From an optimization exercise on the open Yosys and OpenROAD flow, aimed at small area; shortcuts taken in it are not production practice.
In this exercise RTL edits were held to simulation tests only and were not proved equivalent to the original.
The series may have gaps, and a smaller design here may also do less where the tests do not look.
The clock cells of runs 3 to 9 come from the design's own scripts or RTL, not from TritonCTS.
The flow treats the clock pin as an ideal source. Dropping or thinning the clock tree relies on that and would not hold on a real chip.

==> design.v <==
`timescale 1ns / 1ps
module Elevator(input CLK,
                input RST,
                input [1:0] mode,
                input [3:0] request,
                output [3:0] currentFloor1,
                output [3:0] currentFloor2,
                output doorOpen1,
                output doorOpen2,
                output [3:0] listingLeds,
                output listBusy,
                output reg state);
reg [3:0] pool [0:7];
reg [3:0] task1, task2;
reg [3:0] floor1, floor2;
reg       lb;         
reg [2:0] lk;         
assign currentFloor1 = floor1;
assign currentFloor2 = floor2;
assign doorOpen1 = (task1 == 4'd0);
assign doorOpen2 = (task2 == 4'd0);
assign listBusy = lb;
assign listingLeds = lb ? pool[lk] : 4'd0;
wire [7:0] nz;
wire [7:0] m;
genvar g;
generate for (g = 0; g < 8; g = g + 1) begin : g_flags
  assign nz[g] = (pool[g] != 4'd0);
  assign m[g]  = (pool[g] == request);
end endgenerate
wire idle = !state;
wire work = state | (mode == 2'd3);
wire add  = idle & (mode == 2'd0) & ~|m & ~nz[7];
wire del  = idle & (mode == 2'd2) & (request != 4'd0);
wire lst  = idle & (mode == 2'd1);
wire [7:0] s;
assign s[0] = m[0];
generate for (g = 1; g < 8; g = g + 1) begin : g_pre
  assign s[g] = s[g-1] | m[g];
end endgenerate
wire delok = del & s[7];
wire [7:0] w;
assign w[0] = ~nz[0];
generate for (g = 1; g < 8; g = g + 1) begin : g_w
  assign w[g] = ~nz[g] & nz[g-1];
end endgenerate
wire r1 = doorOpen1;
wire r2 = doorOpen2;
wire [3:0] e1 = r1 ? pool[0] : task1;
wire [3:0] e2 = r2 ? (r1 ? pool[1] : pool[0]) : task2;
wire sh2 = r1 & r2;
wire sh1 = r1 ^ r2;
wire [3:0] nf1 = (e1 > floor1) ? floor1 + 4'd1 :
                 ((e1 < floor1) && (e1 != 4'd0)) ? floor1 - 4'd1 : floor1;
wire [3:0] nf2 = (e2 > floor2) ? floor2 + 4'd1 :
                 ((e2 < floor2) && (e2 != 4'd0)) ? floor2 - 4'd1 : floor2;
wire [3:0] nt1 = (nf1 == e1) ? 4'd0 : e1;
wire [3:0] nt2 = (nf2 == e2) ? 4'd0 : e2;
wire [3:0] head = sh2 ? pool[2] : sh1 ? pool[1] : pool[0];
wire nstate = (nt1 != 4'd0) | (nt2 != 4'd0) | (head != 4'd0);
wire [2:0] ln = lb ? lk + 3'd1 : 3'd0;
wire lnb = nz[ln] & ~(lb & (lk == 3'd7));
integer k;
always @(posedge CLK) begin
  if (RST) begin
    floor1 <= 4'd1;
    floor2 <= 4'd1;
    task1 <= 4'd0;
    task2 <= 4'd0;
    state <= 1'b0;
    lb <= 1'b0;
    for (k = 0; k < 8; k = k + 1) pool[k] <= 4'd0;
  end else begin
    if (work) begin
      floor1 <= nf1;
      floor2 <= nf2;
      task1 <= nt1;
      task2 <= nt2;
      state <= nstate;
      lb <= 1'b0;
      for (k = 0; k < 8; k = k + 1)
        if (sh2) pool[k] <= (k < 6) ? pool[k+2] : 4'd0;
        else if (sh1) pool[k] <= (k < 7) ? pool[k+1] : 4'd0;
    end else if (add) begin
      lb <= 1'b0;
      for (k = 0; k < 8; k = k + 1)
        if (w[k]) pool[k] <= request;
    end else if (delok) begin
      lb <= 1'b0;
      for (k = 0; k < 8; k = k + 1)
        if (s[k]) pool[k] <= (k < 7) ? pool[k+1] : 4'd0;
    end else if (lst) begin
      lb <= lnb;
      lk <= ln;
    end
  end
end
endmodule
==> run.sh <==
#!/bin/bash
# synth_recipe.tcl (not shown) runs the flow's synth.tcl, then flattens the netlist and writes it again
# the make line also repeats each setting of config.mk as NAME=value (left out here)
make -C /OpenROAD-flow-scripts/flow DESIGN_CONFIG=/design/flow/config.mk WORK_HOME=/design/flow/orfs CLKGATE_MAP_FILE= SYNTH_SCRIPT=/design/flow/synth_recipe.tcl finish
==> config.mk <==
export PLATFORM = sky130hd
export DESIGN_NAME = Elevator
export DESIGN_NICKNAME = Elevator
export VERILOG_FILES = /design/flow/design.v
export SDC_FILE = /design/flow/constraint.sdc
export NUM_CORES = 4
export LEC_CHECK = 0
export CAP_MARGIN = 20
export CORE_MARGIN = 2
export CORE_UTILIZATION = 40
export SLEW_MARGIN = 20
==> constraint.sdc <==
create_clock -name core_clock -period 10.0 [get_ports {CLK}]
set_input_delay 2.0000 -clock core_clock [delete_from_list [all_inputs] [get_ports {CLK}]]
set_output_delay 2.0000 -clock core_clock [all_outputs]
set_load 0.01 [all_outputs]
==> results.toml, run 1 <==
[run_status]
outcome = "finished clean"

[finish]
top_register = "pool"
multi_input_comb_cells = 412
largest_cell_class = "multi-input combinational cells"

[floorplan]
n_tap_cell = 136
die_w_um = 108

[worst_hold_path]
hp-class = "flip-flop to flip-flop"
holdPathEnd = "floor1[3]"

[sta]
setup_tns_ns = 0
skew_ns = 0.0109
slew_violations = 0
period_minus_slack_ns = 5.14

[synth]
synth.most_common_cell = "dfxtp_1"
synth_flop_cell = "dfxtp_1"
synth_commonest_cells = "dfxtp_1, nor2_1, nand2_1, nor3_1, xnor2_1"

[setup_path]
path_max_fanout = 19
cp-end-kind = "flip-flop"
crit_arrival_ns = 5.35
required_ns = 10.21
crit_chain = "clkdlybuf4s50_1 -> xor2_1 -> nor4_2 -> nor3_1 -> and4_1 -> and3b_1 -> o31ai_2 -> nor3_1 -> a31o_2"
crit_end = "pool[2][1]"

[clock_network]
clkSinkCount = 53
cts_tree = "built"
holdBufCountCts = 0

[route]
viasPerCell = 6.28

[placed_design]
portBuffers = 23
placed_cells_incl_taps = 647
post-dp-hpwl_mm = 8.90
-- run 1: layer usage --
metal | part of all wire [%] | wire (um) | vias up | global-route usage [%]
li1 | - | - | 1979 | -
met5 | 0 | 0 | - | 0
met3 | 6.9 | 865 | 21 | 2.91
met1 | 48 | 6070 | 1949 | 31.8
met2 | 43 | 5420 | 163 | 32.3
met4 | 1.7 | 219 | 0 | 7.51
-- run 1: logic make-up (layout without fill, tap and decap cells) --
group,after synthesis,in the layout,synth area share [%]
fa+ha+maj,19,19,5.51
flops,53,53,25.3
buf+inv,57,54,5.42
xor+xnor,47,47,9.53
compound gates,154,154,28.5
simple gates,171,171,20.6
mux,21,21,5.16
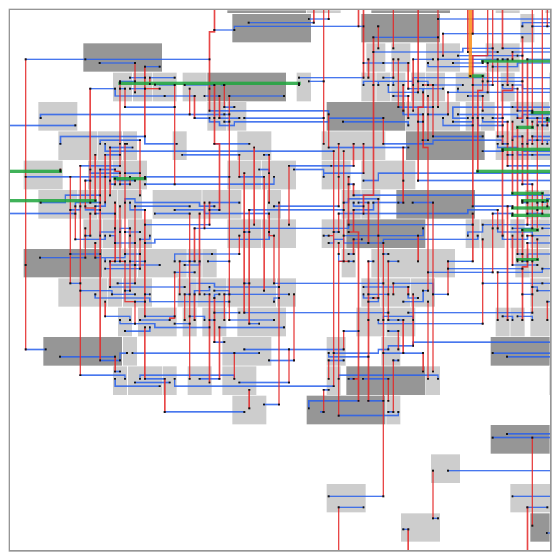
Fig. 1. A small window of the routed layout (run 1).
Region (2, 2) to (52, 52) um. Cells in grey, sequential cells in the stronger grey; small squares are vias.
Blue marks met1. Orange marks met4. Red marks met2. Green marks met3.
Sequential cells in the window: 14. Most frequent: nor2_1 (18), dfxtp_1 (14), a21oi_1 (9). 121 logic cells have their middle in the window. Netlist names of flops here include floor1 (4), pool (4), task1 (4).

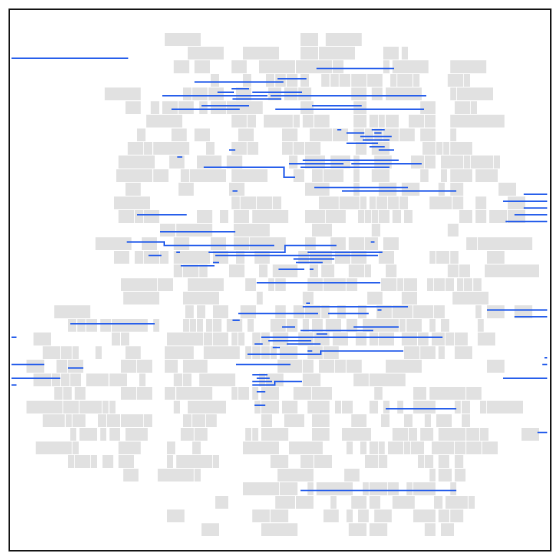
Fig. 2. Metal 3 (run 1).
The longest straight run is 35.9 um. The layer holds 6.9% of the routed length. The layer carries 866 um of wire. 67 nets have wire on it. The wires run mostly horizontal.

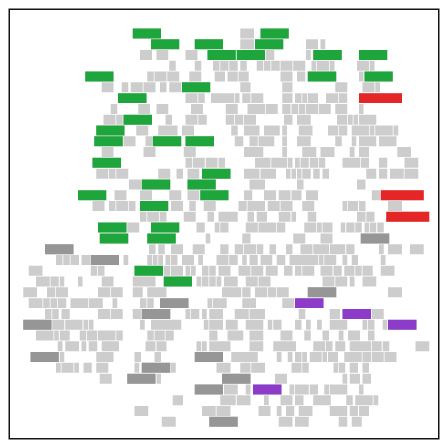
Fig. 3. Register map, names as in the netlist (run 1).
Purple marks floor2, sequential cells 4, where lower right. Red marks lk, sequential cells 3. Green marks pool, sequential cells 32.
Another 14 sequential cells are not coloured.

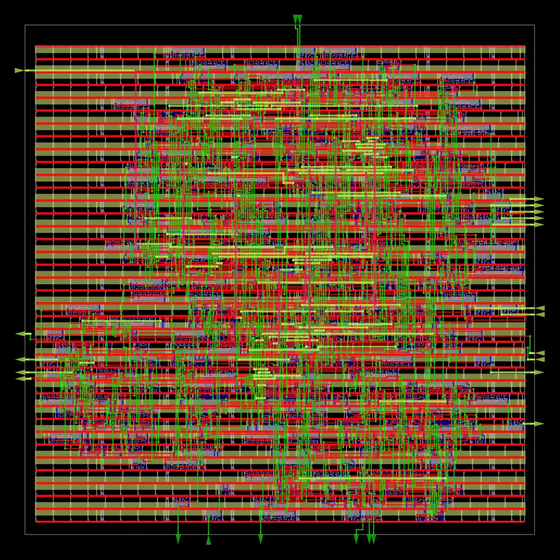
Fig. 4. The routed nets (run 1).
DR WL met3: 865 um
Total GRT Usage: 21.7%
DR top layer: met4
Avg WL per Cell: 19.2 um

Fig. 5: run 1, signal wires on met2
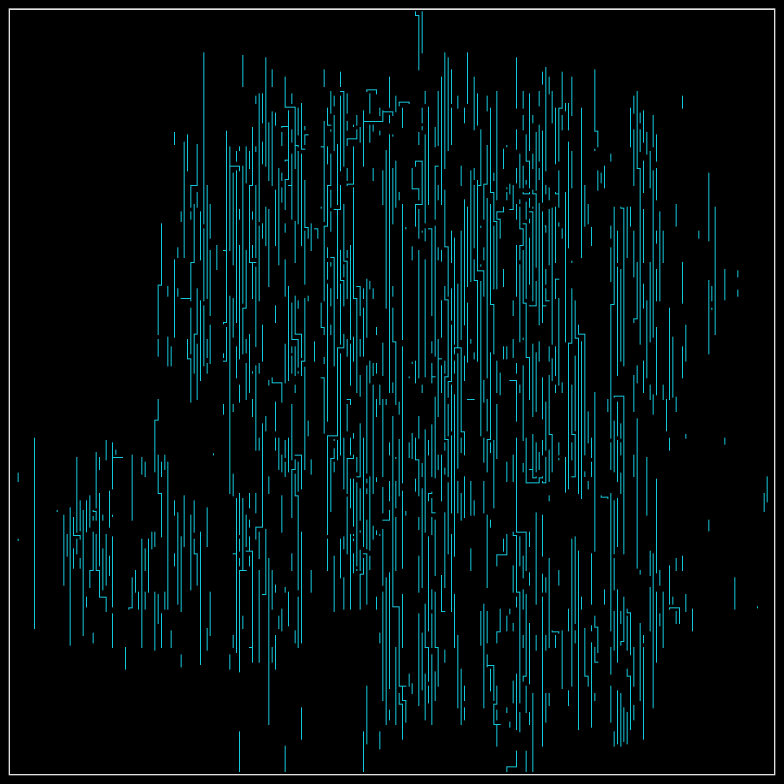

--- run 2 (changed files replaced; the others as in run 1) ---
removed: run.sh
==> design.v <==
`timescale 1ns / 1ps
module Elevator(input CLK,
                input RST,
                input [1:0] mode,
                input [3:0] request,
                output [3:0] currentFloor1,
                output [3:0] currentFloor2,
                output doorOpen1,
                output doorOpen2,
                output [3:0] listingLeds,
                output listBusy,
                output reg state);
reg [3:0] pool [0:7];
reg [3:0] task1, task2;
reg [3:0] floor1, floor2;
wire [2:0] lk = task1[2:0];
wire       lb = ~state & task2[0];
assign currentFloor1 = floor1;
assign currentFloor2 = floor2;
assign doorOpen1 = ~state | (task1 == 4'd0);
assign doorOpen2 = ~state | (task2 == 4'd0);
assign listBusy = lb;
assign listingLeds = lb ? pool[lk] : 4'd0;
wire [7:0] nz;
wire [7:0] m;
genvar g;
generate for (g = 0; g < 8; g = g + 1) begin : g_flags
  assign nz[g] = (pool[g] != 4'd0);
  assign m[g]  = (pool[g] == request);
end endgenerate
wire idle = !state;
wire work = state | (mode == 2'd3);
wire add  = idle & (mode == 2'd0) & ~|m & ~nz[7];
wire del  = idle & (mode == 2'd2) & (request != 4'd0);
wire lst  = idle & (mode == 2'd1);
wire [7:0] s;
assign s[0] = m[0];
generate for (g = 1; g < 8; g = g + 1) begin : g_pre
  assign s[g] = s[g-1] | m[g];
end endgenerate
wire delok = del & s[7];
wire [7:0] w;
assign w[0] = ~nz[0];
generate for (g = 1; g < 8; g = g + 1) begin : g_w
  assign w[g] = ~nz[g] & nz[g-1];
end endgenerate
wire r1 = doorOpen1;
wire r2 = doorOpen2;
wire [3:0] e1 = r1 ? pool[0] : task1;
wire [3:0] e2 = r2 ? (r1 ? pool[1] : pool[0]) : task2;
wire sh2 = r1 & r2;
wire sh1 = r1 ^ r2;
wire [3:0] nf1 = (e1 > floor1) ? floor1 + 4'd1 :
                 ((e1 < floor1) && (e1 != 4'd0)) ? floor1 - 4'd1 : floor1;
wire [3:0] nf2 = (e2 > floor2) ? floor2 + 4'd1 :
                 ((e2 < floor2) && (e2 != 4'd0)) ? floor2 - 4'd1 : floor2;
wire [3:0] nt1 = (nf1 == e1) ? 4'd0 : e1;
wire [3:0] nt2 = (nf2 == e2) ? 4'd0 : e2;
wire [3:0] head = sh2 ? pool[2] : sh1 ? pool[1] : pool[0];
wire nstate = (nt1 != 4'd0) | (nt2 != 4'd0) | (head != 4'd0);
wire [2:0] ln = lb ? lk + 3'd1 : 3'd0;
wire lnb = nz[ln] & ~(lb & (lk == 3'd7));
integer k;
always @(posedge CLK) begin
  if (RST) begin
    floor1 <= 4'd1;
    floor2 <= 4'd1;
    task1 <= 4'd0;
    task2 <= 4'd0;
    state <= 1'b0;
    for (k = 0; k < 8; k = k + 1) pool[k] <= 4'd0;
  end else begin
    if (work) begin
      floor1 <= nf1;
      floor2 <= nf2;
      task1 <= nt1;
      task2 <= nt2;
      state <= nstate;
      for (k = 0; k < 8; k = k + 1)
        if (sh2) pool[k] <= (k < 6) ? pool[k+2] : 4'd0;
        else if (sh1) pool[k] <= (k < 7) ? pool[k+1] : 4'd0;
    end else if (add) begin
      task2[0] <= 1'b0;
      for (k = 0; k < 8; k = k + 1)
        if (w[k]) pool[k] <= request;
    end else if (delok) begin
      task2[0] <= 1'b0;
      for (k = 0; k < 8; k = k + 1)
        if (s[k]) pool[k] <= (k < 7) ? pool[k+1] : 4'd0;
    end else if (lst) begin
      task2[0] <= lnb;
      task1[2:0] <= ln;
    end
  end
end
endmodule
==> flow/run.sh <==
#!/bin/bash
# Own flow: the standard synthesis, then the combinational logic re-mapped
# for area with ABC (flip-flops kept as the standard synthesis made them), then
# the standard layout from floorplan on, with the smallest buffers on the
# ports.  Each tool's output goes to a log file in this folder.
set -euo pipefail
W=$(pwd)
F=$W/flow
YOSYS=$FLOW_HOME/../tools/install/yosys/bin/yosys
[ -x "$YOSYS" ] || YOSYS=yosys
R=$W/orfs/results/$FLOW_PLATFORM/Elevator/base
LIB=$FLOW_HOME/platforms/$FLOW_PLATFORM/lib/sky130_fd_sc_hd__tt_025C_1v80.lib

bash standard.sh synth > $W/log_std_synth.log 2>&1
cp $R/1_2_yosys.v $W/std_1_2_yosys.v

pids=()
for s in a1 a2 a3; do
  ( cd $W && LIBERTY=$LIB IN_V=$W/std_1_2_yosys.v ABC_SCRIPT=$F/$s.abc OUT_V=$W/rs_$s.v OUT_STAT=$W/rs_$s.stat \
      $YOSYS -c $F/resynth.tcl > $W/log_resynth_$s.log 2>&1 ) &
  pids+=($!)
done
for p in "${pids[@]}"; do wait $p || true; done

best=""; besta=""
for s in a1 a2 a3; do
  [ -s $W/rs_$s.v ] && [ -s $W/rs_$s.stat ] || continue
  a=$(grep 'Chip area' $W/rs_$s.stat | awk '{print $NF}')
  [ -n "$a" ] || continue
  if [ -z "$besta" ] || awk "BEGIN{exit !($a < $besta)}"; then best=$s; besta=$a; fi
done
echo "resynth choice: ${best:-none} ${besta:-}" > $W/log_choice.log
if [ -n "$best" ]; then
  cp $W/rs_$best.v $R/1_2_yosys.v
  rm -f $R/1_synth.odb $R/1_synth.sdc
fi

bash standard.sh finish "BUFFER_PORTS_ARGS=-buffer_cell sky130_fd_sc_hd__buf_1" > $W/log_std_finish.log 2>&1
==> flow/a1.abc <==
strash
balance -l; resub -K 6 -l; rewrite -l; resub -K 6 -N 2 -l; refactor -l; resub -K 8 -l; balance -l; resub -K 8 -N 2 -l; rewrite -l; resub -K 10 -l; rewrite -z -l; resub -K 10 -N 2 -l; balance -l; resub -K 12 -l; refactor -z -l; resub -K 12 -N 2 -l; rewrite -z -l; balance -l
balance -l; resub -K 6 -l; rewrite -l; resub -K 6 -N 2 -l; refactor -l; resub -K 8 -l; balance -l; resub -K 8 -N 2 -l; rewrite -l; resub -K 10 -l; rewrite -z -l; resub -K 10 -N 2 -l; balance -l; resub -K 12 -l; refactor -z -l; resub -K 12 -N 2 -l; rewrite -z -l; balance -l
&get -n
&deepsyn -T 60
&put
balance -l; resub -K 6 -l; rewrite -l; resub -K 6 -N 2 -l; refactor -l; resub -K 8 -l; balance -l; resub -K 8 -N 2 -l; rewrite -l; resub -K 10 -l; rewrite -z -l; resub -K 10 -N 2 -l; balance -l; resub -K 12 -l; refactor -z -l; resub -K 12 -N 2 -l; rewrite -z -l; balance -l
&get -n
&dch -f
&nf -R 1000
&put
==> flow/a2.abc <==
strash
&get -n
&deepsyn -T 60
&put
&get -n
&dch -f
&nf -a -R 1000
&put
==> flow/a3.abc <==
strash
&get -n
&deepsyn -T 90
&put
&get -n
&dch -f
&nf -R 1000
&put
==> flow/resynth.tcl <==
# Re-map the combinational logic of the standard synthesis netlist for area.
# The flip-flops stay as they are (same instances, names and cells).
yosys -import
set lib $::env(LIBERTY)
read_liberty -ignore_miss_func $lib
read_verilog $::env(IN_V)
hierarchy -top $::env(FLOW_TOP)
blackbox sky130_fd_sc_hd__dfxtp_* sky130_fd_sc_hd__edfxtp_* sky130_fd_sc_hd__dfrtp_* sky130_fd_sc_hd__dfstp_* sky130_fd_sc_hd__dfxbp_* sky130_fd_sc_hd__dfrbp_* sky130_fd_sc_hd__dfsbp_* sky130_fd_sc_hd__dfbbp_* sky130_fd_sc_hd__dfbbn_* sky130_fd_sc_hd__dfrtn_* sky130_fd_sc_hd__sdf* sky130_fd_sc_hd__sedf* sky130_fd_sc_hd__dl*
flatten
hierarchy -top $::env(FLOW_TOP)
opt -purge
abc -script $::env(ABC_SCRIPT) -liberty $lib -dont_use *probe* -dont_use *lpflow* -dont_use *clkinv* -dont_use *clkbuf* -dont_use *dly* -dont_use *clkdly*
opt_clean -purge
hilomap -singleton -hicell sky130_fd_sc_hd__conb_1 HI -locell sky130_fd_sc_hd__conb_1 LO
splitnets
opt_clean -purge
tee -o $::env(OUT_STAT) stat -liberty $lib
write_verilog -noattr -nohex -nodec $::env(OUT_V)
==> standard.sh <==
#!/bin/bash
# synth_recipe.tcl (not shown) runs the flow's synth.tcl, then flattens the netlist and writes it again
# the make line also repeats each setting of config.mk as NAME=value (left out here)
make -C /OpenROAD-flow-scripts/flow DESIGN_CONFIG=/design/flow/config.mk WORK_HOME=/design/flow/orfs CLKGATE_MAP_FILE= SYNTH_SCRIPT=/design/flow/synth_recipe.tcl "${@:-finish}"
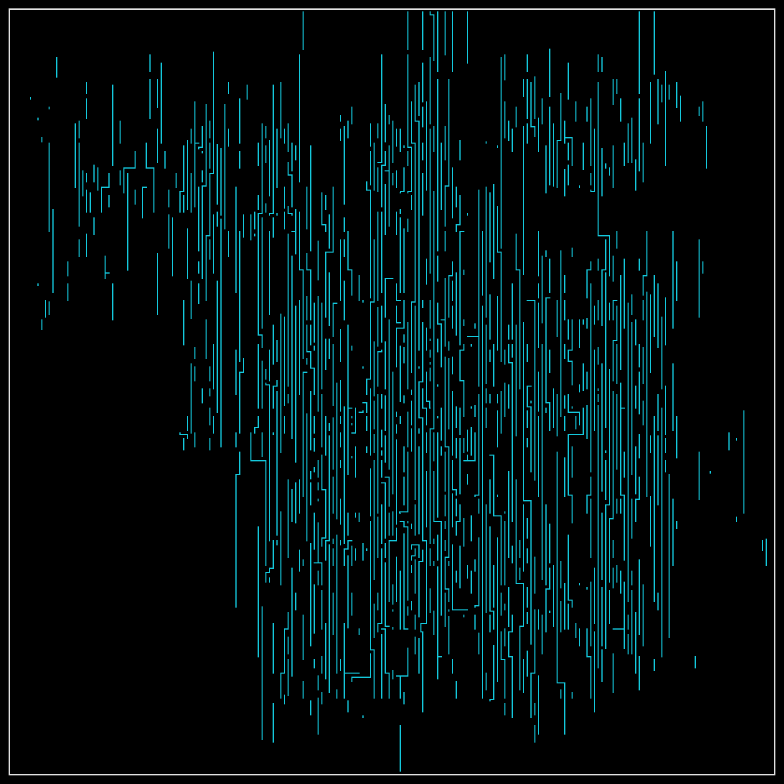
Fig. 6. Signal wires on met2 (run 2).
The layer carries 4710 um of wire. The longest straight run is 48.3 um. The wires run mostly vertical. 378 nets have wire on it. The layer holds 44% of the routed length.

==> results.toml, run 2 <==
[sta]
setup_tns_ns = 0
final-setup-viol-count = 0
tightest_slew_ns = 0.924
skew_ns = 0.0139
slew_violations = 0
period_minus_slack_ns = 5.48

[clock_network]
cts_tree = "built"
cts_repair_resize_count = 0
path_clk_slew_ns = 0.10
root_buffer = "clkbuf_8"
holdBufCountCts = 0

[setup_path]
r2r-start = "task1[0]"
required_ns = 10.21
rr_worst_depth = 17
path_max_fanout = 11
cp-end-kind = "flip-flop"
crit_arrival_ns = 5.70
r2r-end = "state"

[finish]
mostFrequentLayoutCell = "nor2_1"
stdcell_count = 555
multiInputGateArea_um2 = 2250
nNetsFinal = 461
design_area_um2 = 3590
top_register = "pool"
area_delta_synth_final_pct = 10.4

[grt]
grtUsageMet1_pct = 33.2
top_usage_layer = "met2"
grtUsageMet3_pct = 5.46
antenna_found_initial = 0
grt_use_total_pct = 24.5
grt_use_met2_pct = 38.2
grt_first_pass_wirelength_mm = 17.2

[route]
num_vias = 3640
drc_errors = 0
drtIter0Drc = 572
top_layer_used = "met4"
wl_met3_mm = 1.01
wl_met2_mm = 4.71
wl_per_cell_um = 19.3
viasPerCell = 6.56
m1WireLength_mm = 4.67

[worst_hold_path]
holdPathEnd = "task2[2]"
hp-class = "flip-flop to flip-flop"
hold_depth = 2
hold_start = "task2[2]"

[synth]
synth_nets = 427

[placed_design]
pre_cts_slack_ns = 4.37
place_congestion = 1.01
portBuffers = 23
post-dp-hpwl_mm = 7.62
placed_cells_incl_taps = 548

[floorplan]
num_rows = 32
pin_count = 24
initial_core_util_pct = 41.6
die_w_um = 94.1
die_area_um2 = 8850

[run_status]
outcome = "finished clean"
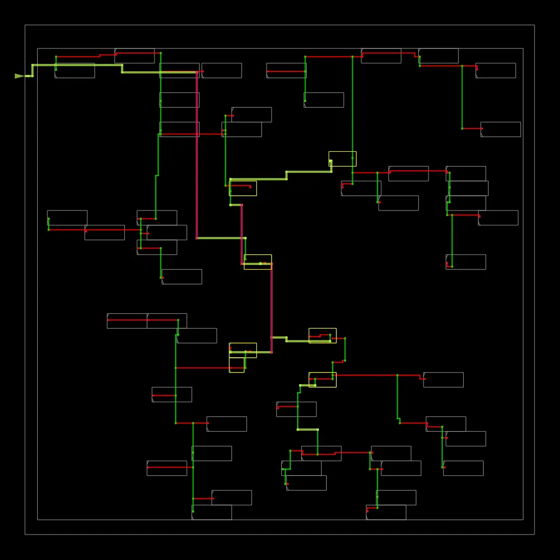
Fig. 7. Clock wiring as the flow saved it (run 2).
CTS Sinks: 49
total CTS buffers: 5
Seq Cell Count: 49

## run 2: critical path, cell delays in order
cell	delay, ns
buf_1	0.55
xor2_1	0.18
o41ai_1	0.55
a41oi_1	0.13
o41ai_1	0.13
a41oi_1	0.13
nand2_1	0.11
a41oi_1	0.06
o21ai_0	0.19
o31ai_1	0.15
or3_1	0.55
nor3_1	0.52
nor2_1	0.17
a22o_1	0.26
## run 2: layout make-up
| class | instances | area share, % |
|---|---|---|
| clock buffer | 6 | 2.30 |
| clock inverter | 1 | 0.209 |
| inverter | 6 | 0.628 |
| multi-input combinational | 364 | 62.7 |
| sequential | 49 | 27.4 |
| tap | 102 | 3.56 |
| timing repair buffer | 27 | 3.24 |
## run 2: how the worst max path moves through the flow
stage                       to  depth (start not counted)
global placement    pool[3][0]                         14
CTS                      state                         17
finish              pool[3][0]                         14
detailed placement  pool[3][3]                         14
floorplan           pool[3][0]                         13
global route        pool[3][0]                         14
Fig. 8: run 2, metal 3
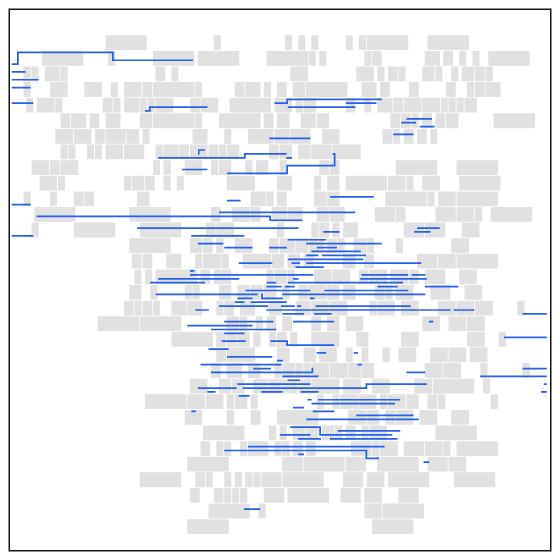

--- run 3 (changed files replaced; the others as in run 2) ---
removed: flow/a1.abc
removed: flow/a2.abc
removed: flow/a3.abc
==> design.v <==
`timescale 1ns / 1ps
module Elevator(input CLK,
                input RST,
                input [1:0] mode,
                input [3:0] request,
                output [3:0] currentFloor1,
                output [3:0] currentFloor2,
                output doorOpen1,
                output doorOpen2,
                output [3:0] listingLeds,
                output listBusy,
                output reg state);
reg [3:0] pool [0:7];
reg [3:0] task1, task2;
reg [3:0] floor1, floor2;
wire [2:0] lk = task1[2:0];
wire       lb = ~state & task2[0];
assign currentFloor1 = floor1;
assign currentFloor2 = floor2;
assign doorOpen1 = ~state | (task1 == 4'd0);
assign doorOpen2 = ~state | (task2 == 4'd0);
assign listBusy = lb;
assign listingLeds = lb ? pool[lk] : 4'd0;
wire [7:0] nz;
wire [7:0] m;
genvar g;
generate for (g = 0; g < 8; g = g + 1) begin : g_flags
  assign nz[g] = (pool[g] != 4'd0);
  assign m[g]  = (pool[g] == request);
end endgenerate
wire idle = !state;
wire work = state | (mode == 2'd3);
wire add  = idle & (mode == 2'd0) & ~|m & ~nz[7];
wire del  = idle & (mode == 2'd2) & (request != 4'd0);
wire lst  = idle & (mode == 2'd1);
wire [7:0] s;
assign s[0] = m[0];
generate for (g = 1; g < 8; g = g + 1) begin : g_pre
  assign s[g] = s[g-1] | m[g];
end endgenerate
wire delok = del & s[7];
wire [7:0] w;
assign w[0] = ~nz[0];
generate for (g = 1; g < 8; g = g + 1) begin : g_w
  assign w[g] = ~nz[g] & nz[g-1];
end endgenerate
wire r1 = doorOpen1;
wire r2 = doorOpen2;
wire [3:0] e1 = r1 ? pool[0] : task1;
wire [3:0] e2 = r2 ? (r1 ? pool[1] : pool[0]) : task2;
wire sh2 = r1 & r2;
wire sh1 = r1 ^ r2;
wire [4:0] d1 = {1'b0, e1} - {1'b0, floor1};
wire [4:0] d2 = {1'b0, e2} - {1'b0, floor2};
wire up1 = ~d1[4] & (d1[3:0] != 4'd0);
wire up2 = ~d2[4] & (d2[3:0] != 4'd0);
wire dn1 = d1[4] & (e1 != 4'd0);
wire dn2 = d2[4] & (e2 != 4'd0);
wire [3:0] nf1 = floor1 + {dn1, dn1, dn1, up1 | dn1};
wire [3:0] nf2 = floor2 + {dn2, dn2, dn2, up2 | dn2};
wire adj1 = (d1 == 5'd0) | (d1 == 5'd1) | (d1 == 5'h1f) | (e1 == 4'd0);
wire adj2 = (d2 == 5'd0) | (d2 == 5'd1) | (d2 == 5'h1f) | (e2 == 4'd0);
wire [3:0] nt1 = adj1 ? 4'd0 : e1;
wire [3:0] nt2 = adj2 ? 4'd0 : e2;
wire head_nz = sh2 ? nz[2] : sh1 ? nz[1] : nz[0];
wire nstate = ~adj1 | ~adj2 | head_nz;
wire [2:0] ln = lb ? lk + 3'd1 : 3'd0;
wire lnb = nz[ln] & ~(lb & (lk == 3'd7));
integer k;
always @(posedge CLK) begin
  if (RST) begin
    floor1 <= 4'd1;
    floor2 <= 4'd1;
    task1 <= 4'd0;
    task2 <= 4'd0;
    state <= 1'b0;
    for (k = 0; k < 8; k = k + 1) pool[k] <= 4'd0;
  end else begin
    if (work) begin
      floor1 <= nf1;
      floor2 <= nf2;
      task1 <= nt1;
      task2 <= nt2;
      state <= nstate;
      for (k = 0; k < 8; k = k + 1)
        if (sh2) pool[k] <= (k < 6) ? pool[k+2] : 4'd0;
        else if (sh1) pool[k] <= (k < 7) ? pool[k+1] : 4'd0;
    end else if (add) begin
      task2[0] <= 1'b0;
      for (k = 0; k < 8; k = k + 1)
        if (w[k]) pool[k] <= request;
    end else if (delok) begin
      task2[0] <= 1'b0;
      for (k = 0; k < 8; k = k + 1)
        if (s[k]) pool[k] <= (k < 7) ? pool[k+1] : 4'd0;
    end else if (lst) begin
      task2[0] <= lnb;
      task1[2:0] <= ln;
    end
  end
end
endmodule
==> flow/run.sh <==
#!/bin/bash
# Own flow:
#  1. the standard synthesis (standard.sh synth);
#  2. its combinational logic re-mapped for area with ABC, keeping every
#     flip-flop instance, name and cell (resynth.tcl; several ABC scripts are
#     tried and the smallest netlist is kept);
#  3. the standard layout from floorplan on, with buf_1 port buffers and a
#     one-level clock tree built by hand before CTS (cts_manual.tcl).
# Each tool's output goes to a log file of its own in this folder.
set -euo pipefail
W=$(pwd)
F=$W/flow
YOSYS=$FLOW_HOME/../tools/install/yosys/bin/yosys
[ -x "$YOSYS" ] || YOSYS=yosys
R=$W/orfs/results/$FLOW_PLATFORM/Elevator/base
LIB=$FLOW_HOME/platforms/$FLOW_PLATFORM/lib/sky130_fd_sc_hd__tt_025C_1v80.lib

bash standard.sh synth > $W/log_std_synth.log 2>&1
cp $R/1_2_yosys.v $W/std_1_2_yosys.v

scripts="b1 b2 b3 b4"
pids=()
for s in $scripts; do
  ( cd $W && FLOW_TOP=$FLOW_TOP LIBERTY=$LIB IN_V=$W/std_1_2_yosys.v ABC_SCRIPT=$F/$s.abc \
      OUT_V=$W/rs_$s.v OUT_STAT=$W/rs_$s.stat \
      timeout 900 $YOSYS -c $F/resynth.tcl > $W/log_resynth_$s.log 2>&1 ) &
  pids+=($!)
done
for p in "${pids[@]}"; do wait $p || true; done

best=""; besta=""
for s in $scripts; do
  [ -s $W/rs_$s.v ] && [ -s $W/rs_$s.stat ] || continue
  a=$(grep 'Chip area' $W/rs_$s.stat | awk '{print $NF}')
  [ -n "$a" ] || continue
  if [ -z "$besta" ] || awk "BEGIN{exit !($a < $besta)}"; then best=$s; besta=$a; fi
done
echo "resynth choice: ${best:-none} ${besta:-}" > $W/log_choice.log
if [ -n "$best" ]; then
  cp $W/rs_$best.v $R/1_2_yosys.v
  rm -f $R/1_synth.odb $R/1_synth.sdc
fi

export BUFFER_PORTS_ARGS="-buffer_cell sky130_fd_sc_hd__buf_1"
export PRE_CTS_TCL=$F/cts_manual.tcl
export MANUAL_CTS_SLEW=0.110
bash standard.sh finish "BUFFER_PORTS_ARGS=$BUFFER_PORTS_ARGS" "PRE_CTS_TCL=$PRE_CTS_TCL" > $W/log_std_finish.log 2>&1
==> flow/b1.abc <==
strash
balance -l; resub -K 6 -l; rewrite -l; resub -K 6 -N 2 -l; refactor -l; resub -K 8 -l; balance -l; resub -K 8 -N 2 -l; rewrite -l; resub -K 10 -l; rewrite -z -l; resub -K 10 -N 2 -l; balance -l; resub -K 12 -l; refactor -z -l; resub -K 12 -N 2 -l; rewrite -z -l; balance -l
balance -l; resub -K 6 -l; rewrite -l; resub -K 6 -N 2 -l; refactor -l; resub -K 8 -l; balance -l; resub -K 8 -N 2 -l; rewrite -l; resub -K 10 -l; rewrite -z -l; resub -K 10 -N 2 -l; balance -l; resub -K 12 -l; refactor -z -l; resub -K 12 -N 2 -l; rewrite -z -l; balance -l
&get -n
&deepsyn -T 60
&put
balance -l; resub -K 6 -l; rewrite -l; resub -K 6 -N 2 -l; refactor -l; resub -K 8 -l; balance -l; resub -K 8 -N 2 -l; rewrite -l; resub -K 10 -l; rewrite -z -l; resub -K 10 -N 2 -l; balance -l; resub -K 12 -l; refactor -z -l; resub -K 12 -N 2 -l; rewrite -z -l; balance -l
&get -n
&dch -f
&nf -R 1000
&put
==> flow/b2.abc <==
strash
balance -l; resub -K 6 -l; rewrite -l; resub -K 6 -N 2 -l; refactor -l; resub -K 8 -l; balance -l; resub -K 8 -N 2 -l; rewrite -l; resub -K 10 -l; rewrite -z -l; resub -K 10 -N 2 -l; balance -l; resub -K 12 -l; refactor -z -l; resub -K 12 -N 2 -l; rewrite -z -l; balance -l
balance -l; resub -K 6 -l; rewrite -l; resub -K 6 -N 2 -l; refactor -l; resub -K 8 -l; balance -l; resub -K 8 -N 2 -l; rewrite -l; resub -K 10 -l; rewrite -z -l; resub -K 10 -N 2 -l; balance -l; resub -K 12 -l; refactor -z -l; resub -K 12 -N 2 -l; rewrite -z -l; balance -l
&get -n
&deepsyn -T 60
&put
balance -l; resub -K 6 -l; rewrite -l; resub -K 6 -N 2 -l; refactor -l; resub -K 8 -l; balance -l; resub -K 8 -N 2 -l; rewrite -l; resub -K 10 -l; rewrite -z -l; resub -K 10 -N 2 -l; balance -l; resub -K 12 -l; refactor -z -l; resub -K 12 -N 2 -l; rewrite -z -l; balance -l
dch -f
amap
==> flow/b3.abc <==
strash
balance -l; resub -K 6 -l; rewrite -l; resub -K 6 -N 2 -l; refactor -l; resub -K 8 -l; balance -l; resub -K 8 -N 2 -l; rewrite -l; resub -K 10 -l; rewrite -z -l; resub -K 10 -N 2 -l; balance -l; resub -K 12 -l; refactor -z -l; resub -K 12 -N 2 -l; rewrite -z -l; balance -l
balance -l; resub -K 6 -l; rewrite -l; resub -K 6 -N 2 -l; refactor -l; resub -K 8 -l; balance -l; resub -K 8 -N 2 -l; rewrite -l; resub -K 10 -l; rewrite -z -l; resub -K 10 -N 2 -l; balance -l; resub -K 12 -l; refactor -z -l; resub -K 12 -N 2 -l; rewrite -z -l; balance -l
&get -n
&deepsyn -T 60
&put
balance -l; resub -K 6 -l; rewrite -l; resub -K 6 -N 2 -l; refactor -l; resub -K 8 -l; balance -l; resub -K 8 -N 2 -l; rewrite -l; resub -K 10 -l; rewrite -z -l; resub -K 10 -N 2 -l; balance -l; resub -K 12 -l; refactor -z -l; resub -K 12 -N 2 -l; rewrite -z -l; balance -l
&get -n
&dch -f
&nf -a -F 5 -A 5 -R 1000
&put
==> flow/b4.abc <==
strash
balance -l; resub -K 6 -l; rewrite -l; resub -K 6 -N 2 -l; refactor -l; resub -K 8 -l; balance -l; resub -K 8 -N 2 -l; rewrite -l; resub -K 10 -l; rewrite -z -l; resub -K 10 -N 2 -l; balance -l; resub -K 12 -l; refactor -z -l; resub -K 12 -N 2 -l; rewrite -z -l; balance -l
balance -l; resub -K 6 -l; rewrite -l; resub -K 6 -N 2 -l; refactor -l; resub -K 8 -l; balance -l; resub -K 8 -N 2 -l; rewrite -l; resub -K 10 -l; rewrite -z -l; resub -K 10 -N 2 -l; balance -l; resub -K 12 -l; refactor -z -l; resub -K 12 -N 2 -l; rewrite -z -l; balance -l
&get -n
&deepsyn -T 60
&put
balance -l; resub -K 6 -l; rewrite -l; resub -K 6 -N 2 -l; refactor -l; resub -K 8 -l; balance -l; resub -K 8 -N 2 -l; rewrite -l; resub -K 10 -l; rewrite -z -l; resub -K 10 -N 2 -l; balance -l; resub -K 12 -l; refactor -z -l; resub -K 12 -N 2 -l; rewrite -z -l; balance -l
&get -n
&synch2
&nf -R 1000
&put
==> flow/cts_manual.tcl <==
# PRE_CTS_TCL hook: a one-level clock tree made by hand.  The clock port
# drives K clock buffers of one type; each drives one cluster of flip-flops
# (k-means on their placed positions).  K grows until the estimated slew at
# every flip-flop clock pin is below the target.  TritonCTS is then skipped.
set cts_buf   [expr {[info exists ::env(MANUAL_CTS_BUF)] ? $::env(MANUAL_CTS_BUF) : "sky130_fd_sc_hd__clkbuf_8"}]
set cts_kmin  [expr {[info exists ::env(MANUAL_CTS_KMIN)] ? $::env(MANUAL_CTS_KMIN) : 3}]
set cts_slew  [expr {[info exists ::env(MANUAL_CTS_SLEW)] ? $::env(MANUAL_CTS_SLEW) : 0.100}]

proc mcts_kmeans {sinks K} {
  set n [llength $sinks]
  set sorted [lsort -integer -index 1 $sinks]
  set cents {}
  for {set k 0} {$k < $K} {incr k} {
    set s [lindex $sorted [expr {int(($k + 0.5) * $n / $K)}]]
    lappend cents [list [lindex $s 1] [lindex $s 2]]
  }
  set assign {}
  for {set iter 0} {$iter < 30} {incr iter} {
    set assign {}
    foreach s $sinks {
      set best 0; set bd 1e30
      for {set k 0} {$k < $K} {incr k} {
        set c [lindex $cents $k]
        set d [expr {abs([lindex $s 1] - [lindex $c 0]) + abs([lindex $s 2] - [lindex $c 1])}]
        if {$d < $bd} { set bd $d; set best $k }
      }
      lappend assign $best
    }
    set newc {}
    for {set k 0} {$k < $K} {incr k} {
      set sx 0; set sy 0; set m 0
      foreach s $sinks a $assign {
        if {$a == $k} { set sx [expr {$sx + [lindex $s 1]}]; set sy [expr {$sy + [lindex $s 2]}]; incr m }
      }
      if {$m > 0} { lappend newc [list [expr {$sx / $m}] [expr {$sy / $m}]] } else { lappend newc [lindex $cents $k] }
    }
    set cents $newc
  }
  return [list $assign $cents]
}

set block [ord::get_db_block]
set cts_port [expr {[info exists ::env(MANUAL_CTS_PORT)] ? $::env(MANUAL_CTS_PORT) : "CLK"}]
set clk_port_net [[$block findBTerm $cts_port] getNet]
$clk_port_net setSigType CLOCK
set master [[ord::get_db] findMaster $cts_buf]
set sinks {}
foreach it [$clk_port_net getITerms] {
  set b [[$it getInst] getBBox]
  lappend sinks [list $it [expr {([$b xMin] + [$b xMax]) / 2}] [expr {([$b yMin] + [$b yMax]) / 2}]]
}
set core [$block getCoreArea]
set_propagated_clock [all_clocks]
for {set K $cts_kmin} {$K <= 12} {incr K} {
  lassign [mcts_kmeans $sinks $K] assign cents
  set made {}
  for {set k 0} {$k < $K} {incr k} {
    set inst [odb::dbInst_create $block $master clkbuf_leaf_$k]
    set net [odb::dbNet_create $block clknet_leaf_$k]
    $net setSigType CLOCK
    foreach s $sinks a $assign {
      if {$a == $k} { set it [lindex $s 0]; $it disconnect; $it connect $net }
    }
    [$inst findITerm A] connect $clk_port_net
    [$inst findITerm X] connect $net
    set c [lindex $cents $k]
    set x [expr {max([$core xMin], min([$core xMax] - [$master getWidth], [lindex $c 0]))}]
    set y [expr {max([$core yMin], min([$core yMax] - [$master getHeight], [lindex $c 1]))}]
    $inst setLocation $x $y
    $inst setPlacementStatus PLACED
    lappend made [list $inst $net]
  }
  estimate_parasitics -placement
  set mx 0
  foreach s $sinks {
    set it [lindex $s 0]
    set p [get_pins [[$it getInst] getName]/[[$it getMTerm] getName]]
    set sl [get_property $p slew_max]
    if {$sl > $mx} { set mx $sl }
  }
  puts "manual CTS: $K x $cts_buf, estimated max clock pin slew [format %.1f [expr {$mx * 1000.0}]] ps"
  if {$mx <= $cts_slew || $K == 12} { break }
  foreach m $made {
    lassign $m inst net
    foreach it [$net getITerms] { $it disconnect; if {[$it getInst] ne $inst} { $it connect $clk_port_net } }
    odb::dbInst_destroy $inst
    odb::dbNet_destroy $net
  }
}

rename clock_tree_synthesis mcts_unused_clock_tree_synthesis
proc clock_tree_synthesis {args} { puts "clock tree already built by the PRE_CTS_TCL hook" }
==> config.mk <==
export PLATFORM = sky130hd
export DESIGN_NAME = Elevator
export DESIGN_NICKNAME = Elevator
export VERILOG_FILES = /design/flow/design.v
export SDC_FILE = /design/flow/constraint.sdc
export NUM_CORES = 4
export LEC_CHECK = 0
export CAP_MARGIN = 20
export CORE_MARGIN = 2
export CORE_UTILIZATION = 60
export GPL_TIMING_DRIVEN = 0
export PLACE_DENSITY = 0.75
export SLEW_MARGIN = 20
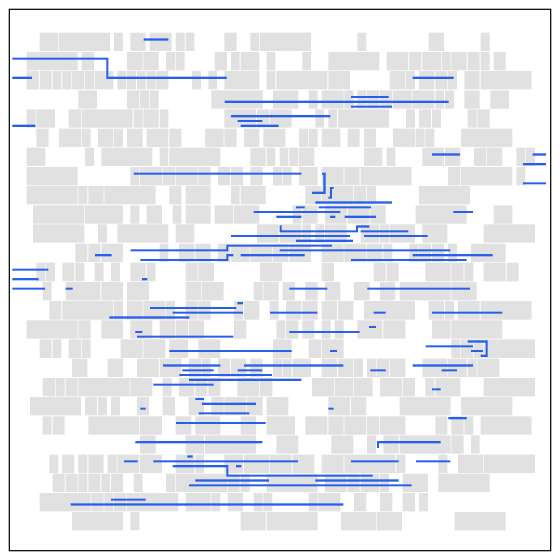
Fig. 9. Metal 3 (run 3).
The layer holds 8.1% of the routed length. The longest straight run is 38.4 um. The wires run mostly horizontal.

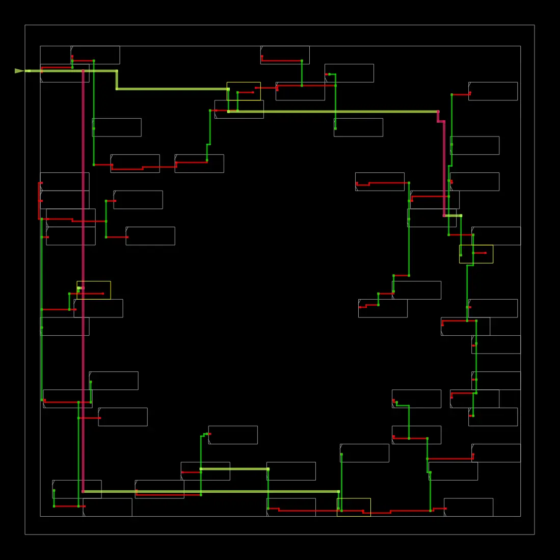
Fig. 10. Clock wiring as the flow saved it (run 3).
Worst-Skew Late Latency: 0.15 ns
clock skew: 0.0171 ns

==> results.toml, run 3 <==
[setup_path]
crit_top_cell = "o21ai_0"
crit_chain = "buf_1 -> xor2_1 -> nor4_1 -> a41oi_1 -> o41a_1 -> nand3_1 -> nor2_1 -> nor2_2 -> buf_8 -> nand2_1 -> o21ai_0 -> nor2b_1 -> a21boi_0 -> o21ai_0 -> a21oi_1 -> or2_0 -> o21ai_0"
r2r-start = "task1[0]"
rr_worst_depth = 13
path_max_fanout = 18
r2r-end = "pool[5][1]"
crit_family = "simple AND/OR/NAND/NOR gates"

[sta]
slew_violations = 0
final-setup-viol-count = 0
setup_tns_ns = 0

[route]
drc_errors = 0
num_vias = 3446
drtIter0Drc = 386

[finish]
multi_input_comb_cells = 357
mostFrequentLayoutCell = "nand2_1"
nNetsFinal = 453
area_delta_synth_final_pct = 7.99
nNonClkInverters = 9
top_register = "pool"

[worst_hold_path]
hp-class = "flip-flop to flip-flop"

[floorplan]
initial_core_util_pct = 61.9
die_area_um2 = 5870
num_rows = 26

[placed_design]
place_congestion = 1.00
portBuffers = 23

[run_status]
outcome = "finished clean"

[clock_network]
holdBufCountCts = 0
path_clk_slew_ns = 0.08

[synth]
synth_nets = 423
-- run 3: worst min-delay path, delay by kind of cell (launching register included) --
family | cells | cell delay [ns]
compound gates | 1 | 0.06
flops | 1 | 0.33
simple gates | 1 | 0.06
-- run 3: how the worst max path moves through the flow --
stage               start         end  slack, ns  cells after the start
4_1_cts        request[1]  pool[5][1]       3.07                     17
2_1_floorplan  request[1]  pool[5][0]       4.04                     15
3_5_place_dp   request[1]  pool[5][1]       2.92                     17
5_1_grt        request[0]  pool[5][1]       2.47                     17
6_report       request[0]  pool[5][1]       2.89                     17
3_3_place_gp   request[1]  pool[5][2]       1.75                     16
-- run 3: layer usage --
layer	wire (um)	vias to the layer above	global-route usage, %
met5	0	-	0
met4	197	0	7.64
met3	784	22	3.32
met2	4490	168	53.1
met1	4170	1629	45.7
li1	-	1627	-
-- run 3: through the flow --
step	util (%)	area (um2)	hold slack, ns	setup WS (ns)
final	66.9	3420	0.497	2.89
after global routing	66.9	3420	0.528	2.47
after CTS	66.8	3410	0.494	3.07
after detailed placement	65.7	3350	0.476	2.92
after global placement	65.3	3340	0.463	1.75
after floorplan	-	3160	0.442	4.04
Fig. 11: run 3, signal wires on met2
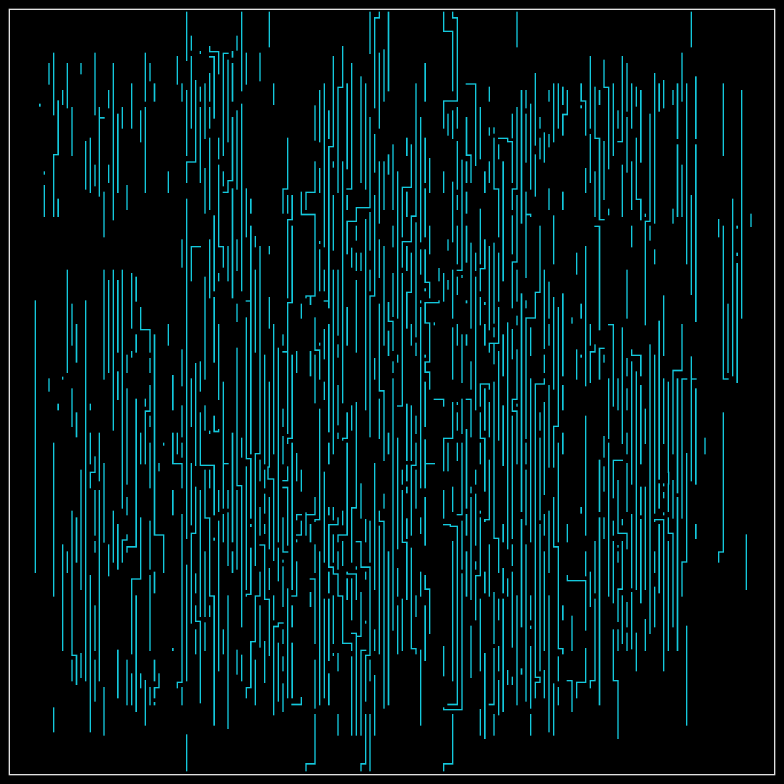

==> run 4: changes to the inputs <==
--- a/design.v
+++ b/design.v
@@ -13,14 +13,21 @@
 reg [3:0] pool [0:7];
 reg [3:0] task1, task2;
 reg [3:0] floor1, floor2;
-wire [2:0] lk = task1[2:0];
-wire       lb = ~state & task2[0];
+wire [7:0] lp = {task2, task1};
+wire       lb = ~state & (lp != 8'd0);
 assign currentFloor1 = floor1;
 assign currentFloor2 = floor2;
 assign doorOpen1 = ~state | (task1 == 4'd0);
 assign doorOpen2 = ~state | (task2 == 4'd0);
 assign listBusy = lb;
-assign listingLeds = lb ? pool[lk] : 4'd0;
+reg [3:0] leds;
+integer q;
+always @* begin
+  leds = 4'd0;
+  for (q = 0; q < 8; q = q + 1)
+    leds = leds | ({4{lp[q]}} & pool[q]);
+end
+assign listingLeds = state ? 4'd0 : leds;
 wire [7:0] nz;
 wire [7:0] m;
 genvar g;
@@ -64,8 +71,7 @@
 wire [3:0] nt2 = adj2 ? 4'd0 : e2;
 wire head_nz = sh2 ? nz[2] : sh1 ? nz[1] : nz[0];
 wire nstate = ~adj1 | ~adj2 | head_nz;
-wire [2:0] ln = lb ? lk + 3'd1 : 3'd0;
-wire lnb = nz[ln] & ~(lb & (lk == 3'd7));
+wire [7:0] lpn = {lp[6:0], ~lb} & nz;
 integer k;
 always @(posedge CLK) begin
   if (RST) begin
@@ -86,16 +92,18 @@
         if (sh2) pool[k] <= (k < 6) ? pool[k+2] : 4'd0;
         else if (sh1) pool[k] <= (k < 7) ? pool[k+1] : 4'd0;
     end else if (add) begin
-      task2[0] <= 1'b0;
+      task1 <= 4'd0;
+      task2 <= 4'd0;
       for (k = 0; k < 8; k = k + 1)
         if (w[k]) pool[k] <= request;
     end else if (delok) begin
-      task2[0] <= 1'b0;
+      task1 <= 4'd0;
+      task2 <= 4'd0;
       for (k = 0; k < 8; k = k + 1)
         if (s[k]) pool[k] <= (k < 7) ? pool[k+1] : 4'd0;
     end else if (lst) begin
-      task2[0] <= lnb;
-      task1[2:0] <= ln;
+      task1 <= lpn[3:0];
+      task2 <= lpn[7:4];
     end
   end
 end
--- a/flow/run.sh
+++ b/flow/run.sh
@@ -18,7 +18,7 @@
 bash standard.sh synth > $W/log_std_synth.log 2>&1
 cp $R/1_2_yosys.v $W/std_1_2_yosys.v
 
-scripts="b1 b2 b3 b4"
+scripts="b1 b3 b3s1 b3s2"
 pids=()
 for s in $scripts; do
   ( cd $W && FLOW_TOP=$FLOW_TOP LIBERTY=$LIB IN_V=$W/std_1_2_yosys.v ABC_SCRIPT=$F/$s.abc \
==> flow/b3s1.abc (new file) <==
strash
balance -l; resub -K 6 -l; rewrite -l; resub -K 6 -N 2 -l; refactor -l; resub -K 8 -l; balance -l; resub -K 8 -N 2 -l; rewrite -l; resub -K 10 -l; rewrite -z -l; resub -K 10 -N 2 -l; balance -l; resub -K 12 -l; refactor -z -l; resub -K 12 -N 2 -l; rewrite -z -l; balance -l
balance -l; resub -K 6 -l; rewrite -l; resub -K 6 -N 2 -l; refactor -l; resub -K 8 -l; balance -l; resub -K 8 -N 2 -l; rewrite -l; resub -K 10 -l; rewrite -z -l; resub -K 10 -N 2 -l; balance -l; resub -K 12 -l; refactor -z -l; resub -K 12 -N 2 -l; rewrite -z -l; balance -l
&get -n
&deepsyn -S 1 -T 60
&put
balance -l; resub -K 6 -l; rewrite -l; resub -K 6 -N 2 -l; refactor -l; resub -K 8 -l; balance -l; resub -K 8 -N 2 -l; rewrite -l; resub -K 10 -l; rewrite -z -l; resub -K 10 -N 2 -l; balance -l; resub -K 12 -l; refactor -z -l; resub -K 12 -N 2 -l; rewrite -z -l; balance -l
&get -n
&dch -f
&nf -a -F 5 -A 5 -R 1000
&put
==> flow/b3s2.abc (new file) <==
strash
balance -l; resub -K 6 -l; rewrite -l; resub -K 6 -N 2 -l; refactor -l; resub -K 8 -l; balance -l; resub -K 8 -N 2 -l; rewrite -l; resub -K 10 -l; rewrite -z -l; resub -K 10 -N 2 -l; balance -l; resub -K 12 -l; refactor -z -l; resub -K 12 -N 2 -l; rewrite -z -l; balance -l
balance -l; resub -K 6 -l; rewrite -l; resub -K 6 -N 2 -l; refactor -l; resub -K 8 -l; balance -l; resub -K 8 -N 2 -l; rewrite -l; resub -K 10 -l; rewrite -z -l; resub -K 10 -N 2 -l; balance -l; resub -K 12 -l; refactor -z -l; resub -K 12 -N 2 -l; rewrite -z -l; balance -l
&get -n
&deepsyn -S 2 -T 60
&put
balance -l; resub -K 6 -l; rewrite -l; resub -K 6 -N 2 -l; refactor -l; resub -K 8 -l; balance -l; resub -K 8 -N 2 -l; rewrite -l; resub -K 10 -l; rewrite -z -l; resub -K 10 -N 2 -l; balance -l; resub -K 12 -l; refactor -z -l; resub -K 12 -N 2 -l; rewrite -z -l; balance -l
&get -n
&dch -f
&nf -a -F 5 -A 5 -R 1000
&put
--- a/flow/cts_manual.tcl
+++ b/flow/cts_manual.tcl
@@ -1,9 +1,9 @@
 # PRE_CTS_TCL hook: a one-level clock tree made by hand.  The clock port
 # drives K clock buffers of one type; each drives one cluster of flip-flops
-# (k-means on their placed positions).  K grows until the estimated slew at
-# every flip-flop clock pin is below the target.  TritonCTS is then skipped.
-set cts_buf   [expr {[info exists ::env(MANUAL_CTS_BUF)] ? $::env(MANUAL_CTS_BUF) : "sky130_fd_sc_hd__clkbuf_8"}]
-set cts_kmin  [expr {[info exists ::env(MANUAL_CTS_KMIN)] ? $::env(MANUAL_CTS_KMIN) : 3}]
+# (k-means on their placed positions).  The (K, buffer) pairs are tried from
+# the smallest total buffer area up, and the first whose estimated slew at
+# every flip-flop clock pin is below the target is kept.  TritonCTS is then
+# skipped.
 set cts_slew  [expr {[info exists ::env(MANUAL_CTS_SLEW)] ? $::env(MANUAL_CTS_SLEW) : 0.100}]
 
 proc mcts_kmeans {sinks K} {
@@ -43,7 +43,6 @@
 set cts_port [expr {[info exists ::env(MANUAL_CTS_PORT)] ? $::env(MANUAL_CTS_PORT) : "CLK"}]
 set clk_port_net [[$block findBTerm $cts_port] getNet]
 $clk_port_net setSigType CLOCK
-set master [[ord::get_db] findMaster $cts_buf]
 set sinks {}
 foreach it [$clk_port_net getITerms] {
   set b [[$it getInst] getBBox]
@@ -51,7 +50,21 @@
 }
 set core [$block getCoreArea]
 set_propagated_clock [all_clocks]
-for {set K $cts_kmin} {$K <= 12} {incr K} {
+set cands {}
+foreach bn {sky130_fd_sc_hd__clkbuf_8 sky130_fd_sc_hd__clkbuf_16} {
+  set bm [[ord::get_db] findMaster $bn]
+  for {set K 2} {$K <= 12} {incr K} {
+    lappend cands [list [expr {$K * [$bm getWidth]}] $K $bn]
+  }
+}
+set cands [lsort -integer -index 0 $cands]
+set ncand [llength $cands]
+set ci 0
+foreach cand $cands {
+  incr ci
+  lassign $cand _ K cts_buf
+  set master [[ord::get_db] findMaster $cts_buf]
+  if {$K > [llength $sinks]} { continue }
   lassign [mcts_kmeans $sinks $K] assign cents
   set made {}
   for {set k 0} {$k < $K} {incr k} {
@@ -79,7 +92,7 @@
     if {$sl > $mx} { set mx $sl }
   }
   puts "manual CTS: $K x $cts_buf, estimated max clock pin slew [format %.1f [expr {$mx * 1000.0}]] ps"
-  if {$mx <= $cts_slew || $K == 12} { break }
+  if {$mx <= $cts_slew || $ci == $ncand} { break }
   foreach m $made {
     lassign $m inst net
     foreach it [$net getITerms] { $it disconnect; if {[$it getInst] ne $inst} { $it connect $clk_port_net } }
removed: flow/b2.abc
removed: flow/b4.abc
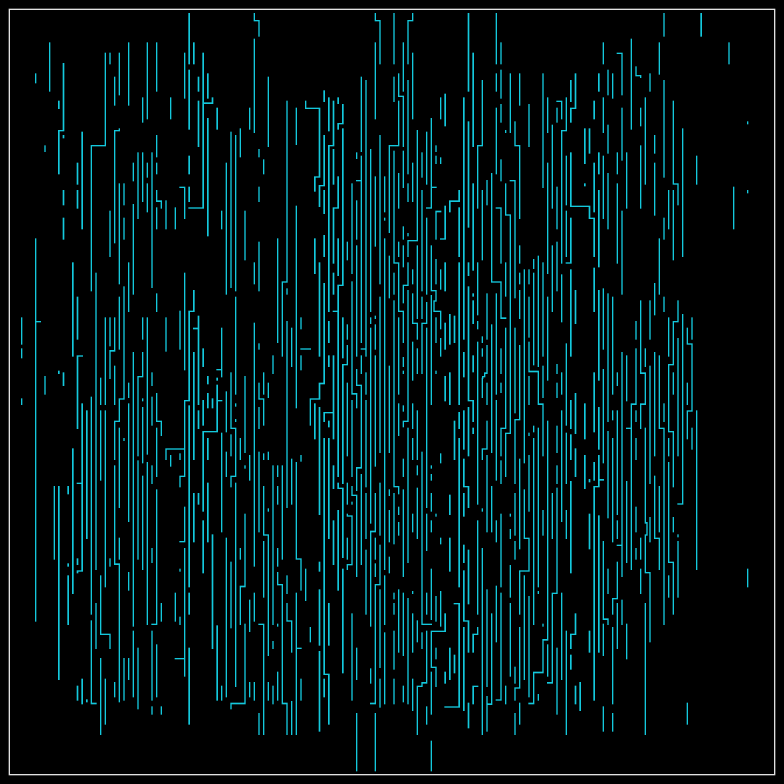
Fig. 12. Signal wires on met2 (run 4).
The layer holds 45% of the routed length. The layer carries 4220 um of wire. The wires run mostly vertical.

==> results.toml, run 4 <==
[grt]
grt_pass1_vias = 2875
grt_first_pass_wirelength_mm = 14.6
grt_use_total_pct = 32.7

[setup_path]
crit_arrival_ns = 6.17
cp-end-kind = "flip-flop"
path_max_fanout = 15
critPathMaxStageDelay_ns = 0.76
path_buf_inv = 2
startpoint_type = "input port"
crit_top_cell = "o41a_1"
crit_family = "simple AND/OR/NAND/NOR gates"
crit_chain = "buf_1 -> xnor2_1 -> nand4_1 -> o41a_1 -> o41a_1 -> nand3_1 -> nor4_2 -> o21bai_1 -> inv_1 -> a21o_1 -> o22ai_1 -> nand2b_1 -> nor2_1 -> a22oi_1 -> o21ai_0"
rr_worst_depth = 14
required_ns = 10.09
r2r-end = "pool[4][0]"
critPathSlowestCell = "nor2_1"
r2r-start = "pool[4][1]"

[sta]
final-setup-viol-count = 0
slew_violations = 0
setup_tns_ns = 0
period_minus_slack_ns = 6.07
fin_crit_sh_pct = 60.7
fin_hold_ws_ns = 0.537
tightest_slew_ns = 0.975
fin_ws_ns = 3.93

[route]
drtIter0Drc = 482
wl_per_cell_um = 19.2
num_vias = 3333
firstDrtPassIters = 8
viasPerCell = 6.87
drc_errors = 0

[finish]
utilization_pct = 66.7
design_area_um2 = 3340
mostFrequentLayoutCell = "dfxtp_1"
top_register = "pool"
nNetsFinal = 425
area_delta_synth_final_pct = 8.85
stdcell_count = 485

[clock_network]
path_clk_slew_ns = 0.10
cts_repair_resize_count = 0
holdBufCountCts = 0

[run_status]
outcome = "finished clean"

[placed_design]
dpl_cell_area_um2 = 3290
pre_cts_slack_ns = 3.91
place_congestion = 0.979
portBuffers = 23
post-dp-hpwl_mm = 6.87
placed_cells_incl_taps = 482

[worst_hold_path]
hold_depth = 1
holdPathEnd = "floor1[2]"
hold_start = "floor1[2]"
hp-class = "flip-flop to flip-flop"

[floorplan]
die_w_um = 75.5
pin_count = 24
die_area_um2 = 5700
num_rows = 26

[synth]
synth_warnings = 2
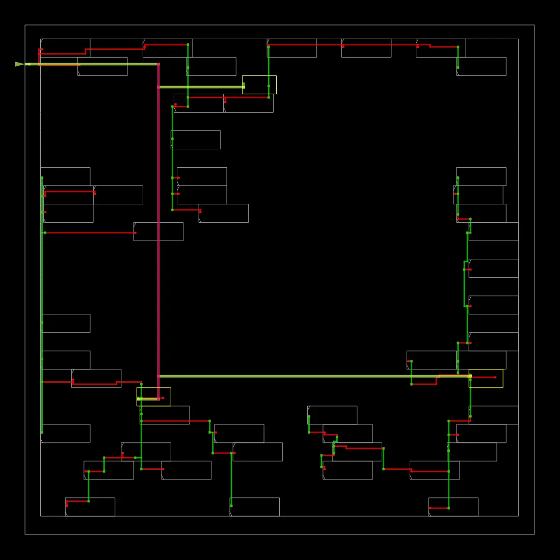
Fig. 13. Clock wiring as the flow saved it (run 4).
Worst-Skew Late Latency: 0.16 ns
clock skew: 0.0139 ns

-- run 4: per-layer routing --
metal | wire [um] | GRT usage (%) | up-vias
li1 | - | - | 1566
met1 | 4060 | 47.9 | 1554
met3 | 848 | 3.57 | 24
met5 | 0 | 0 | -
met2 | 4220 | 52.8 | 189
met4 | 187 | 5.26 | 0
-- run 4: how the worst max path moves through the flow --
stage	start	end	slack, ns	cells after the start
6_report	request[1]	pool[4][0]	3.93	15
5_1_grt	request[1]	pool[4][0]	3.65	15
4_1_cts	request[1]	pool[0][3]	4.05	15
3_5_place_dp	request[1]	pool[4][0]	3.91	15
3_3_place_gp	request[1]	pool[0][3]	2.96	15
2_1_floorplan	request[1]	pool[0][3]	4.71	14
-- run 4: area by class of cell --
cell class | count | area, um2
Buffer | 3 | 41.3
Fill cell | 446 | 1670
Inverter | 8 | 30.0
Multi-Input combinational cell | 329 | 2080
Sequential cell | 49 | 981
Tap cell | 70 | 87.6
Timing Repair Buffer | 26 | 121
Fig. 14: run 4, register map, names as in the netlist
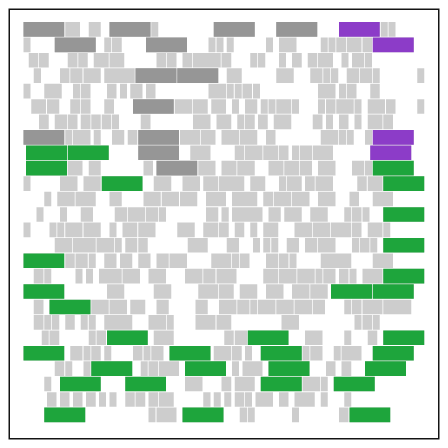

==> run 5: changes to the inputs <==
--- a/flow/run.sh
+++ b/flow/run.sh
@@ -4,7 +4,8 @@
 #  2. its combinational logic re-mapped for area with ABC, keeping every
 #     flip-flop instance, name and cell (resynth.tcl; several ABC scripts are
 #     tried and the smallest netlist is kept);
-#  3. the standard layout from floorplan on, with buf_1 port buffers and a
+#  3. the standard layout from floorplan on, with buf_1 port buffers,
+#     no large buffers for repair_design (resize_dont_use.tcl) and a
 #     one-level clock tree built by hand before CTS (cts_manual.tcl).
 # Each tool's output goes to a log file of its own in this folder.
 set -euo pipefail
@@ -18,15 +19,19 @@
 bash standard.sh synth > $W/log_std_synth.log 2>&1
 cp $R/1_2_yosys.v $W/std_1_2_yosys.v
 
-scripts="b1 b3 b3s1 b3s2"
-pids=()
-for s in $scripts; do
-  ( cd $W && FLOW_TOP=$FLOW_TOP LIBERTY=$LIB IN_V=$W/std_1_2_yosys.v ABC_SCRIPT=$F/$s.abc \
-      OUT_V=$W/rs_$s.v OUT_STAT=$W/rs_$s.stat \
-      timeout 900 $YOSYS -c $F/resynth.tcl > $W/log_resynth_$s.log 2>&1 ) &
-  pids+=($!)
-done
-for p in "${pids[@]}"; do wait $p || true; done
+scripts="b1 b3 b3s1 b3s2 e2 b1s1 b3s3 e2s5"
+run_batch() {
+  local pids=()
+  for s in "$@"; do
+    ( cd $W && FLOW_TOP=$FLOW_TOP LIBERTY=$LIB IN_V=$W/std_1_2_yosys.v ABC_SCRIPT=$F/$s.abc \
+        OUT_V=$W/rs_$s.v OUT_STAT=$W/rs_$s.stat \
+        timeout 900 $YOSYS -c $F/resynth.tcl > $W/log_resynth_$s.log 2>&1 ) &
+    pids+=($!)
+  done
+  for p in "${pids[@]}"; do wait $p || true; done
+}
+run_batch b1 b3 b3s1 b3s2
+run_batch e2 b1s1 b3s3 e2s5
 
 best=""; besta=""
 for s in $scripts; do
@@ -44,4 +49,5 @@
 export BUFFER_PORTS_ARGS="-buffer_cell sky130_fd_sc_hd__buf_1"
 export PRE_CTS_TCL=$F/cts_manual.tcl
 export MANUAL_CTS_SLEW=0.110
-bash standard.sh finish "BUFFER_PORTS_ARGS=$BUFFER_PORTS_ARGS" "PRE_CTS_TCL=$PRE_CTS_TCL" > $W/log_std_finish.log 2>&1
+export PRE_RESIZE_TCL=$F/resize_dont_use.tcl
+bash standard.sh finish "BUFFER_PORTS_ARGS=$BUFFER_PORTS_ARGS" "PRE_CTS_TCL=$PRE_CTS_TCL" "PRE_RESIZE_TCL=$PRE_RESIZE_TCL" > $W/log_std_finish.log 2>&1
==> flow/b1s1.abc (new file) <==
strash
balance -l; resub -K 6 -l; rewrite -l; resub -K 6 -N 2 -l; refactor -l; resub -K 8 -l; balance -l; resub -K 8 -N 2 -l; rewrite -l; resub -K 10 -l; rewrite -z -l; resub -K 10 -N 2 -l; balance -l; resub -K 12 -l; refactor -z -l; resub -K 12 -N 2 -l; rewrite -z -l; balance -l
balance -l; resub -K 6 -l; rewrite -l; resub -K 6 -N 2 -l; refactor -l; resub -K 8 -l; balance -l; resub -K 8 -N 2 -l; rewrite -l; resub -K 10 -l; rewrite -z -l; resub -K 10 -N 2 -l; balance -l; resub -K 12 -l; refactor -z -l; resub -K 12 -N 2 -l; rewrite -z -l; balance -l
&get -n
&deepsyn -S 1 -T 60
&put
balance -l; resub -K 6 -l; rewrite -l; resub -K 6 -N 2 -l; refactor -l; resub -K 8 -l; balance -l; resub -K 8 -N 2 -l; rewrite -l; resub -K 10 -l; rewrite -z -l; resub -K 10 -N 2 -l; balance -l; resub -K 12 -l; refactor -z -l; resub -K 12 -N 2 -l; rewrite -z -l; balance -l
&get -n
&dch -f
&nf -R 1000
&put
==> flow/b3s3.abc (new file) <==
strash
balance -l; resub -K 6 -l; rewrite -l; resub -K 6 -N 2 -l; refactor -l; resub -K 8 -l; balance -l; resub -K 8 -N 2 -l; rewrite -l; resub -K 10 -l; rewrite -z -l; resub -K 10 -N 2 -l; balance -l; resub -K 12 -l; refactor -z -l; resub -K 12 -N 2 -l; rewrite -z -l; balance -l
balance -l; resub -K 6 -l; rewrite -l; resub -K 6 -N 2 -l; refactor -l; resub -K 8 -l; balance -l; resub -K 8 -N 2 -l; rewrite -l; resub -K 10 -l; rewrite -z -l; resub -K 10 -N 2 -l; balance -l; resub -K 12 -l; refactor -z -l; resub -K 12 -N 2 -l; rewrite -z -l; balance -l
&get -n
&deepsyn -S 3 -T 60
&put
balance -l; resub -K 6 -l; rewrite -l; resub -K 6 -N 2 -l; refactor -l; resub -K 8 -l; balance -l; resub -K 8 -N 2 -l; rewrite -l; resub -K 10 -l; rewrite -z -l; resub -K 10 -N 2 -l; balance -l; resub -K 12 -l; refactor -z -l; resub -K 12 -N 2 -l; rewrite -z -l; balance -l
&get -n
&dch -f
&nf -a -F 5 -A 5 -R 1000
&put
==> flow/e2.abc (new file) <==
strash
balance -l; resub -K 6 -l; rewrite -l; resub -K 6 -N 2 -l; refactor -l; resub -K 8 -l; balance -l; resub -K 8 -N 2 -l; rewrite -l; resub -K 10 -l; rewrite -z -l; resub -K 10 -N 2 -l; balance -l; resub -K 12 -l; refactor -z -l; resub -K 12 -N 2 -l; rewrite -z -l; balance -l
balance -l; resub -K 6 -l; rewrite -l; resub -K 6 -N 2 -l; refactor -l; resub -K 8 -l; balance -l; resub -K 8 -N 2 -l; rewrite -l; resub -K 10 -l; rewrite -z -l; resub -K 10 -N 2 -l; balance -l; resub -K 12 -l; refactor -z -l; resub -K 12 -N 2 -l; rewrite -z -l; balance -l
&get -n
&deepsyn -T 60
&put
balance -l; resub -K 6 -l; rewrite -l; resub -K 6 -N 2 -l; refactor -l; resub -K 8 -l; balance -l; resub -K 8 -N 2 -l; rewrite -l; resub -K 10 -l; rewrite -z -l; resub -K 10 -N 2 -l; balance -l; resub -K 12 -l; refactor -z -l; resub -K 12 -N 2 -l; rewrite -z -l; balance -l
&get -n
&dch -f
&nf -a -F 5 -A 5 -R 1000
&put
strash
&get -n
&dch -f
&nf -a -F 5 -A 5 -R 1000
&put
==> flow/e2s5.abc (new file) <==
strash
balance -l; resub -K 6 -l; rewrite -l; resub -K 6 -N 2 -l; refactor -l; resub -K 8 -l; balance -l; resub -K 8 -N 2 -l; rewrite -l; resub -K 10 -l; rewrite -z -l; resub -K 10 -N 2 -l; balance -l; resub -K 12 -l; refactor -z -l; resub -K 12 -N 2 -l; rewrite -z -l; balance -l
balance -l; resub -K 6 -l; rewrite -l; resub -K 6 -N 2 -l; refactor -l; resub -K 8 -l; balance -l; resub -K 8 -N 2 -l; rewrite -l; resub -K 10 -l; rewrite -z -l; resub -K 10 -N 2 -l; balance -l; resub -K 12 -l; refactor -z -l; resub -K 12 -N 2 -l; rewrite -z -l; balance -l
&get -n
&deepsyn -S 5 -T 60
&put
balance -l; resub -K 6 -l; rewrite -l; resub -K 6 -N 2 -l; refactor -l; resub -K 8 -l; balance -l; resub -K 8 -N 2 -l; rewrite -l; resub -K 10 -l; rewrite -z -l; resub -K 10 -N 2 -l; balance -l; resub -K 12 -l; refactor -z -l; resub -K 12 -N 2 -l; rewrite -z -l; balance -l
&get -n
&dch -f
&nf -a -F 5 -A 5 -R 1000
&put
strash
&get -n
&dch -f
&nf -a -F 5 -A 5 -R 1000
&put
==> flow/resize_dont_use.tcl (new file) <==
# PRE_RESIZE_TCL hook: repair_design fixes the few slow, heavily loaded nets
# with small buffers or resizing rather than with the largest buffers.
set_dont_use [list sky130_fd_sc_hd__buf_6 sky130_fd_sc_hd__buf_8 sky130_fd_sc_hd__buf_12 \
  sky130_fd_sc_hd__buf_16 sky130_fd_sc_hd__bufbuf_8 sky130_fd_sc_hd__bufbuf_16 \
  sky130_fd_sc_hd__clkbuf_8 sky130_fd_sc_hd__clkbuf_16]
--- a/config.mk
+++ b/config.mk
@@ -7,7 +7,7 @@
 export LEC_CHECK = 0
 export CAP_MARGIN = 20
 export CORE_MARGIN = 2
-export CORE_UTILIZATION = 60
+export CORE_UTILIZATION = 70
 export GPL_TIMING_DRIVEN = 0
-export PLACE_DENSITY = 0.75
+export PLACE_DENSITY = 0.85
 export SLEW_MARGIN = 20
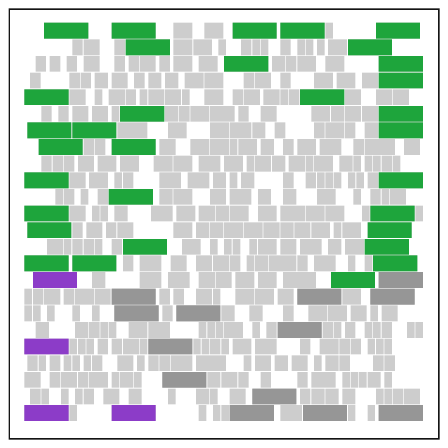
Fig. 15. Register map, names as in the netlist (run 5).
Purple marks floor2, sequential cells 4, where lower left. Green marks pool, sequential cells 32.
Another 13 sequential cells are not coloured.

==> results.toml, run 5 <==
[run_status]
outcome = "finished clean"

[grt]
grt_use_met2_pct = 56.5
grtUsageMet3_pct = 5.19
top_usage_layer = "met2"
antenna_found_initial = 0
grt_first_pass_wirelength_mm = 14.9
grt_use_total_pct = 36.8

[clock_network]
clkLatencyLatePin_ns = 0.16
holdBufCountCts = 0
path_clk_slew_ns = 0.11

[setup_path]
critPathSlowestCell = "nor3_2"
cp-end-kind = "flip-flop"
startpoint_type = "input port"
crit_family = "compound AO/OA/AOI/OAI gates"
crit_arrival_ns = 7.65
path_max_fanout = 18
crit_cells = 20
r2r-start = "pool[0][0]"
rr_worst_depth = 19
critPathMaxStageDelay_ns = 0.66
r2r-end = "pool[4][0]"
required_ns = 10.10
crit_chain = "buf_1 -> xor2_1 -> nor4_1 -> nor4_1 -> o41a_1 -> o41ai_1 -> a41oi_1 -> o41ai_1 -> a41o_1 -> a41o_1 -> nor3_2 -> a21o_1 -> inv_1 -> a21oi_1 -> inv_1 -> o22ai_1 -> nand2b_1 -> nor2b_2 -> a22oi_1 -> o21ai_0"

[route]
viasPerCell = 7.42
m1WireLength_mm = 3.65
top_layer_used = "met4"
wl_met2_mm = 4.02
firstDrtPassIters = 7
wl_met3_mm = 1.12
drtIter0Drc = 471

[worst_hold_path]
hold_depth = 1
hp-class = "flip-flop to flip-flop"

[sta]
period_minus_slack_ns = 7.55
setup_tns_ns = 0
final-setup-viol-count = 0

[placed_design]
post-dp-hpwl_mm = 6.47
portBuffers = 23
place_congestion = 1.05

[floorplan]
die_w_um = 70.0
pin_count = 24
num_rows = 24

[finish]
mostFrequentLayoutCell = "dfxtp_1"
top_register = "pool"

[synth]
synth_nets = 390
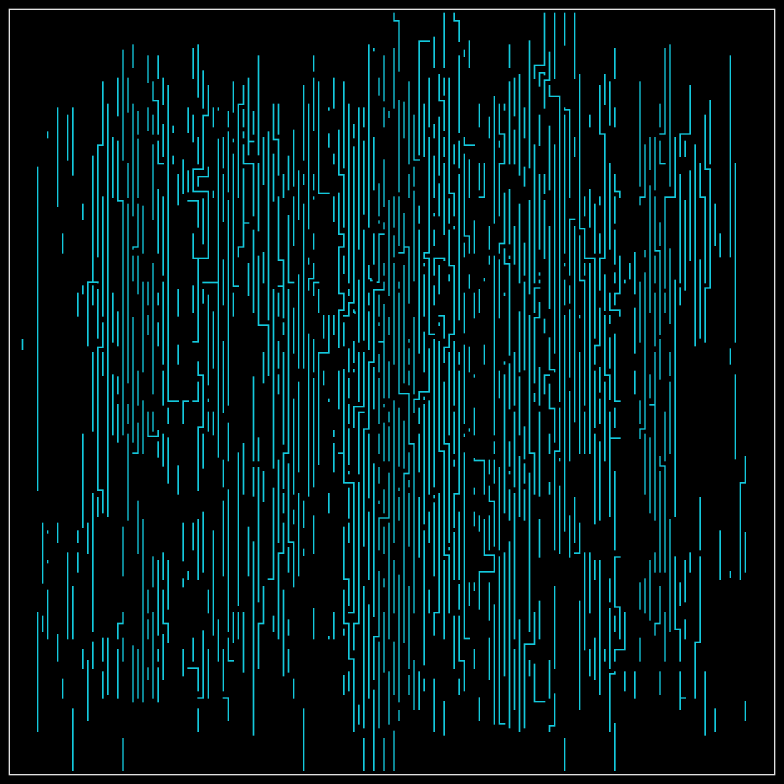
Fig. 16. Signal wires on met2 (run 5).
The longest straight run is 37.7 um. The layer holds 44% of the routed length. 353 nets have wire on it. The layer carries 4020 um of wire.

-- run 5: area by class of cell --
class | count | area (um2) | share of cell area [%]
inverters | 6 | 22.5 | 0.688
multi-input cells | 327 | 2070 | 63.2
flip-flops and latches | 49 | 981 | 30.0
plain buffers | 3 | 41.3 | 1.26
repair buffers | 24 | 95.1 | 2.90
well taps | 52 | 65.1 | 1.99
-- run 5: through the flow --
stage / instance area, um2 / utilization (%) / setup slack [ns] / instances
after floorplan: 3050 / - / 3.97 / 382
after global placement: 3200 / 75.1 / 2.02 / 457
after detailed placement: 3220 / 75.5 / 2.40 / 458
after CTS: 3260 / 76.4 / 2.53 / 461
after global routing: 3270 / 76.8 / 2.09 / 461
final: 3270 / 76.8 / 2.45 / 461
Fig. 17: run 5, metal 3
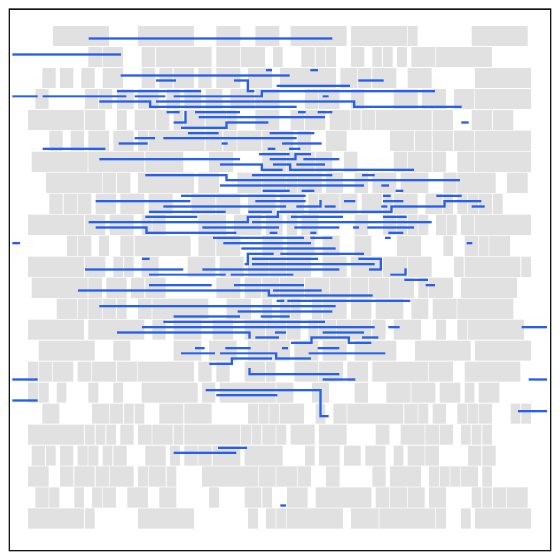

==> run 6: changes to the inputs <==
==> design.v (replaced) <==
`timescale 1ns / 1ps
module Elevator(input CLK,
                input RST,
                input [1:0] mode,
                input [3:0] request,
                output [3:0] currentFloor1,
                output [3:0] currentFloor2,
                output doorOpen1,
                output doorOpen2,
                output [3:0] listingLeds,
                output listBusy,
                output reg state);
reg  [31:0] poolv;
reg  [7:0]  lp;
reg  [3:0]  floor1, floor2;
wire [3:0] pool [0:9];
wire [7:0] nz;
wire [7:0] m;
genvar g;
generate for (g = 0; g < 8; g = g + 1) begin : g_slot
  assign pool[g] = poolv[4*g +: 4];
  assign nz[g] = (pool[g] != 4'd0);
  assign m[g]  = (pool[g] == request);
end endgenerate
assign pool[8] = 4'd0;
assign pool[9] = 4'd0;
assign currentFloor1 = floor1;
assign currentFloor2 = floor2;
assign doorOpen1 = ~state | ~nz[0];
assign doorOpen2 = ~state | ~nz[1];
wire lb = (lp != 8'd0);
assign listBusy = lb;
reg [3:0] leds;
integer q;
always @* begin
  leds = 4'd0;
  for (q = 0; q < 8; q = q + 1)
    leds = leds | ({4{lp[q]}} & pool[q]);
end
assign listingLeds = leds;
wire idle = ~state;
wire work = state | (mode == 2'd3);
wire add  = idle & (mode == 2'd0) & ~|m & ~nz[7];
wire del  = idle & (mode == 2'd2) & (request != 4'd0);
wire lst  = idle & (mode == 2'd1);
wire [7:0] s;
assign s[0] = m[0];
generate for (g = 1; g < 8; g = g + 1) begin : g_pre
  assign s[g] = s[g-1] | m[g];
end endgenerate
wire delok = del & s[7];
wire [7:0] w;
assign w[0] = ~nz[0];
generate for (g = 1; g < 8; g = g + 1) begin : g_w
  assign w[g] = ~nz[g] & nz[g-1];
end endgenerate
wire r1 = state & ~nz[0];
wire r2 = state & ~nz[1];
wire [3:0] e1 = r1 ? pool[2] : pool[0];
wire [3:0] e2 = r2 ? (r1 ? pool[3] : pool[2]) : pool[1];
wire sh2 = r1 & r2;
wire sh1 = r1 ^ r2;
wire [4:0] d1 = {1'b0, e1} - {1'b0, floor1};
wire [4:0] d2 = {1'b0, e2} - {1'b0, floor2};
wire up1 = ~d1[4] & (d1[3:0] != 4'd0);
wire up2 = ~d2[4] & (d2[3:0] != 4'd0);
wire dn1 = d1[4] & (e1 != 4'd0);
wire dn2 = d2[4] & (e2 != 4'd0);
wire [3:0] nf1 = floor1 + {dn1, dn1, dn1, up1 | dn1};
wire [3:0] nf2 = floor2 + {dn2, dn2, dn2, up2 | dn2};
wire adj1 = (d1 == 5'd0) | (d1 == 5'd1) | (d1 == 5'h1f) | (e1 == 4'd0);
wire adj2 = (d2 == 5'd0) | (d2 == 5'd1) | (d2 == 5'h1f) | (e2 == 4'd0);
wire [3:0] nt1 = adj1 ? 4'd0 : e1;
wire [3:0] nt2 = adj2 ? 4'd0 : e2;
wire head_nz = sh2 ? nz[4] : sh1 ? nz[3] : nz[2];
wire nstate = ~adj1 | ~adj2 | head_nz;
wire [7:0] lpn = {lp[6:0], ~lb} & nz;
wire [31:0] poolnx;
generate for (g = 0; g < 8; g = g + 1) begin : g_next
  wire [3:0] wk = (g == 0) ? nt1 :
                  (g == 1) ? nt2 :
                  sh2 ? pool[g+2] : sh1 ? pool[g+1] : pool[g];
  wire [3:0] ik = (add & w[g]) ? request :
                  (delok & s[g]) ? pool[g+1] : pool[g];
  assign poolnx[4*g +: 4] = work ? wk : ik;
end endgenerate
always @(posedge CLK) begin
  if (RST) begin
    poolv <= 32'd0;
    lp <= 8'd0;
    floor1 <= 4'd1;
    floor2 <= 4'd1;
    state <= 1'b0;
  end else begin
    poolv <= poolnx;
    if (work) begin
      floor1 <= nf1;
      floor2 <= nf2;
      state <= nstate;
      lp <= 8'd0;
    end else if (add | delok) begin
      lp <= 8'd0;
    end else if (lst) begin
      lp <= lpn;
    end
  end
end
endmodule
--- a/flow/run.sh
+++ b/flow/run.sh
@@ -19,7 +19,7 @@
 bash standard.sh synth > $W/log_std_synth.log 2>&1
 cp $R/1_2_yosys.v $W/std_1_2_yosys.v
 
-scripts="b1 b3 b3s1 b3s2 e2 b1s1 b3s3 e2s5"
+scripts="b1 b3 e2 e2s5 e2s7 e2s8 e2s9 b3s3"
 run_batch() {
   local pids=()
   for s in "$@"; do
@@ -30,8 +30,8 @@
   done
   for p in "${pids[@]}"; do wait $p || true; done
 }
-run_batch b1 b3 b3s1 b3s2
-run_batch e2 b1s1 b3s3 e2s5
+run_batch b1 b3 e2 e2s5
+run_batch e2s7 e2s8 e2s9 b3s3
 
 best=""; besta=""
 for s in $scripts; do
==> flow/e2s7.abc (new file) <==
strash
balance -l; resub -K 6 -l; rewrite -l; resub -K 6 -N 2 -l; refactor -l; resub -K 8 -l; balance -l; resub -K 8 -N 2 -l; rewrite -l; resub -K 10 -l; rewrite -z -l; resub -K 10 -N 2 -l; balance -l; resub -K 12 -l; refactor -z -l; resub -K 12 -N 2 -l; rewrite -z -l; balance -l
balance -l; resub -K 6 -l; rewrite -l; resub -K 6 -N 2 -l; refactor -l; resub -K 8 -l; balance -l; resub -K 8 -N 2 -l; rewrite -l; resub -K 10 -l; rewrite -z -l; resub -K 10 -N 2 -l; balance -l; resub -K 12 -l; refactor -z -l; resub -K 12 -N 2 -l; rewrite -z -l; balance -l
&get -n
&deepsyn -S 7 -T 60
&put
balance -l; resub -K 6 -l; rewrite -l; resub -K 6 -N 2 -l; refactor -l; resub -K 8 -l; balance -l; resub -K 8 -N 2 -l; rewrite -l; resub -K 10 -l; rewrite -z -l; resub -K 10 -N 2 -l; balance -l; resub -K 12 -l; refactor -z -l; resub -K 12 -N 2 -l; rewrite -z -l; balance -l
&get -n
&dch -f
&nf -a -F 5 -A 5 -R 1000
&put
strash
&get -n
&dch -f
&nf -a -F 5 -A 5 -R 1000
&put
==> flow/e2s8.abc (new file) <==
strash
balance -l; resub -K 6 -l; rewrite -l; resub -K 6 -N 2 -l; refactor -l; resub -K 8 -l; balance -l; resub -K 8 -N 2 -l; rewrite -l; resub -K 10 -l; rewrite -z -l; resub -K 10 -N 2 -l; balance -l; resub -K 12 -l; refactor -z -l; resub -K 12 -N 2 -l; rewrite -z -l; balance -l
balance -l; resub -K 6 -l; rewrite -l; resub -K 6 -N 2 -l; refactor -l; resub -K 8 -l; balance -l; resub -K 8 -N 2 -l; rewrite -l; resub -K 10 -l; rewrite -z -l; resub -K 10 -N 2 -l; balance -l; resub -K 12 -l; refactor -z -l; resub -K 12 -N 2 -l; rewrite -z -l; balance -l
&get -n
&deepsyn -S 8 -T 60
&put
balance -l; resub -K 6 -l; rewrite -l; resub -K 6 -N 2 -l; refactor -l; resub -K 8 -l; balance -l; resub -K 8 -N 2 -l; rewrite -l; resub -K 10 -l; rewrite -z -l; resub -K 10 -N 2 -l; balance -l; resub -K 12 -l; refactor -z -l; resub -K 12 -N 2 -l; rewrite -z -l; balance -l
&get -n
&dch -f
&nf -a -F 5 -A 5 -R 1000
&put
strash
&get -n
&dch -f
&nf -a -F 5 -A 5 -R 1000
&put
==> flow/e2s9.abc (new file) <==
strash
balance -l; resub -K 6 -l; rewrite -l; resub -K 6 -N 2 -l; refactor -l; resub -K 8 -l; balance -l; resub -K 8 -N 2 -l; rewrite -l; resub -K 10 -l; rewrite -z -l; resub -K 10 -N 2 -l; balance -l; resub -K 12 -l; refactor -z -l; resub -K 12 -N 2 -l; rewrite -z -l; balance -l
balance -l; resub -K 6 -l; rewrite -l; resub -K 6 -N 2 -l; refactor -l; resub -K 8 -l; balance -l; resub -K 8 -N 2 -l; rewrite -l; resub -K 10 -l; rewrite -z -l; resub -K 10 -N 2 -l; balance -l; resub -K 12 -l; refactor -z -l; resub -K 12 -N 2 -l; rewrite -z -l; balance -l
&get -n
&deepsyn -S 9 -T 60
&put
balance -l; resub -K 6 -l; rewrite -l; resub -K 6 -N 2 -l; refactor -l; resub -K 8 -l; balance -l; resub -K 8 -N 2 -l; rewrite -l; resub -K 10 -l; rewrite -z -l; resub -K 10 -N 2 -l; balance -l; resub -K 12 -l; refactor -z -l; resub -K 12 -N 2 -l; rewrite -z -l; balance -l
&get -n
&dch -f
&nf -a -F 5 -A 5 -R 1000
&put
strash
&get -n
&dch -f
&nf -a -F 5 -A 5 -R 1000
&put
removed: flow/b1s1.abc
removed: flow/b3s1.abc
removed: flow/b3s2.abc
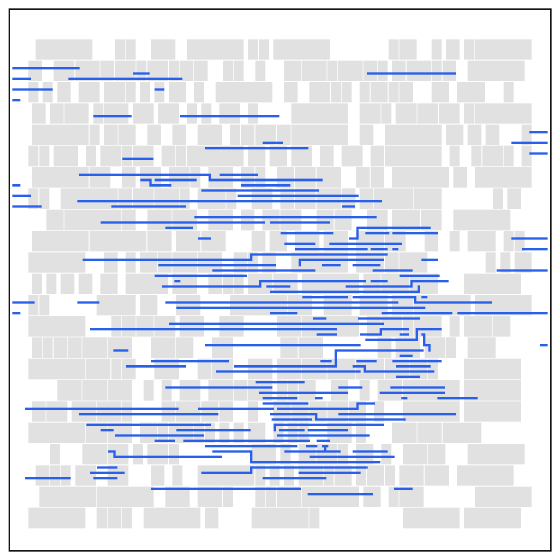
Fig. 18. Metal 3 (run 6).
The layer carries 1230 um of wire. The layer holds 14% of the routed length. 90 nets have wire on it. The wires run mostly horizontal. The longest straight run is 38.6 um.

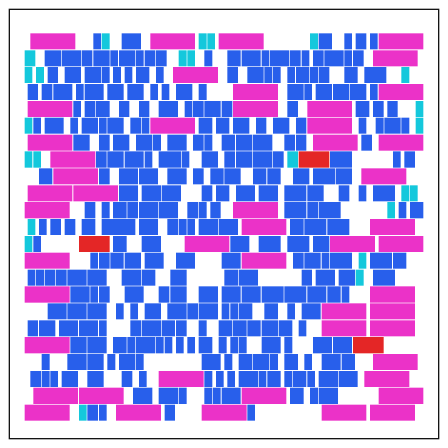
Fig. 19. Cells coloured by class (run 6).
Cyan marks other buffers and delay cells, cells 24, share of their area 3.0%. Red marks cells driving clock nets, cells 3, share of their area 1.3%. Magenta marks flip-flops, cells 49, share of their area 32%. Blue marks all other logic, cells 317, share of their area 64%.

==> results.toml, run 6 <==
[run_status]
outcome = "finished clean"

[grt]
top_usage_layer = "met2"
grtUsageMet1_pct = 53.6
antenna_found_initial = 0
grt_use_met2_pct = 55.2
grtUsageMet3_pct = 6.33

[synth]
synth_warnings = 1
synth_nets = 374

[finish]
mostFrequentLayoutCell = "dfxtp_1"
design_area_um2 = 3160
area_delta_synth_final_pct = 6.86

[route]
drc_errors = 0
top_layer_used = "met4"
viasPerCell = 7.40
firstDrtPassIters = 9
wl_met2_mm = 3.74

[sta]
fin_ws_ns = 4.42
period_minus_slack_ns = 5.58
tightest_slew_ns = 0.969
setup_tns_ns = 0

[clock_network]
holdBufCountCts = 0
cts_repair_resize_count = 0
path_clk_slew_ns = 0.09

[setup_path]
startpoint_type = "input port"
cp-end-kind = "flip-flop"
critPathMaxStageDelay_ns = 0.70
required_ns = 10.10
crit_family = "compound AO/OA/AOI/OAI gates"
path_buf_inv = 1

[worst_hold_path]
hp-class = "flip-flop to flip-flop"

[floorplan]
die_w_um = 69.0
die_area_um2 = 4760
initial_core_util_pct = 73.4
pin_count = 24

[placed_design]
place_congestion = 1.00
## run 6: worst paths after layout
check	to	cells past startpoint	from	slack [ns]
worst max-delay path	poolv[19]	13	request[2]	4.42
worst min-delay path	poolv[20]	2	poolv[20]	0.55
worst max register to register	floor2[2]	13	poolv[2]	6.34
worst min register to register	poolv[20]	2	poolv[20]	0.55
## run 6: area by class of cell
cell class	instances	area [um2]	share of cell area (%)
timing repair buffer	24	92.6	2.93
sequential	49	981	31.1
multi-input combinational	306	1940	61.4
tap	50	62.6	1.98
inverter	11	41.3	1.31
buffer	3	41.3	1.31
## run 6: metrics by stage
step	utilization (%)	cells
2_1_floorplan	-	366
3_3_place_gp	77.0	439
3_5_place_dp	77.2	439
4_1_cts	78.3	442
5_1_grt	78.4	443
6_report	78.4	443
Fig. 20: run 6, the routed nets
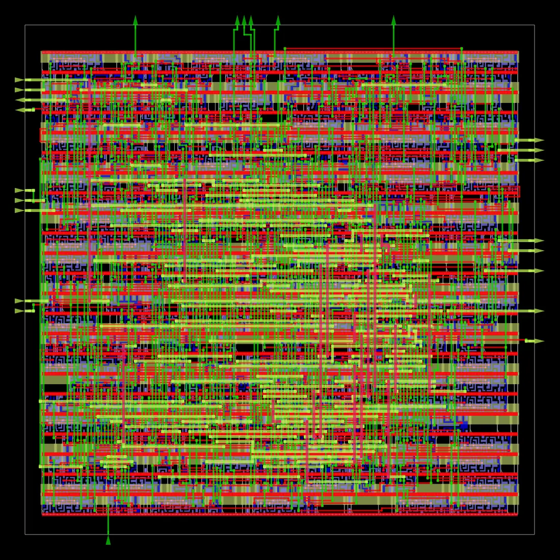

==> run 7: changes to the inputs <==
--- a/design.v
+++ b/design.v
@@ -11,7 +11,7 @@
                 output listBusy,
                 output reg state);
 reg  [31:0] poolv;
-reg  [7:0]  lp;
+reg  [4:0]  lj;
 reg  [3:0]  floor1, floor2;
 wire [3:0] pool [0:9];
 wire [7:0] nz;
@@ -28,7 +28,9 @@
 assign currentFloor2 = floor2;
 assign doorOpen1 = ~state | ~nz[0];
 assign doorOpen2 = ~state | ~nz[1];
-wire lb = (lp != 8'd0);
+wire [7:0] lp = {lj[3] & ~lj[2], lj[2] & ~lj[1], lj[1] & ~lj[0], lj[4] & lj[0],
+                 lj[3] & ~lj[4], lj[2] & ~lj[3], lj[1] & ~lj[2], lj[0] & ~lj[1]};
+wire lb = lj[0] | lj[3];
 assign listBusy = lb;
 reg [3:0] leds;
 integer q;
@@ -74,7 +76,8 @@
 wire [3:0] nt2 = adj2 ? 4'd0 : e2;
 wire head_nz = sh2 ? nz[4] : sh1 ? nz[3] : nz[2];
 wire nstate = ~adj1 | ~adj2 | head_nz;
-wire [7:0] lpn = {lp[6:0], ~lb} & nz;
+wire ladv = |({lp[6:0], ~lb} & nz);
+wire [4:0] ljn = ladv ? {lj[3:0], ~lj[4]} : 5'd0;
 wire [31:0] poolnx;
 generate for (g = 0; g < 8; g = g + 1) begin : g_next
   wire [3:0] wk = (g == 0) ? nt1 :
@@ -87,7 +90,7 @@
 always @(posedge CLK) begin
   if (RST) begin
     poolv <= 32'd0;
-    lp <= 8'd0;
+    lj <= 5'd0;
     floor1 <= 4'd1;
     floor2 <= 4'd1;
     state <= 1'b0;
@@ -97,11 +100,11 @@
       floor1 <= nf1;
       floor2 <= nf2;
       state <= nstate;
-      lp <= 8'd0;
+      lj <= 5'd0;
     end else if (add | delok) begin
-      lp <= 8'd0;
+      lj <= 5'd0;
     end else if (lst) begin
-      lp <= lpn;
+      lj <= ljn;
     end
   end
 end
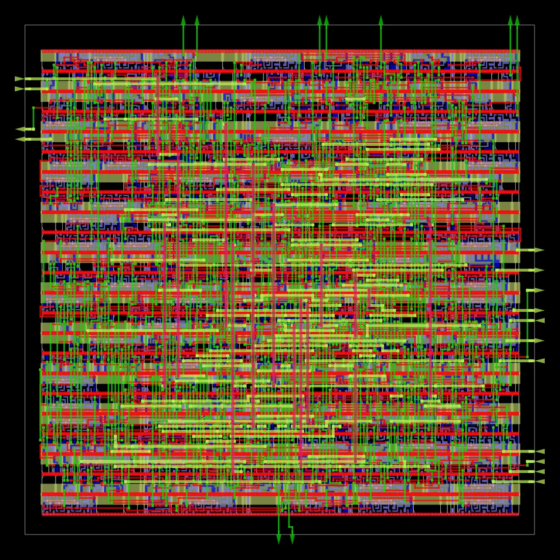
Fig. 21. The routed nets (run 7).
DR WL met3: 1.07 mm
drt total wl: 8.66 mm
Total GRT Usage: 37.0%
M1 wire length: 3.64 mm

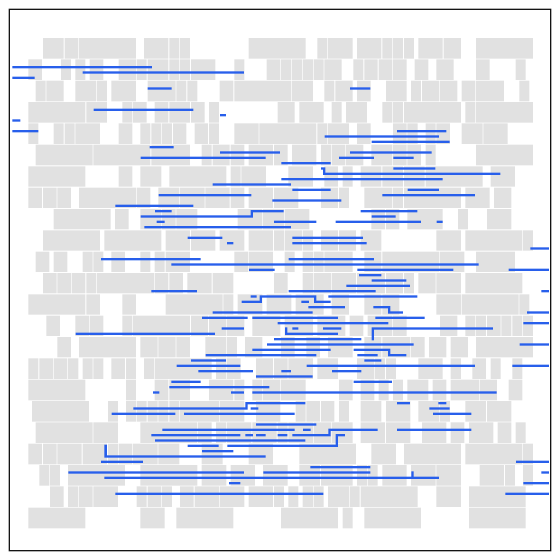
Fig. 22. Metal 3 (run 7).
The wires run mostly horizontal. 81 nets have wire on it. The layer carries 1070 um of wire. The layer holds 12% of the routed length.

==> results.toml, run 7 <==
[run_status]
outcome = "finished clean"

[setup_path]
crit_top_cell = "a41oi_1"
rr_worst_depth = 11
crit_family = "compound AO/OA/AOI/OAI gates"
r2r-start = "poolv[2]"
path_max_fanout = 15
r2r-end = "poolv[17]"
ff2ff_setup_slack_ns = 6.02
cp-end-kind = "flip-flop"

[route]
wl_per_cell_um = 19.0
drc_errors = 0
drtIter0Drc = 638

[worst_hold_path]
hp-class = "flip-flop to flip-flop"
hold_depth = 1
hold_start = "floor1[1]"

[grt]
antenna_found_initial = 0
grt_first_pass_wirelength_mm = 13.6
grt_pass1_vias = 2840

[finish]
nNetsFinal = 416
nFillCells = 317
multiInputGateArea_um2 = 2000
area_delta_synth_final_pct = 6.72
stdcell_count = 456
seq_area_um2 = 921
design_area_um2 = 3140

[floorplan]
die_area_um2 = 4730
die_w_um = 68.8

[sta]
setup_tns_ns = 0
fin_ws_ns = 3.84
tightest_slew_ns = 1.06
skew_ns = 0.0155

[clock_network]
holdBufCountCts = 0
clkLatencyLatePin_ns = 0.16
cts_repair_resize_count = 0
path_clk_slew_ns = 0.11

[synth]
synth_nets = 388

[placed_design]
dpl_cell_area_um2 = 3100
run 7: area by class of cell:
type	instances	share of cell area [%]
buffer	3	1.32
inverter	6	0.718
multi-input combinational	328	63.8
sequential	46	29.3
tap	50	1.99
timing repair buffer	23	2.79
run 7: per-stage QoR:
stage,util (%),hold slack (ns)
global route,77.9,0.570
CTS,77.9,0.546
finish,77.9,0.538
global placement,76.7,0.505
detailed placement,76.8,0.522
floorplan,-,0.474
run 7: worst max path at each step:
stage | to | startpoint | cells past startpoint | slack [ns]
after detailed placement | poolv[17] | request[1] | 12 | 3.82
after global routing | poolv[17] | request[1] | 13 | 3.53
final | poolv[17] | request[1] | 12 | 3.84
after floorplan | poolv[16] | request[0] | 11 | 5.00
after global placement | poolv[16] | request[1] | 12 | 3.62
after CTS | poolv[17] | request[1] | 12 | 3.99
run 7: layer usage:
layer  track usage, %  vias up  share of wire (%)
met5                0        -                  0
met4             14.0        0                3.3
met3             7.14       36                 12
met2             54.3      238                 42
met1             53.3     1454                 42
li1                 -     1518                  -
Fig. 23: run 7, clock wiring as the flow saved it
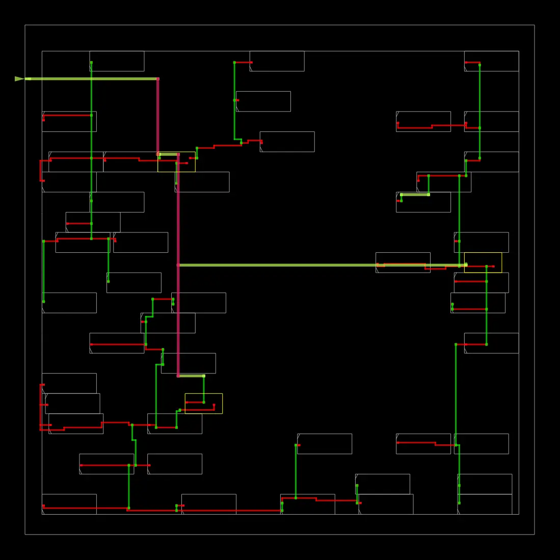

==> run 8: changes to the inputs <==
--- a/design.v
+++ b/design.v
@@ -11,7 +11,8 @@
                 output listBusy,
                 output reg state);
 reg  [31:0] poolv;
-reg  [4:0]  lj;
+reg        lb;
+reg  [2:0]  lk;
 reg  [3:0]  floor1, floor2;
 wire [3:0] pool [0:9];
 wire [7:0] nz;
@@ -28,18 +29,8 @@
 assign currentFloor2 = floor2;
 assign doorOpen1 = ~state | ~nz[0];
 assign doorOpen2 = ~state | ~nz[1];
-wire [7:0] lp = {lj[3] & ~lj[2], lj[2] & ~lj[1], lj[1] & ~lj[0], lj[4] & lj[0],
-                 lj[3] & ~lj[4], lj[2] & ~lj[3], lj[1] & ~lj[2], lj[0] & ~lj[1]};
-wire lb = lj[0] | lj[3];
 assign listBusy = lb;
-reg [3:0] leds;
-integer q;
-always @* begin
-  leds = 4'd0;
-  for (q = 0; q < 8; q = q + 1)
-    leds = leds | ({4{lp[q]}} & pool[q]);
-end
-assign listingLeds = leds;
+assign listingLeds = lb ? pool[lk] : 4'd0;
 wire idle = ~state;
 wire work = state | (mode == 2'd3);
 wire add  = idle & (mode == 2'd0) & ~|m & ~nz[7];
@@ -76,8 +67,8 @@
 wire [3:0] nt2 = adj2 ? 4'd0 : e2;
 wire head_nz = sh2 ? nz[4] : sh1 ? nz[3] : nz[2];
 wire nstate = ~adj1 | ~adj2 | head_nz;
-wire ladv = |({lp[6:0], ~lb} & nz);
-wire [4:0] ljn = ladv ? {lj[3:0], ~lj[4]} : 5'd0;
+wire [2:0] ln = lb ? lk + 3'd1 : 3'd0;
+wire lnb = nz[ln] & ~(lb & (lk == 3'd7));
 wire [31:0] poolnx;
 generate for (g = 0; g < 8; g = g + 1) begin : g_next
   wire [3:0] wk = (g == 0) ? nt1 :
@@ -90,7 +81,7 @@
 always @(posedge CLK) begin
   if (RST) begin
     poolv <= 32'd0;
-    lj <= 5'd0;
+    lb <= 1'b0;
     floor1 <= 4'd1;
     floor2 <= 4'd1;
     state <= 1'b0;
@@ -100,11 +91,12 @@
       floor1 <= nf1;
       floor2 <= nf2;
       state <= nstate;
-      lj <= 5'd0;
+      lb <= 1'b0;
     end else if (add | delok) begin
-      lj <= 5'd0;
+      lb <= 1'b0;
     end else if (lst) begin
-      lj <= ljn;
+      lb <= lnb;
+      lk <= ln;
     end
   end
 end
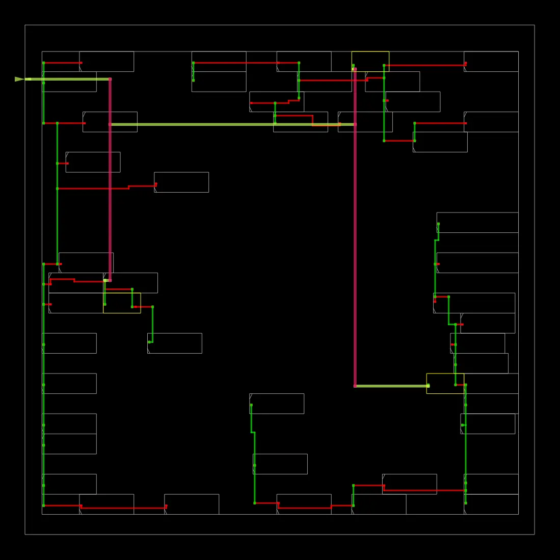
Fig. 24. Clock wiring as the flow saved it (run 8).
clock skew: 0.0187 ns
Worst-Skew Late Latency: 0.15 ns

==> results.toml, run 8 <==
[run_status]
outcome = "finished clean"

[finish]
multi_input_comb_cells = 325
top_register = "poolv"
multiInputGateArea_um2 = 1990
nNetsFinal = 415
area_delta_synth_final_pct = 6.71
seq_cells = 45
seq_share_pct = 29.6
mostFrequentLayoutCell = "dfxtp_1"
nFillCells = 300
seq_area_um2 = 931
nNonClkInverters = 9
stdcell_count = 455

[floorplan]
die_area_um2 = 4740
pin_count = 24
die_w_um = 68.9
n_tap_cell = 50
num_rows = 23

[setup_path]
crit_arrival_ns = 6.57
critPathSlowestCell = "o31ai_1"
startpoint_type = "input port"
r2r-end = "poolv[7]"
r2r-start = "poolv[2]"
crit_chain = "buf_1 -> xor2_1 -> nor4_1 -> a41oi_1 -> o41ai_1 -> a41o_1 -> a41oi_1 -> o41ai_1 -> a41o_1 -> a41o_1 -> nor2_1 -> nand3_1 -> o31ai_1 -> o22ai_1 -> a21oi_1"
required_ns = 10.09
rr_worst_depth = 16
crit_family = "compound AO/OA/AOI/OAI gates"
crit_top_cell = "a41o_1"
path_max_fanout = 15
path_buf_inv = 1
crit_cells = 15
crit_path_start = "request[1]"
crit_end = "poolv[21]"
critPathMaxStageDelay_ns = 0.88

[route]
m1WireLength_mm = 3.53
drc_errors = 0
viasPerCell = 7.40
finalWirelength_mm = 8.99
top_layer_used = "met4"
num_vias = 3367
firstDrtPassIters = 8
wl_met2_mm = 3.92
wl_met3_mm = 1.18

[worst_hold_path]
hold_start = "floor2[3]"
hold_depth = 2

[sta]
setup_tns_ns = 0
period_minus_slack_ns = 6.49
final-setup-viol-count = 0
tightest_slew_ns = 1.08

[grt]
grt_use_total_pct = 38.3
grt_first_pass_wirelength_mm = 13.9
grtUsageMet3_pct = 5.19
grtUsageMet1_pct = 51.7
grt_use_met2_pct = 63.8

[placed_design]
placed_cells_incl_taps = 452
place_congestion = 0.984
portBuffers = 23

[clock_network]
cts_repair_resize_count = 0
path_clk_slew_ns = 0.09

[power]
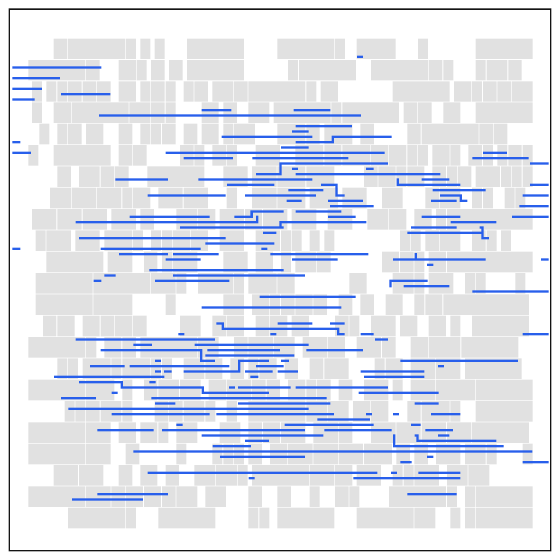
Fig. 25. Metal 3 (run 8).
The layer carries 1180 um of wire. The longest straight run is 50.6 um. The layer holds 13% of the routed length. 92 nets have wire on it. The wires run mostly horizontal.

run 8: changes by cell type in the layout (fill, tap and decap cells not counted), moves of 5 or more:
cell,before,now
o22ai_1,4,23
o21bai_1,2,12
a21oi_1,26,36
nor2_1,49,36
a22o_1,9,4
o21ai_0,35,26
nor2b_1,10,3
a22oi_1,14,8
run 8: metrics by stage:
| stage | worst slack (ns) | area [um2] | hold WS (ns) |
|---|---|---|---|
| floorplan | 5.18 | 2950 | 0.493 |
| global placement | 3.65 | 3090 | 0.536 |
| detailed placement | 3.59 | 3100 | 0.564 |
| CTS | 3.76 | 3140 | 0.574 |
| global route | 3.22 | 3140 | 0.605 |
| finish | 3.51 | 3140 | 0.576 |
Fig. 26: run 8, register map, names as in the netlist
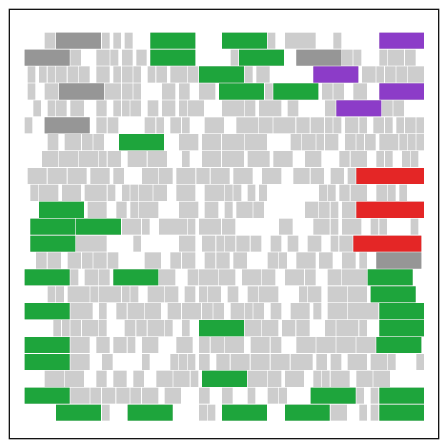

==> run 9: changes to the inputs <==
--- a/design.v
+++ b/design.v
@@ -11,8 +11,7 @@
                 output listBusy,
                 output reg state);
 reg  [31:0] poolv;
-reg        lb;
-reg  [2:0]  lk;
+reg  [7:0]  lp;
 reg  [3:0]  floor1, floor2;
 wire [3:0] pool [0:9];
 wire [7:0] nz;
@@ -29,8 +28,16 @@
 assign currentFloor2 = floor2;
 assign doorOpen1 = ~state | ~nz[0];
 assign doorOpen2 = ~state | ~nz[1];
+wire lb = (lp != 8'd0);
 assign listBusy = lb;
-assign listingLeds = lb ? pool[lk] : 4'd0;
+reg [3:0] leds;
+integer q;
+always @* begin
+  leds = 4'd0;
+  for (q = 0; q < 8; q = q + 1)
+    leds = leds | ({4{lp[q]}} & pool[q]);
+end
+assign listingLeds = leds;
 wire idle = ~state;
 wire work = state | (mode == 2'd3);
 wire add  = idle & (mode == 2'd0) & ~|m & ~nz[7];
@@ -67,36 +74,44 @@
 wire [3:0] nt2 = adj2 ? 4'd0 : e2;
 wire head_nz = sh2 ? nz[4] : sh1 ? nz[3] : nz[2];
 wire nstate = ~adj1 | ~adj2 | head_nz;
-wire [2:0] ln = lb ? lk + 3'd1 : 3'd0;
-wire lnb = nz[ln] & ~(lb & (lk == 3'd7));
+wire [7:0] lpn = {lp[6:0], ~lb} & nz;
+wire nrst = ~RST;
+wire wk_s2 = nrst & work & sh2;
+wire wk_s1 = nrst & work & sh1;
+wire wk_k  = nrst & work & ~sh1 & ~sh2;
+wire id_a  = nrst & ~work & add;
+wire id_d  = nrst & ~work & delok;
+wire id_k  = nrst & ~work;
+wire nt1s  = nrst & work & ~adj1;
+wire nt2s  = nrst & work & ~adj2;
 wire [31:0] poolnx;
 generate for (g = 0; g < 8; g = g + 1) begin : g_next
-  wire [3:0] wk = (g == 0) ? nt1 :
-                  (g == 1) ? nt2 :
-                  sh2 ? pool[g+2] : sh1 ? pool[g+1] : pool[g];
-  wire [3:0] ik = (add & w[g]) ? request :
-                  (delok & s[g]) ? pool[g+1] : pool[g];
-  assign poolnx[4*g +: 4] = work ? wk : ik;
+  wire sd = id_d & s[g];
+  wire sk = (id_k & ~(delok & s[g])) | ((g >= 2) ? wk_k : 1'b0);
+  wire s1 = sd | ((g >= 2) ? wk_s1 : 1'b0);
+  wire s2 = (g >= 2) ? wk_s2 : 1'b0;
+  wire sr = id_a & w[g];
+  wire [3:0] tn = (g == 0) ? ({4{nt1s}} & e1) : (g == 1) ? ({4{nt2s}} & e2) : 4'd0;
+  assign poolnx[4*g +: 4] = ({4{sk}} & pool[g]) | ({4{s1}} & pool[g+1]) |
+                            ({4{s2}} & pool[g+2]) | ({4{sr}} & request) | tn;
 end endgenerate
 always @(posedge CLK) begin
+  poolv <= poolnx;
   if (RST) begin
-    poolv <= 32'd0;
-    lb <= 1'b0;
+    lp <= 8'd0;
     floor1 <= 4'd1;
     floor2 <= 4'd1;
     state <= 1'b0;
   end else begin
-    poolv <= poolnx;
     if (work) begin
       floor1 <= nf1;
       floor2 <= nf2;
       state <= nstate;
-      lb <= 1'b0;
+      lp <= 8'd0;
     end else if (add | delok) begin
-      lb <= 1'b0;
+      lp <= 8'd0;
     end else if (lst) begin
-      lb <= lnb;
-      lk <= ln;
+      lp <= lpn;
     end
   end
 end
--- a/flow/run.sh
+++ b/flow/run.sh
@@ -19,7 +19,7 @@
 bash standard.sh synth > $W/log_std_synth.log 2>&1
 cp $R/1_2_yosys.v $W/std_1_2_yosys.v
 
-scripts="b1 b3 e2 e2s5 e2s7 e2s8 e2s9 b3s3"
+scripts="e2 e2s1 e2s2 e2s3 e2s4 e2s5 e2s7 e2s8 e2s9 e2s10 b3 b3s3"
 run_batch() {
   local pids=()
   for s in "$@"; do
@@ -30,8 +30,9 @@
   done
   for p in "${pids[@]}"; do wait $p || true; done
 }
-run_batch b1 b3 e2 e2s5
-run_batch e2s7 e2s8 e2s9 b3s3
+run_batch e2 e2s1 e2s2 e2s3
+run_batch e2s4 e2s5 e2s7 e2s8
+run_batch e2s9 e2s10 b3 b3s3
 
 best=""; besta=""
 for s in $scripts; do
--- a/flow/cts_manual.tcl
+++ b/flow/cts_manual.tcl
@@ -51,9 +51,9 @@
 set core [$block getCoreArea]
 set_propagated_clock [all_clocks]
 set cands {}
-foreach bn {sky130_fd_sc_hd__clkbuf_8 sky130_fd_sc_hd__clkbuf_16} {
+foreach bn {sky130_fd_sc_hd__clkbuf_4 sky130_fd_sc_hd__clkbuf_8 sky130_fd_sc_hd__clkbuf_16} {
   set bm [[ord::get_db] findMaster $bn]
-  for {set K 2} {$K <= 12} {incr K} {
+  for {set K 1} {$K <= 4} {incr K} {
     lappend cands [list [expr {$K * [$bm getWidth]}] $K $bn]
   }
 }
==> flow/e2s1.abc (new file) <==
strash
balance -l; resub -K 6 -l; rewrite -l; resub -K 6 -N 2 -l; refactor -l; resub -K 8 -l; balance -l; resub -K 8 -N 2 -l; rewrite -l; resub -K 10 -l; rewrite -z -l; resub -K 10 -N 2 -l; balance -l; resub -K 12 -l; refactor -z -l; resub -K 12 -N 2 -l; rewrite -z -l; balance -l
balance -l; resub -K 6 -l; rewrite -l; resub -K 6 -N 2 -l; refactor -l; resub -K 8 -l; balance -l; resub -K 8 -N 2 -l; rewrite -l; resub -K 10 -l; rewrite -z -l; resub -K 10 -N 2 -l; balance -l; resub -K 12 -l; refactor -z -l; resub -K 12 -N 2 -l; rewrite -z -l; balance -l
&get -n
&deepsyn -S 1 -T 60
&put
balance -l; resub -K 6 -l; rewrite -l; resub -K 6 -N 2 -l; refactor -l; resub -K 8 -l; balance -l; resub -K 8 -N 2 -l; rewrite -l; resub -K 10 -l; rewrite -z -l; resub -K 10 -N 2 -l; balance -l; resub -K 12 -l; refactor -z -l; resub -K 12 -N 2 -l; rewrite -z -l; balance -l
&get -n
&dch -f
&nf -a -F 5 -A 5 -R 1000
&put
strash
&get -n
&dch -f
&nf -a -F 5 -A 5 -R 1000
&put
==> flow/e2s10.abc (new file) <==
strash
balance -l; resub -K 6 -l; rewrite -l; resub -K 6 -N 2 -l; refactor -l; resub -K 8 -l; balance -l; resub -K 8 -N 2 -l; rewrite -l; resub -K 10 -l; rewrite -z -l; resub -K 10 -N 2 -l; balance -l; resub -K 12 -l; refactor -z -l; resub -K 12 -N 2 -l; rewrite -z -l; balance -l
balance -l; resub -K 6 -l; rewrite -l; resub -K 6 -N 2 -l; refactor -l; resub -K 8 -l; balance -l; resub -K 8 -N 2 -l; rewrite -l; resub -K 10 -l; rewrite -z -l; resub -K 10 -N 2 -l; balance -l; resub -K 12 -l; refactor -z -l; resub -K 12 -N 2 -l; rewrite -z -l; balance -l
&get -n
&deepsyn -S 10 -T 60
&put
balance -l; resub -K 6 -l; rewrite -l; resub -K 6 -N 2 -l; refactor -l; resub -K 8 -l; balance -l; resub -K 8 -N 2 -l; rewrite -l; resub -K 10 -l; rewrite -z -l; resub -K 10 -N 2 -l; balance -l; resub -K 12 -l; refactor -z -l; resub -K 12 -N 2 -l; rewrite -z -l; balance -l
&get -n
&dch -f
&nf -a -F 5 -A 5 -R 1000
&put
strash
&get -n
&dch -f
&nf -a -F 5 -A 5 -R 1000
&put
==> flow/e2s2.abc (new file) <==
strash
balance -l; resub -K 6 -l; rewrite -l; resub -K 6 -N 2 -l; refactor -l; resub -K 8 -l; balance -l; resub -K 8 -N 2 -l; rewrite -l; resub -K 10 -l; rewrite -z -l; resub -K 10 -N 2 -l; balance -l; resub -K 12 -l; refactor -z -l; resub -K 12 -N 2 -l; rewrite -z -l; balance -l
balance -l; resub -K 6 -l; rewrite -l; resub -K 6 -N 2 -l; refactor -l; resub -K 8 -l; balance -l; resub -K 8 -N 2 -l; rewrite -l; resub -K 10 -l; rewrite -z -l; resub -K 10 -N 2 -l; balance -l; resub -K 12 -l; refactor -z -l; resub -K 12 -N 2 -l; rewrite -z -l; balance -l
&get -n
&deepsyn -S 2 -T 60
&put
balance -l; resub -K 6 -l; rewrite -l; resub -K 6 -N 2 -l; refactor -l; resub -K 8 -l; balance -l; resub -K 8 -N 2 -l; rewrite -l; resub -K 10 -l; rewrite -z -l; resub -K 10 -N 2 -l; balance -l; resub -K 12 -l; refactor -z -l; resub -K 12 -N 2 -l; rewrite -z -l; balance -l
&get -n
&dch -f
&nf -a -F 5 -A 5 -R 1000
&put
strash
&get -n
&dch -f
&nf -a -F 5 -A 5 -R 1000
&put
==> flow/e2s3.abc (new file) <==
strash
balance -l; resub -K 6 -l; rewrite -l; resub -K 6 -N 2 -l; refactor -l; resub -K 8 -l; balance -l; resub -K 8 -N 2 -l; rewrite -l; resub -K 10 -l; rewrite -z -l; resub -K 10 -N 2 -l; balance -l; resub -K 12 -l; refactor -z -l; resub -K 12 -N 2 -l; rewrite -z -l; balance -l
balance -l; resub -K 6 -l; rewrite -l; resub -K 6 -N 2 -l; refactor -l; resub -K 8 -l; balance -l; resub -K 8 -N 2 -l; rewrite -l; resub -K 10 -l; rewrite -z -l; resub -K 10 -N 2 -l; balance -l; resub -K 12 -l; refactor -z -l; resub -K 12 -N 2 -l; rewrite -z -l; balance -l
&get -n
&deepsyn -S 3 -T 60
&put
balance -l; resub -K 6 -l; rewrite -l; resub -K 6 -N 2 -l; refactor -l; resub -K 8 -l; balance -l; resub -K 8 -N 2 -l; rewrite -l; resub -K 10 -l; rewrite -z -l; resub -K 10 -N 2 -l; balance -l; resub -K 12 -l; refactor -z -l; resub -K 12 -N 2 -l; rewrite -z -l; balance -l
&get -n
&dch -f
&nf -a -F 5 -A 5 -R 1000
&put
strash
&get -n
&dch -f
&nf -a -F 5 -A 5 -R 1000
&put
==> flow/e2s4.abc (new file) <==
strash
balance -l; resub -K 6 -l; rewrite -l; resub -K 6 -N 2 -l; refactor -l; resub -K 8 -l; balance -l; resub -K 8 -N 2 -l; rewrite -l; resub -K 10 -l; rewrite -z -l; resub -K 10 -N 2 -l; balance -l; resub -K 12 -l; refactor -z -l; resub -K 12 -N 2 -l; rewrite -z -l; balance -l
balance -l; resub -K 6 -l; rewrite -l; resub -K 6 -N 2 -l; refactor -l; resub -K 8 -l; balance -l; resub -K 8 -N 2 -l; rewrite -l; resub -K 10 -l; rewrite -z -l; resub -K 10 -N 2 -l; balance -l; resub -K 12 -l; refactor -z -l; resub -K 12 -N 2 -l; rewrite -z -l; balance -l
&get -n
&deepsyn -S 4 -T 60
&put
balance -l; resub -K 6 -l; rewrite -l; resub -K 6 -N 2 -l; refactor -l; resub -K 8 -l; balance -l; resub -K 8 -N 2 -l; rewrite -l; resub -K 10 -l; rewrite -z -l; resub -K 10 -N 2 -l; balance -l; resub -K 12 -l; refactor -z -l; resub -K 12 -N 2 -l; rewrite -z -l; balance -l
&get -n
&dch -f
&nf -a -F 5 -A 5 -R 1000
&put
strash
&get -n
&dch -f
&nf -a -F 5 -A 5 -R 1000
&put
removed: flow/b1.abc
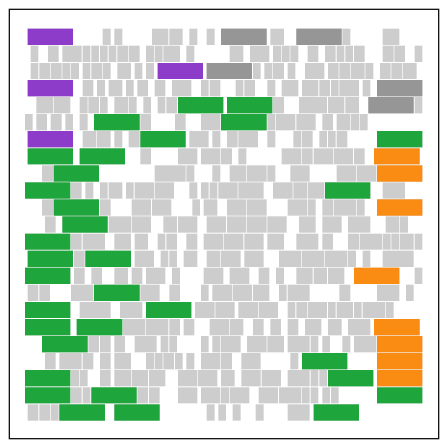
Fig. 27. Register map, names as in the netlist (run 9).
Purple marks floor2, sequential cells 4, where upper left. Green marks poolv, sequential cells 32, where all over the die. Orange marks lp, sequential cells 8.
Another 5 sequential cells are not coloured.

==> results.toml, run 9 <==
[clock_network]
clkLatencyLatePin_ns = 0.16

[setup_path]
cp-end-kind = "flip-flop"
required_ns = 10.07
path_max_fanout = 12
startpoint_type = "input port"
crit_arrival_ns = 5.98

[placed_design]
pre_cts_slack_ns = 4.08
placed_cells_incl_taps = 432
post-dp-hpwl_mm = 6.27
dpl_cell_area_um2 = 3030

[sta]
fin_ws_ns = 4.09
skew_ns = 0.00878
tightest_slew_ns = 1.12
period_minus_slack_ns = 5.91
slew_violations = 0

[run_status]
outcome = "finished clean"

[grt]
grt_first_pass_wirelength_mm = 13.3

[route]
viasPerCell = 7.39
drc_errors = 0
top_layer_used = "met4"
wl_met3_mm = 1.11

[floorplan]
num_rows = 23
die_w_um = 68.2
initial_core_util_pct = 72.7
die_area_um2 = 4650

[finish]
stdcell_count = 435
utilization_pct = 77.6
nNetsFinal = 395
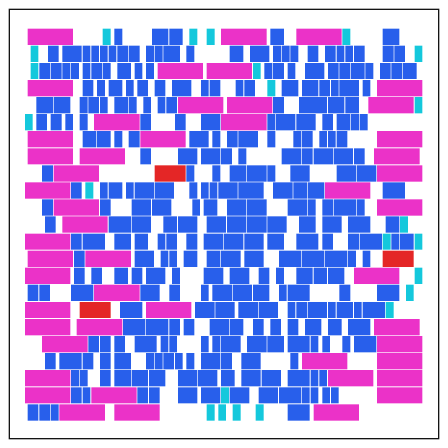
Fig. 28. Cells coloured by class (run 9).
Magenta marks flip-flops, cells 49, share of their area 32%. Red marks cells driving clock nets, cells 3, share of their area 1.4%. Blue marks all other logic, cells 310, share of their area 63%. Cyan marks other buffers and delay cells, cells 23, share of their area 2.9%.

-- run 9: final timing paths --
kind | slack [ns] | cells after the start | start | endpoint
worst max-delay path | 4.09 | 14 | request[2] | poolv[2]
worst min-delay path | 0.52 | 2 | floor1[3] | floor1[3]
worst max register to register | 6.06 | 13 | poolv[2] | poolv[2]
worst min register to register | 0.52 | 2 | floor1[3] | floor1[3]
-- run 9: area by class of cell --
| class | instances | area (um2) |
|---|---|---|
| plain buffers | 3 | 41.3 |
| flip-flops and latches | 49 | 981 |
| fillers | 314 | 890 |
| inverters | 4 | 15.0 |
| well taps | 50 | 62.6 |
| multi-input cells | 306 | 1900 |
| repair buffers | 23 | 86.3 |
-- run 9: metal layers --
metal	up-vias	global-route usage [%]
li1	1458	-
met1	1468	53.6
met2	246	57.2
met3	42	6.74
met4	0	11.0
met5	-	0

==> gallery <==
Register map, names as in the netlist.
(a)
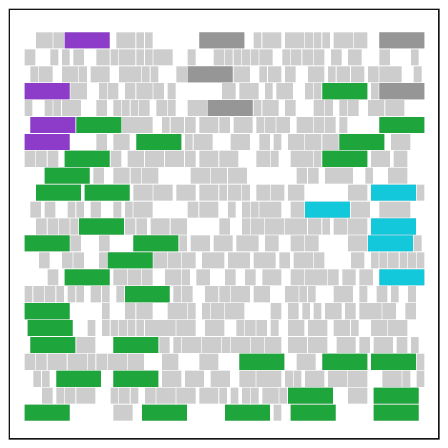
(b)
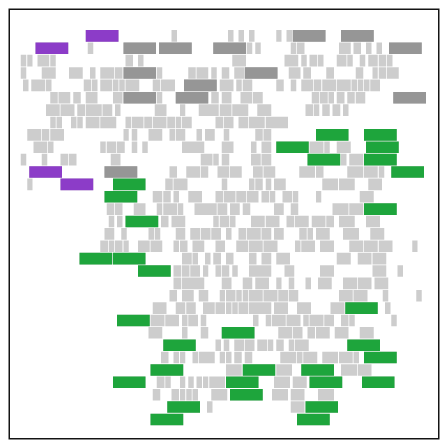
(c)
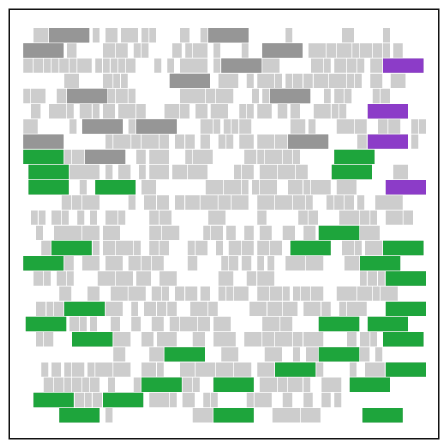
(d)
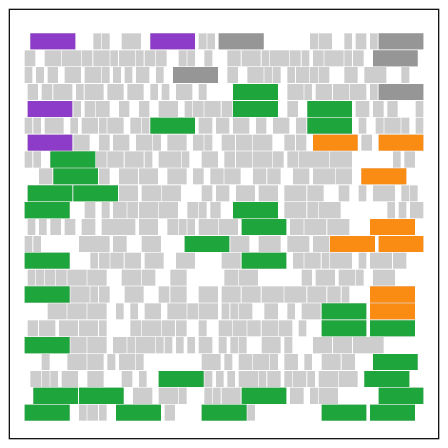
run 3 -> (c)
run 6 -> (d)
run 2 -> (b)
run 7 -> (a)

Key to (c):
Purple marks floor2, sequential cells 4, where upper right. Green marks pool, sequential cells 32.
Another 13 sequential cells are not coloured.

==> re-timing with driven ports <==
Ports are ideal in the flow. The routed layouts listed here were re-timed in OpenROAD.
Step 1: set_driving_cell puts a clkbuf_16 on CLK and a buf_2 on each other input, an assumption about the parent block.
Step 2 moves the port delays by t, midway between the first and last clock arrival at a register: inputs arrive t later, outputs are due t later. That takes back most of the time a late clock gives input paths.
a / b / c = ideal / step 1 / step 2; a / b = the first two.
run	t (ns)	slack for setup (ns)	worst setup path after step 2	worst data-port slew with drivers (ns)
run 1	0.345	4.855 / 4.865 / 4.521	input to register	0.03
run 2	0.336	4.516 / 4.518 / 4.182	input to register	0.03
run 3	0.212	2.895 / 2.938 / 2.727	input to register	0.03
run 4	0.205	3.926 / 3.952 / 3.747	input to register	0.04
run 5	0.209	2.453 / 2.483 / 2.274	input to register	0.03
run 6	0.207	4.425 / 4.451 / 4.244	input to register	0.03
run 7	0.208	3.840 / 3.863 / 3.656	input to register	0.03
run 8	0.201	3.514 / 3.541 / 3.341	input to register	0.03
run 9	0.206	4.086 / 4.111 / 3.905	input to register	0.03
After both steps every run listed still meets setup and hold.
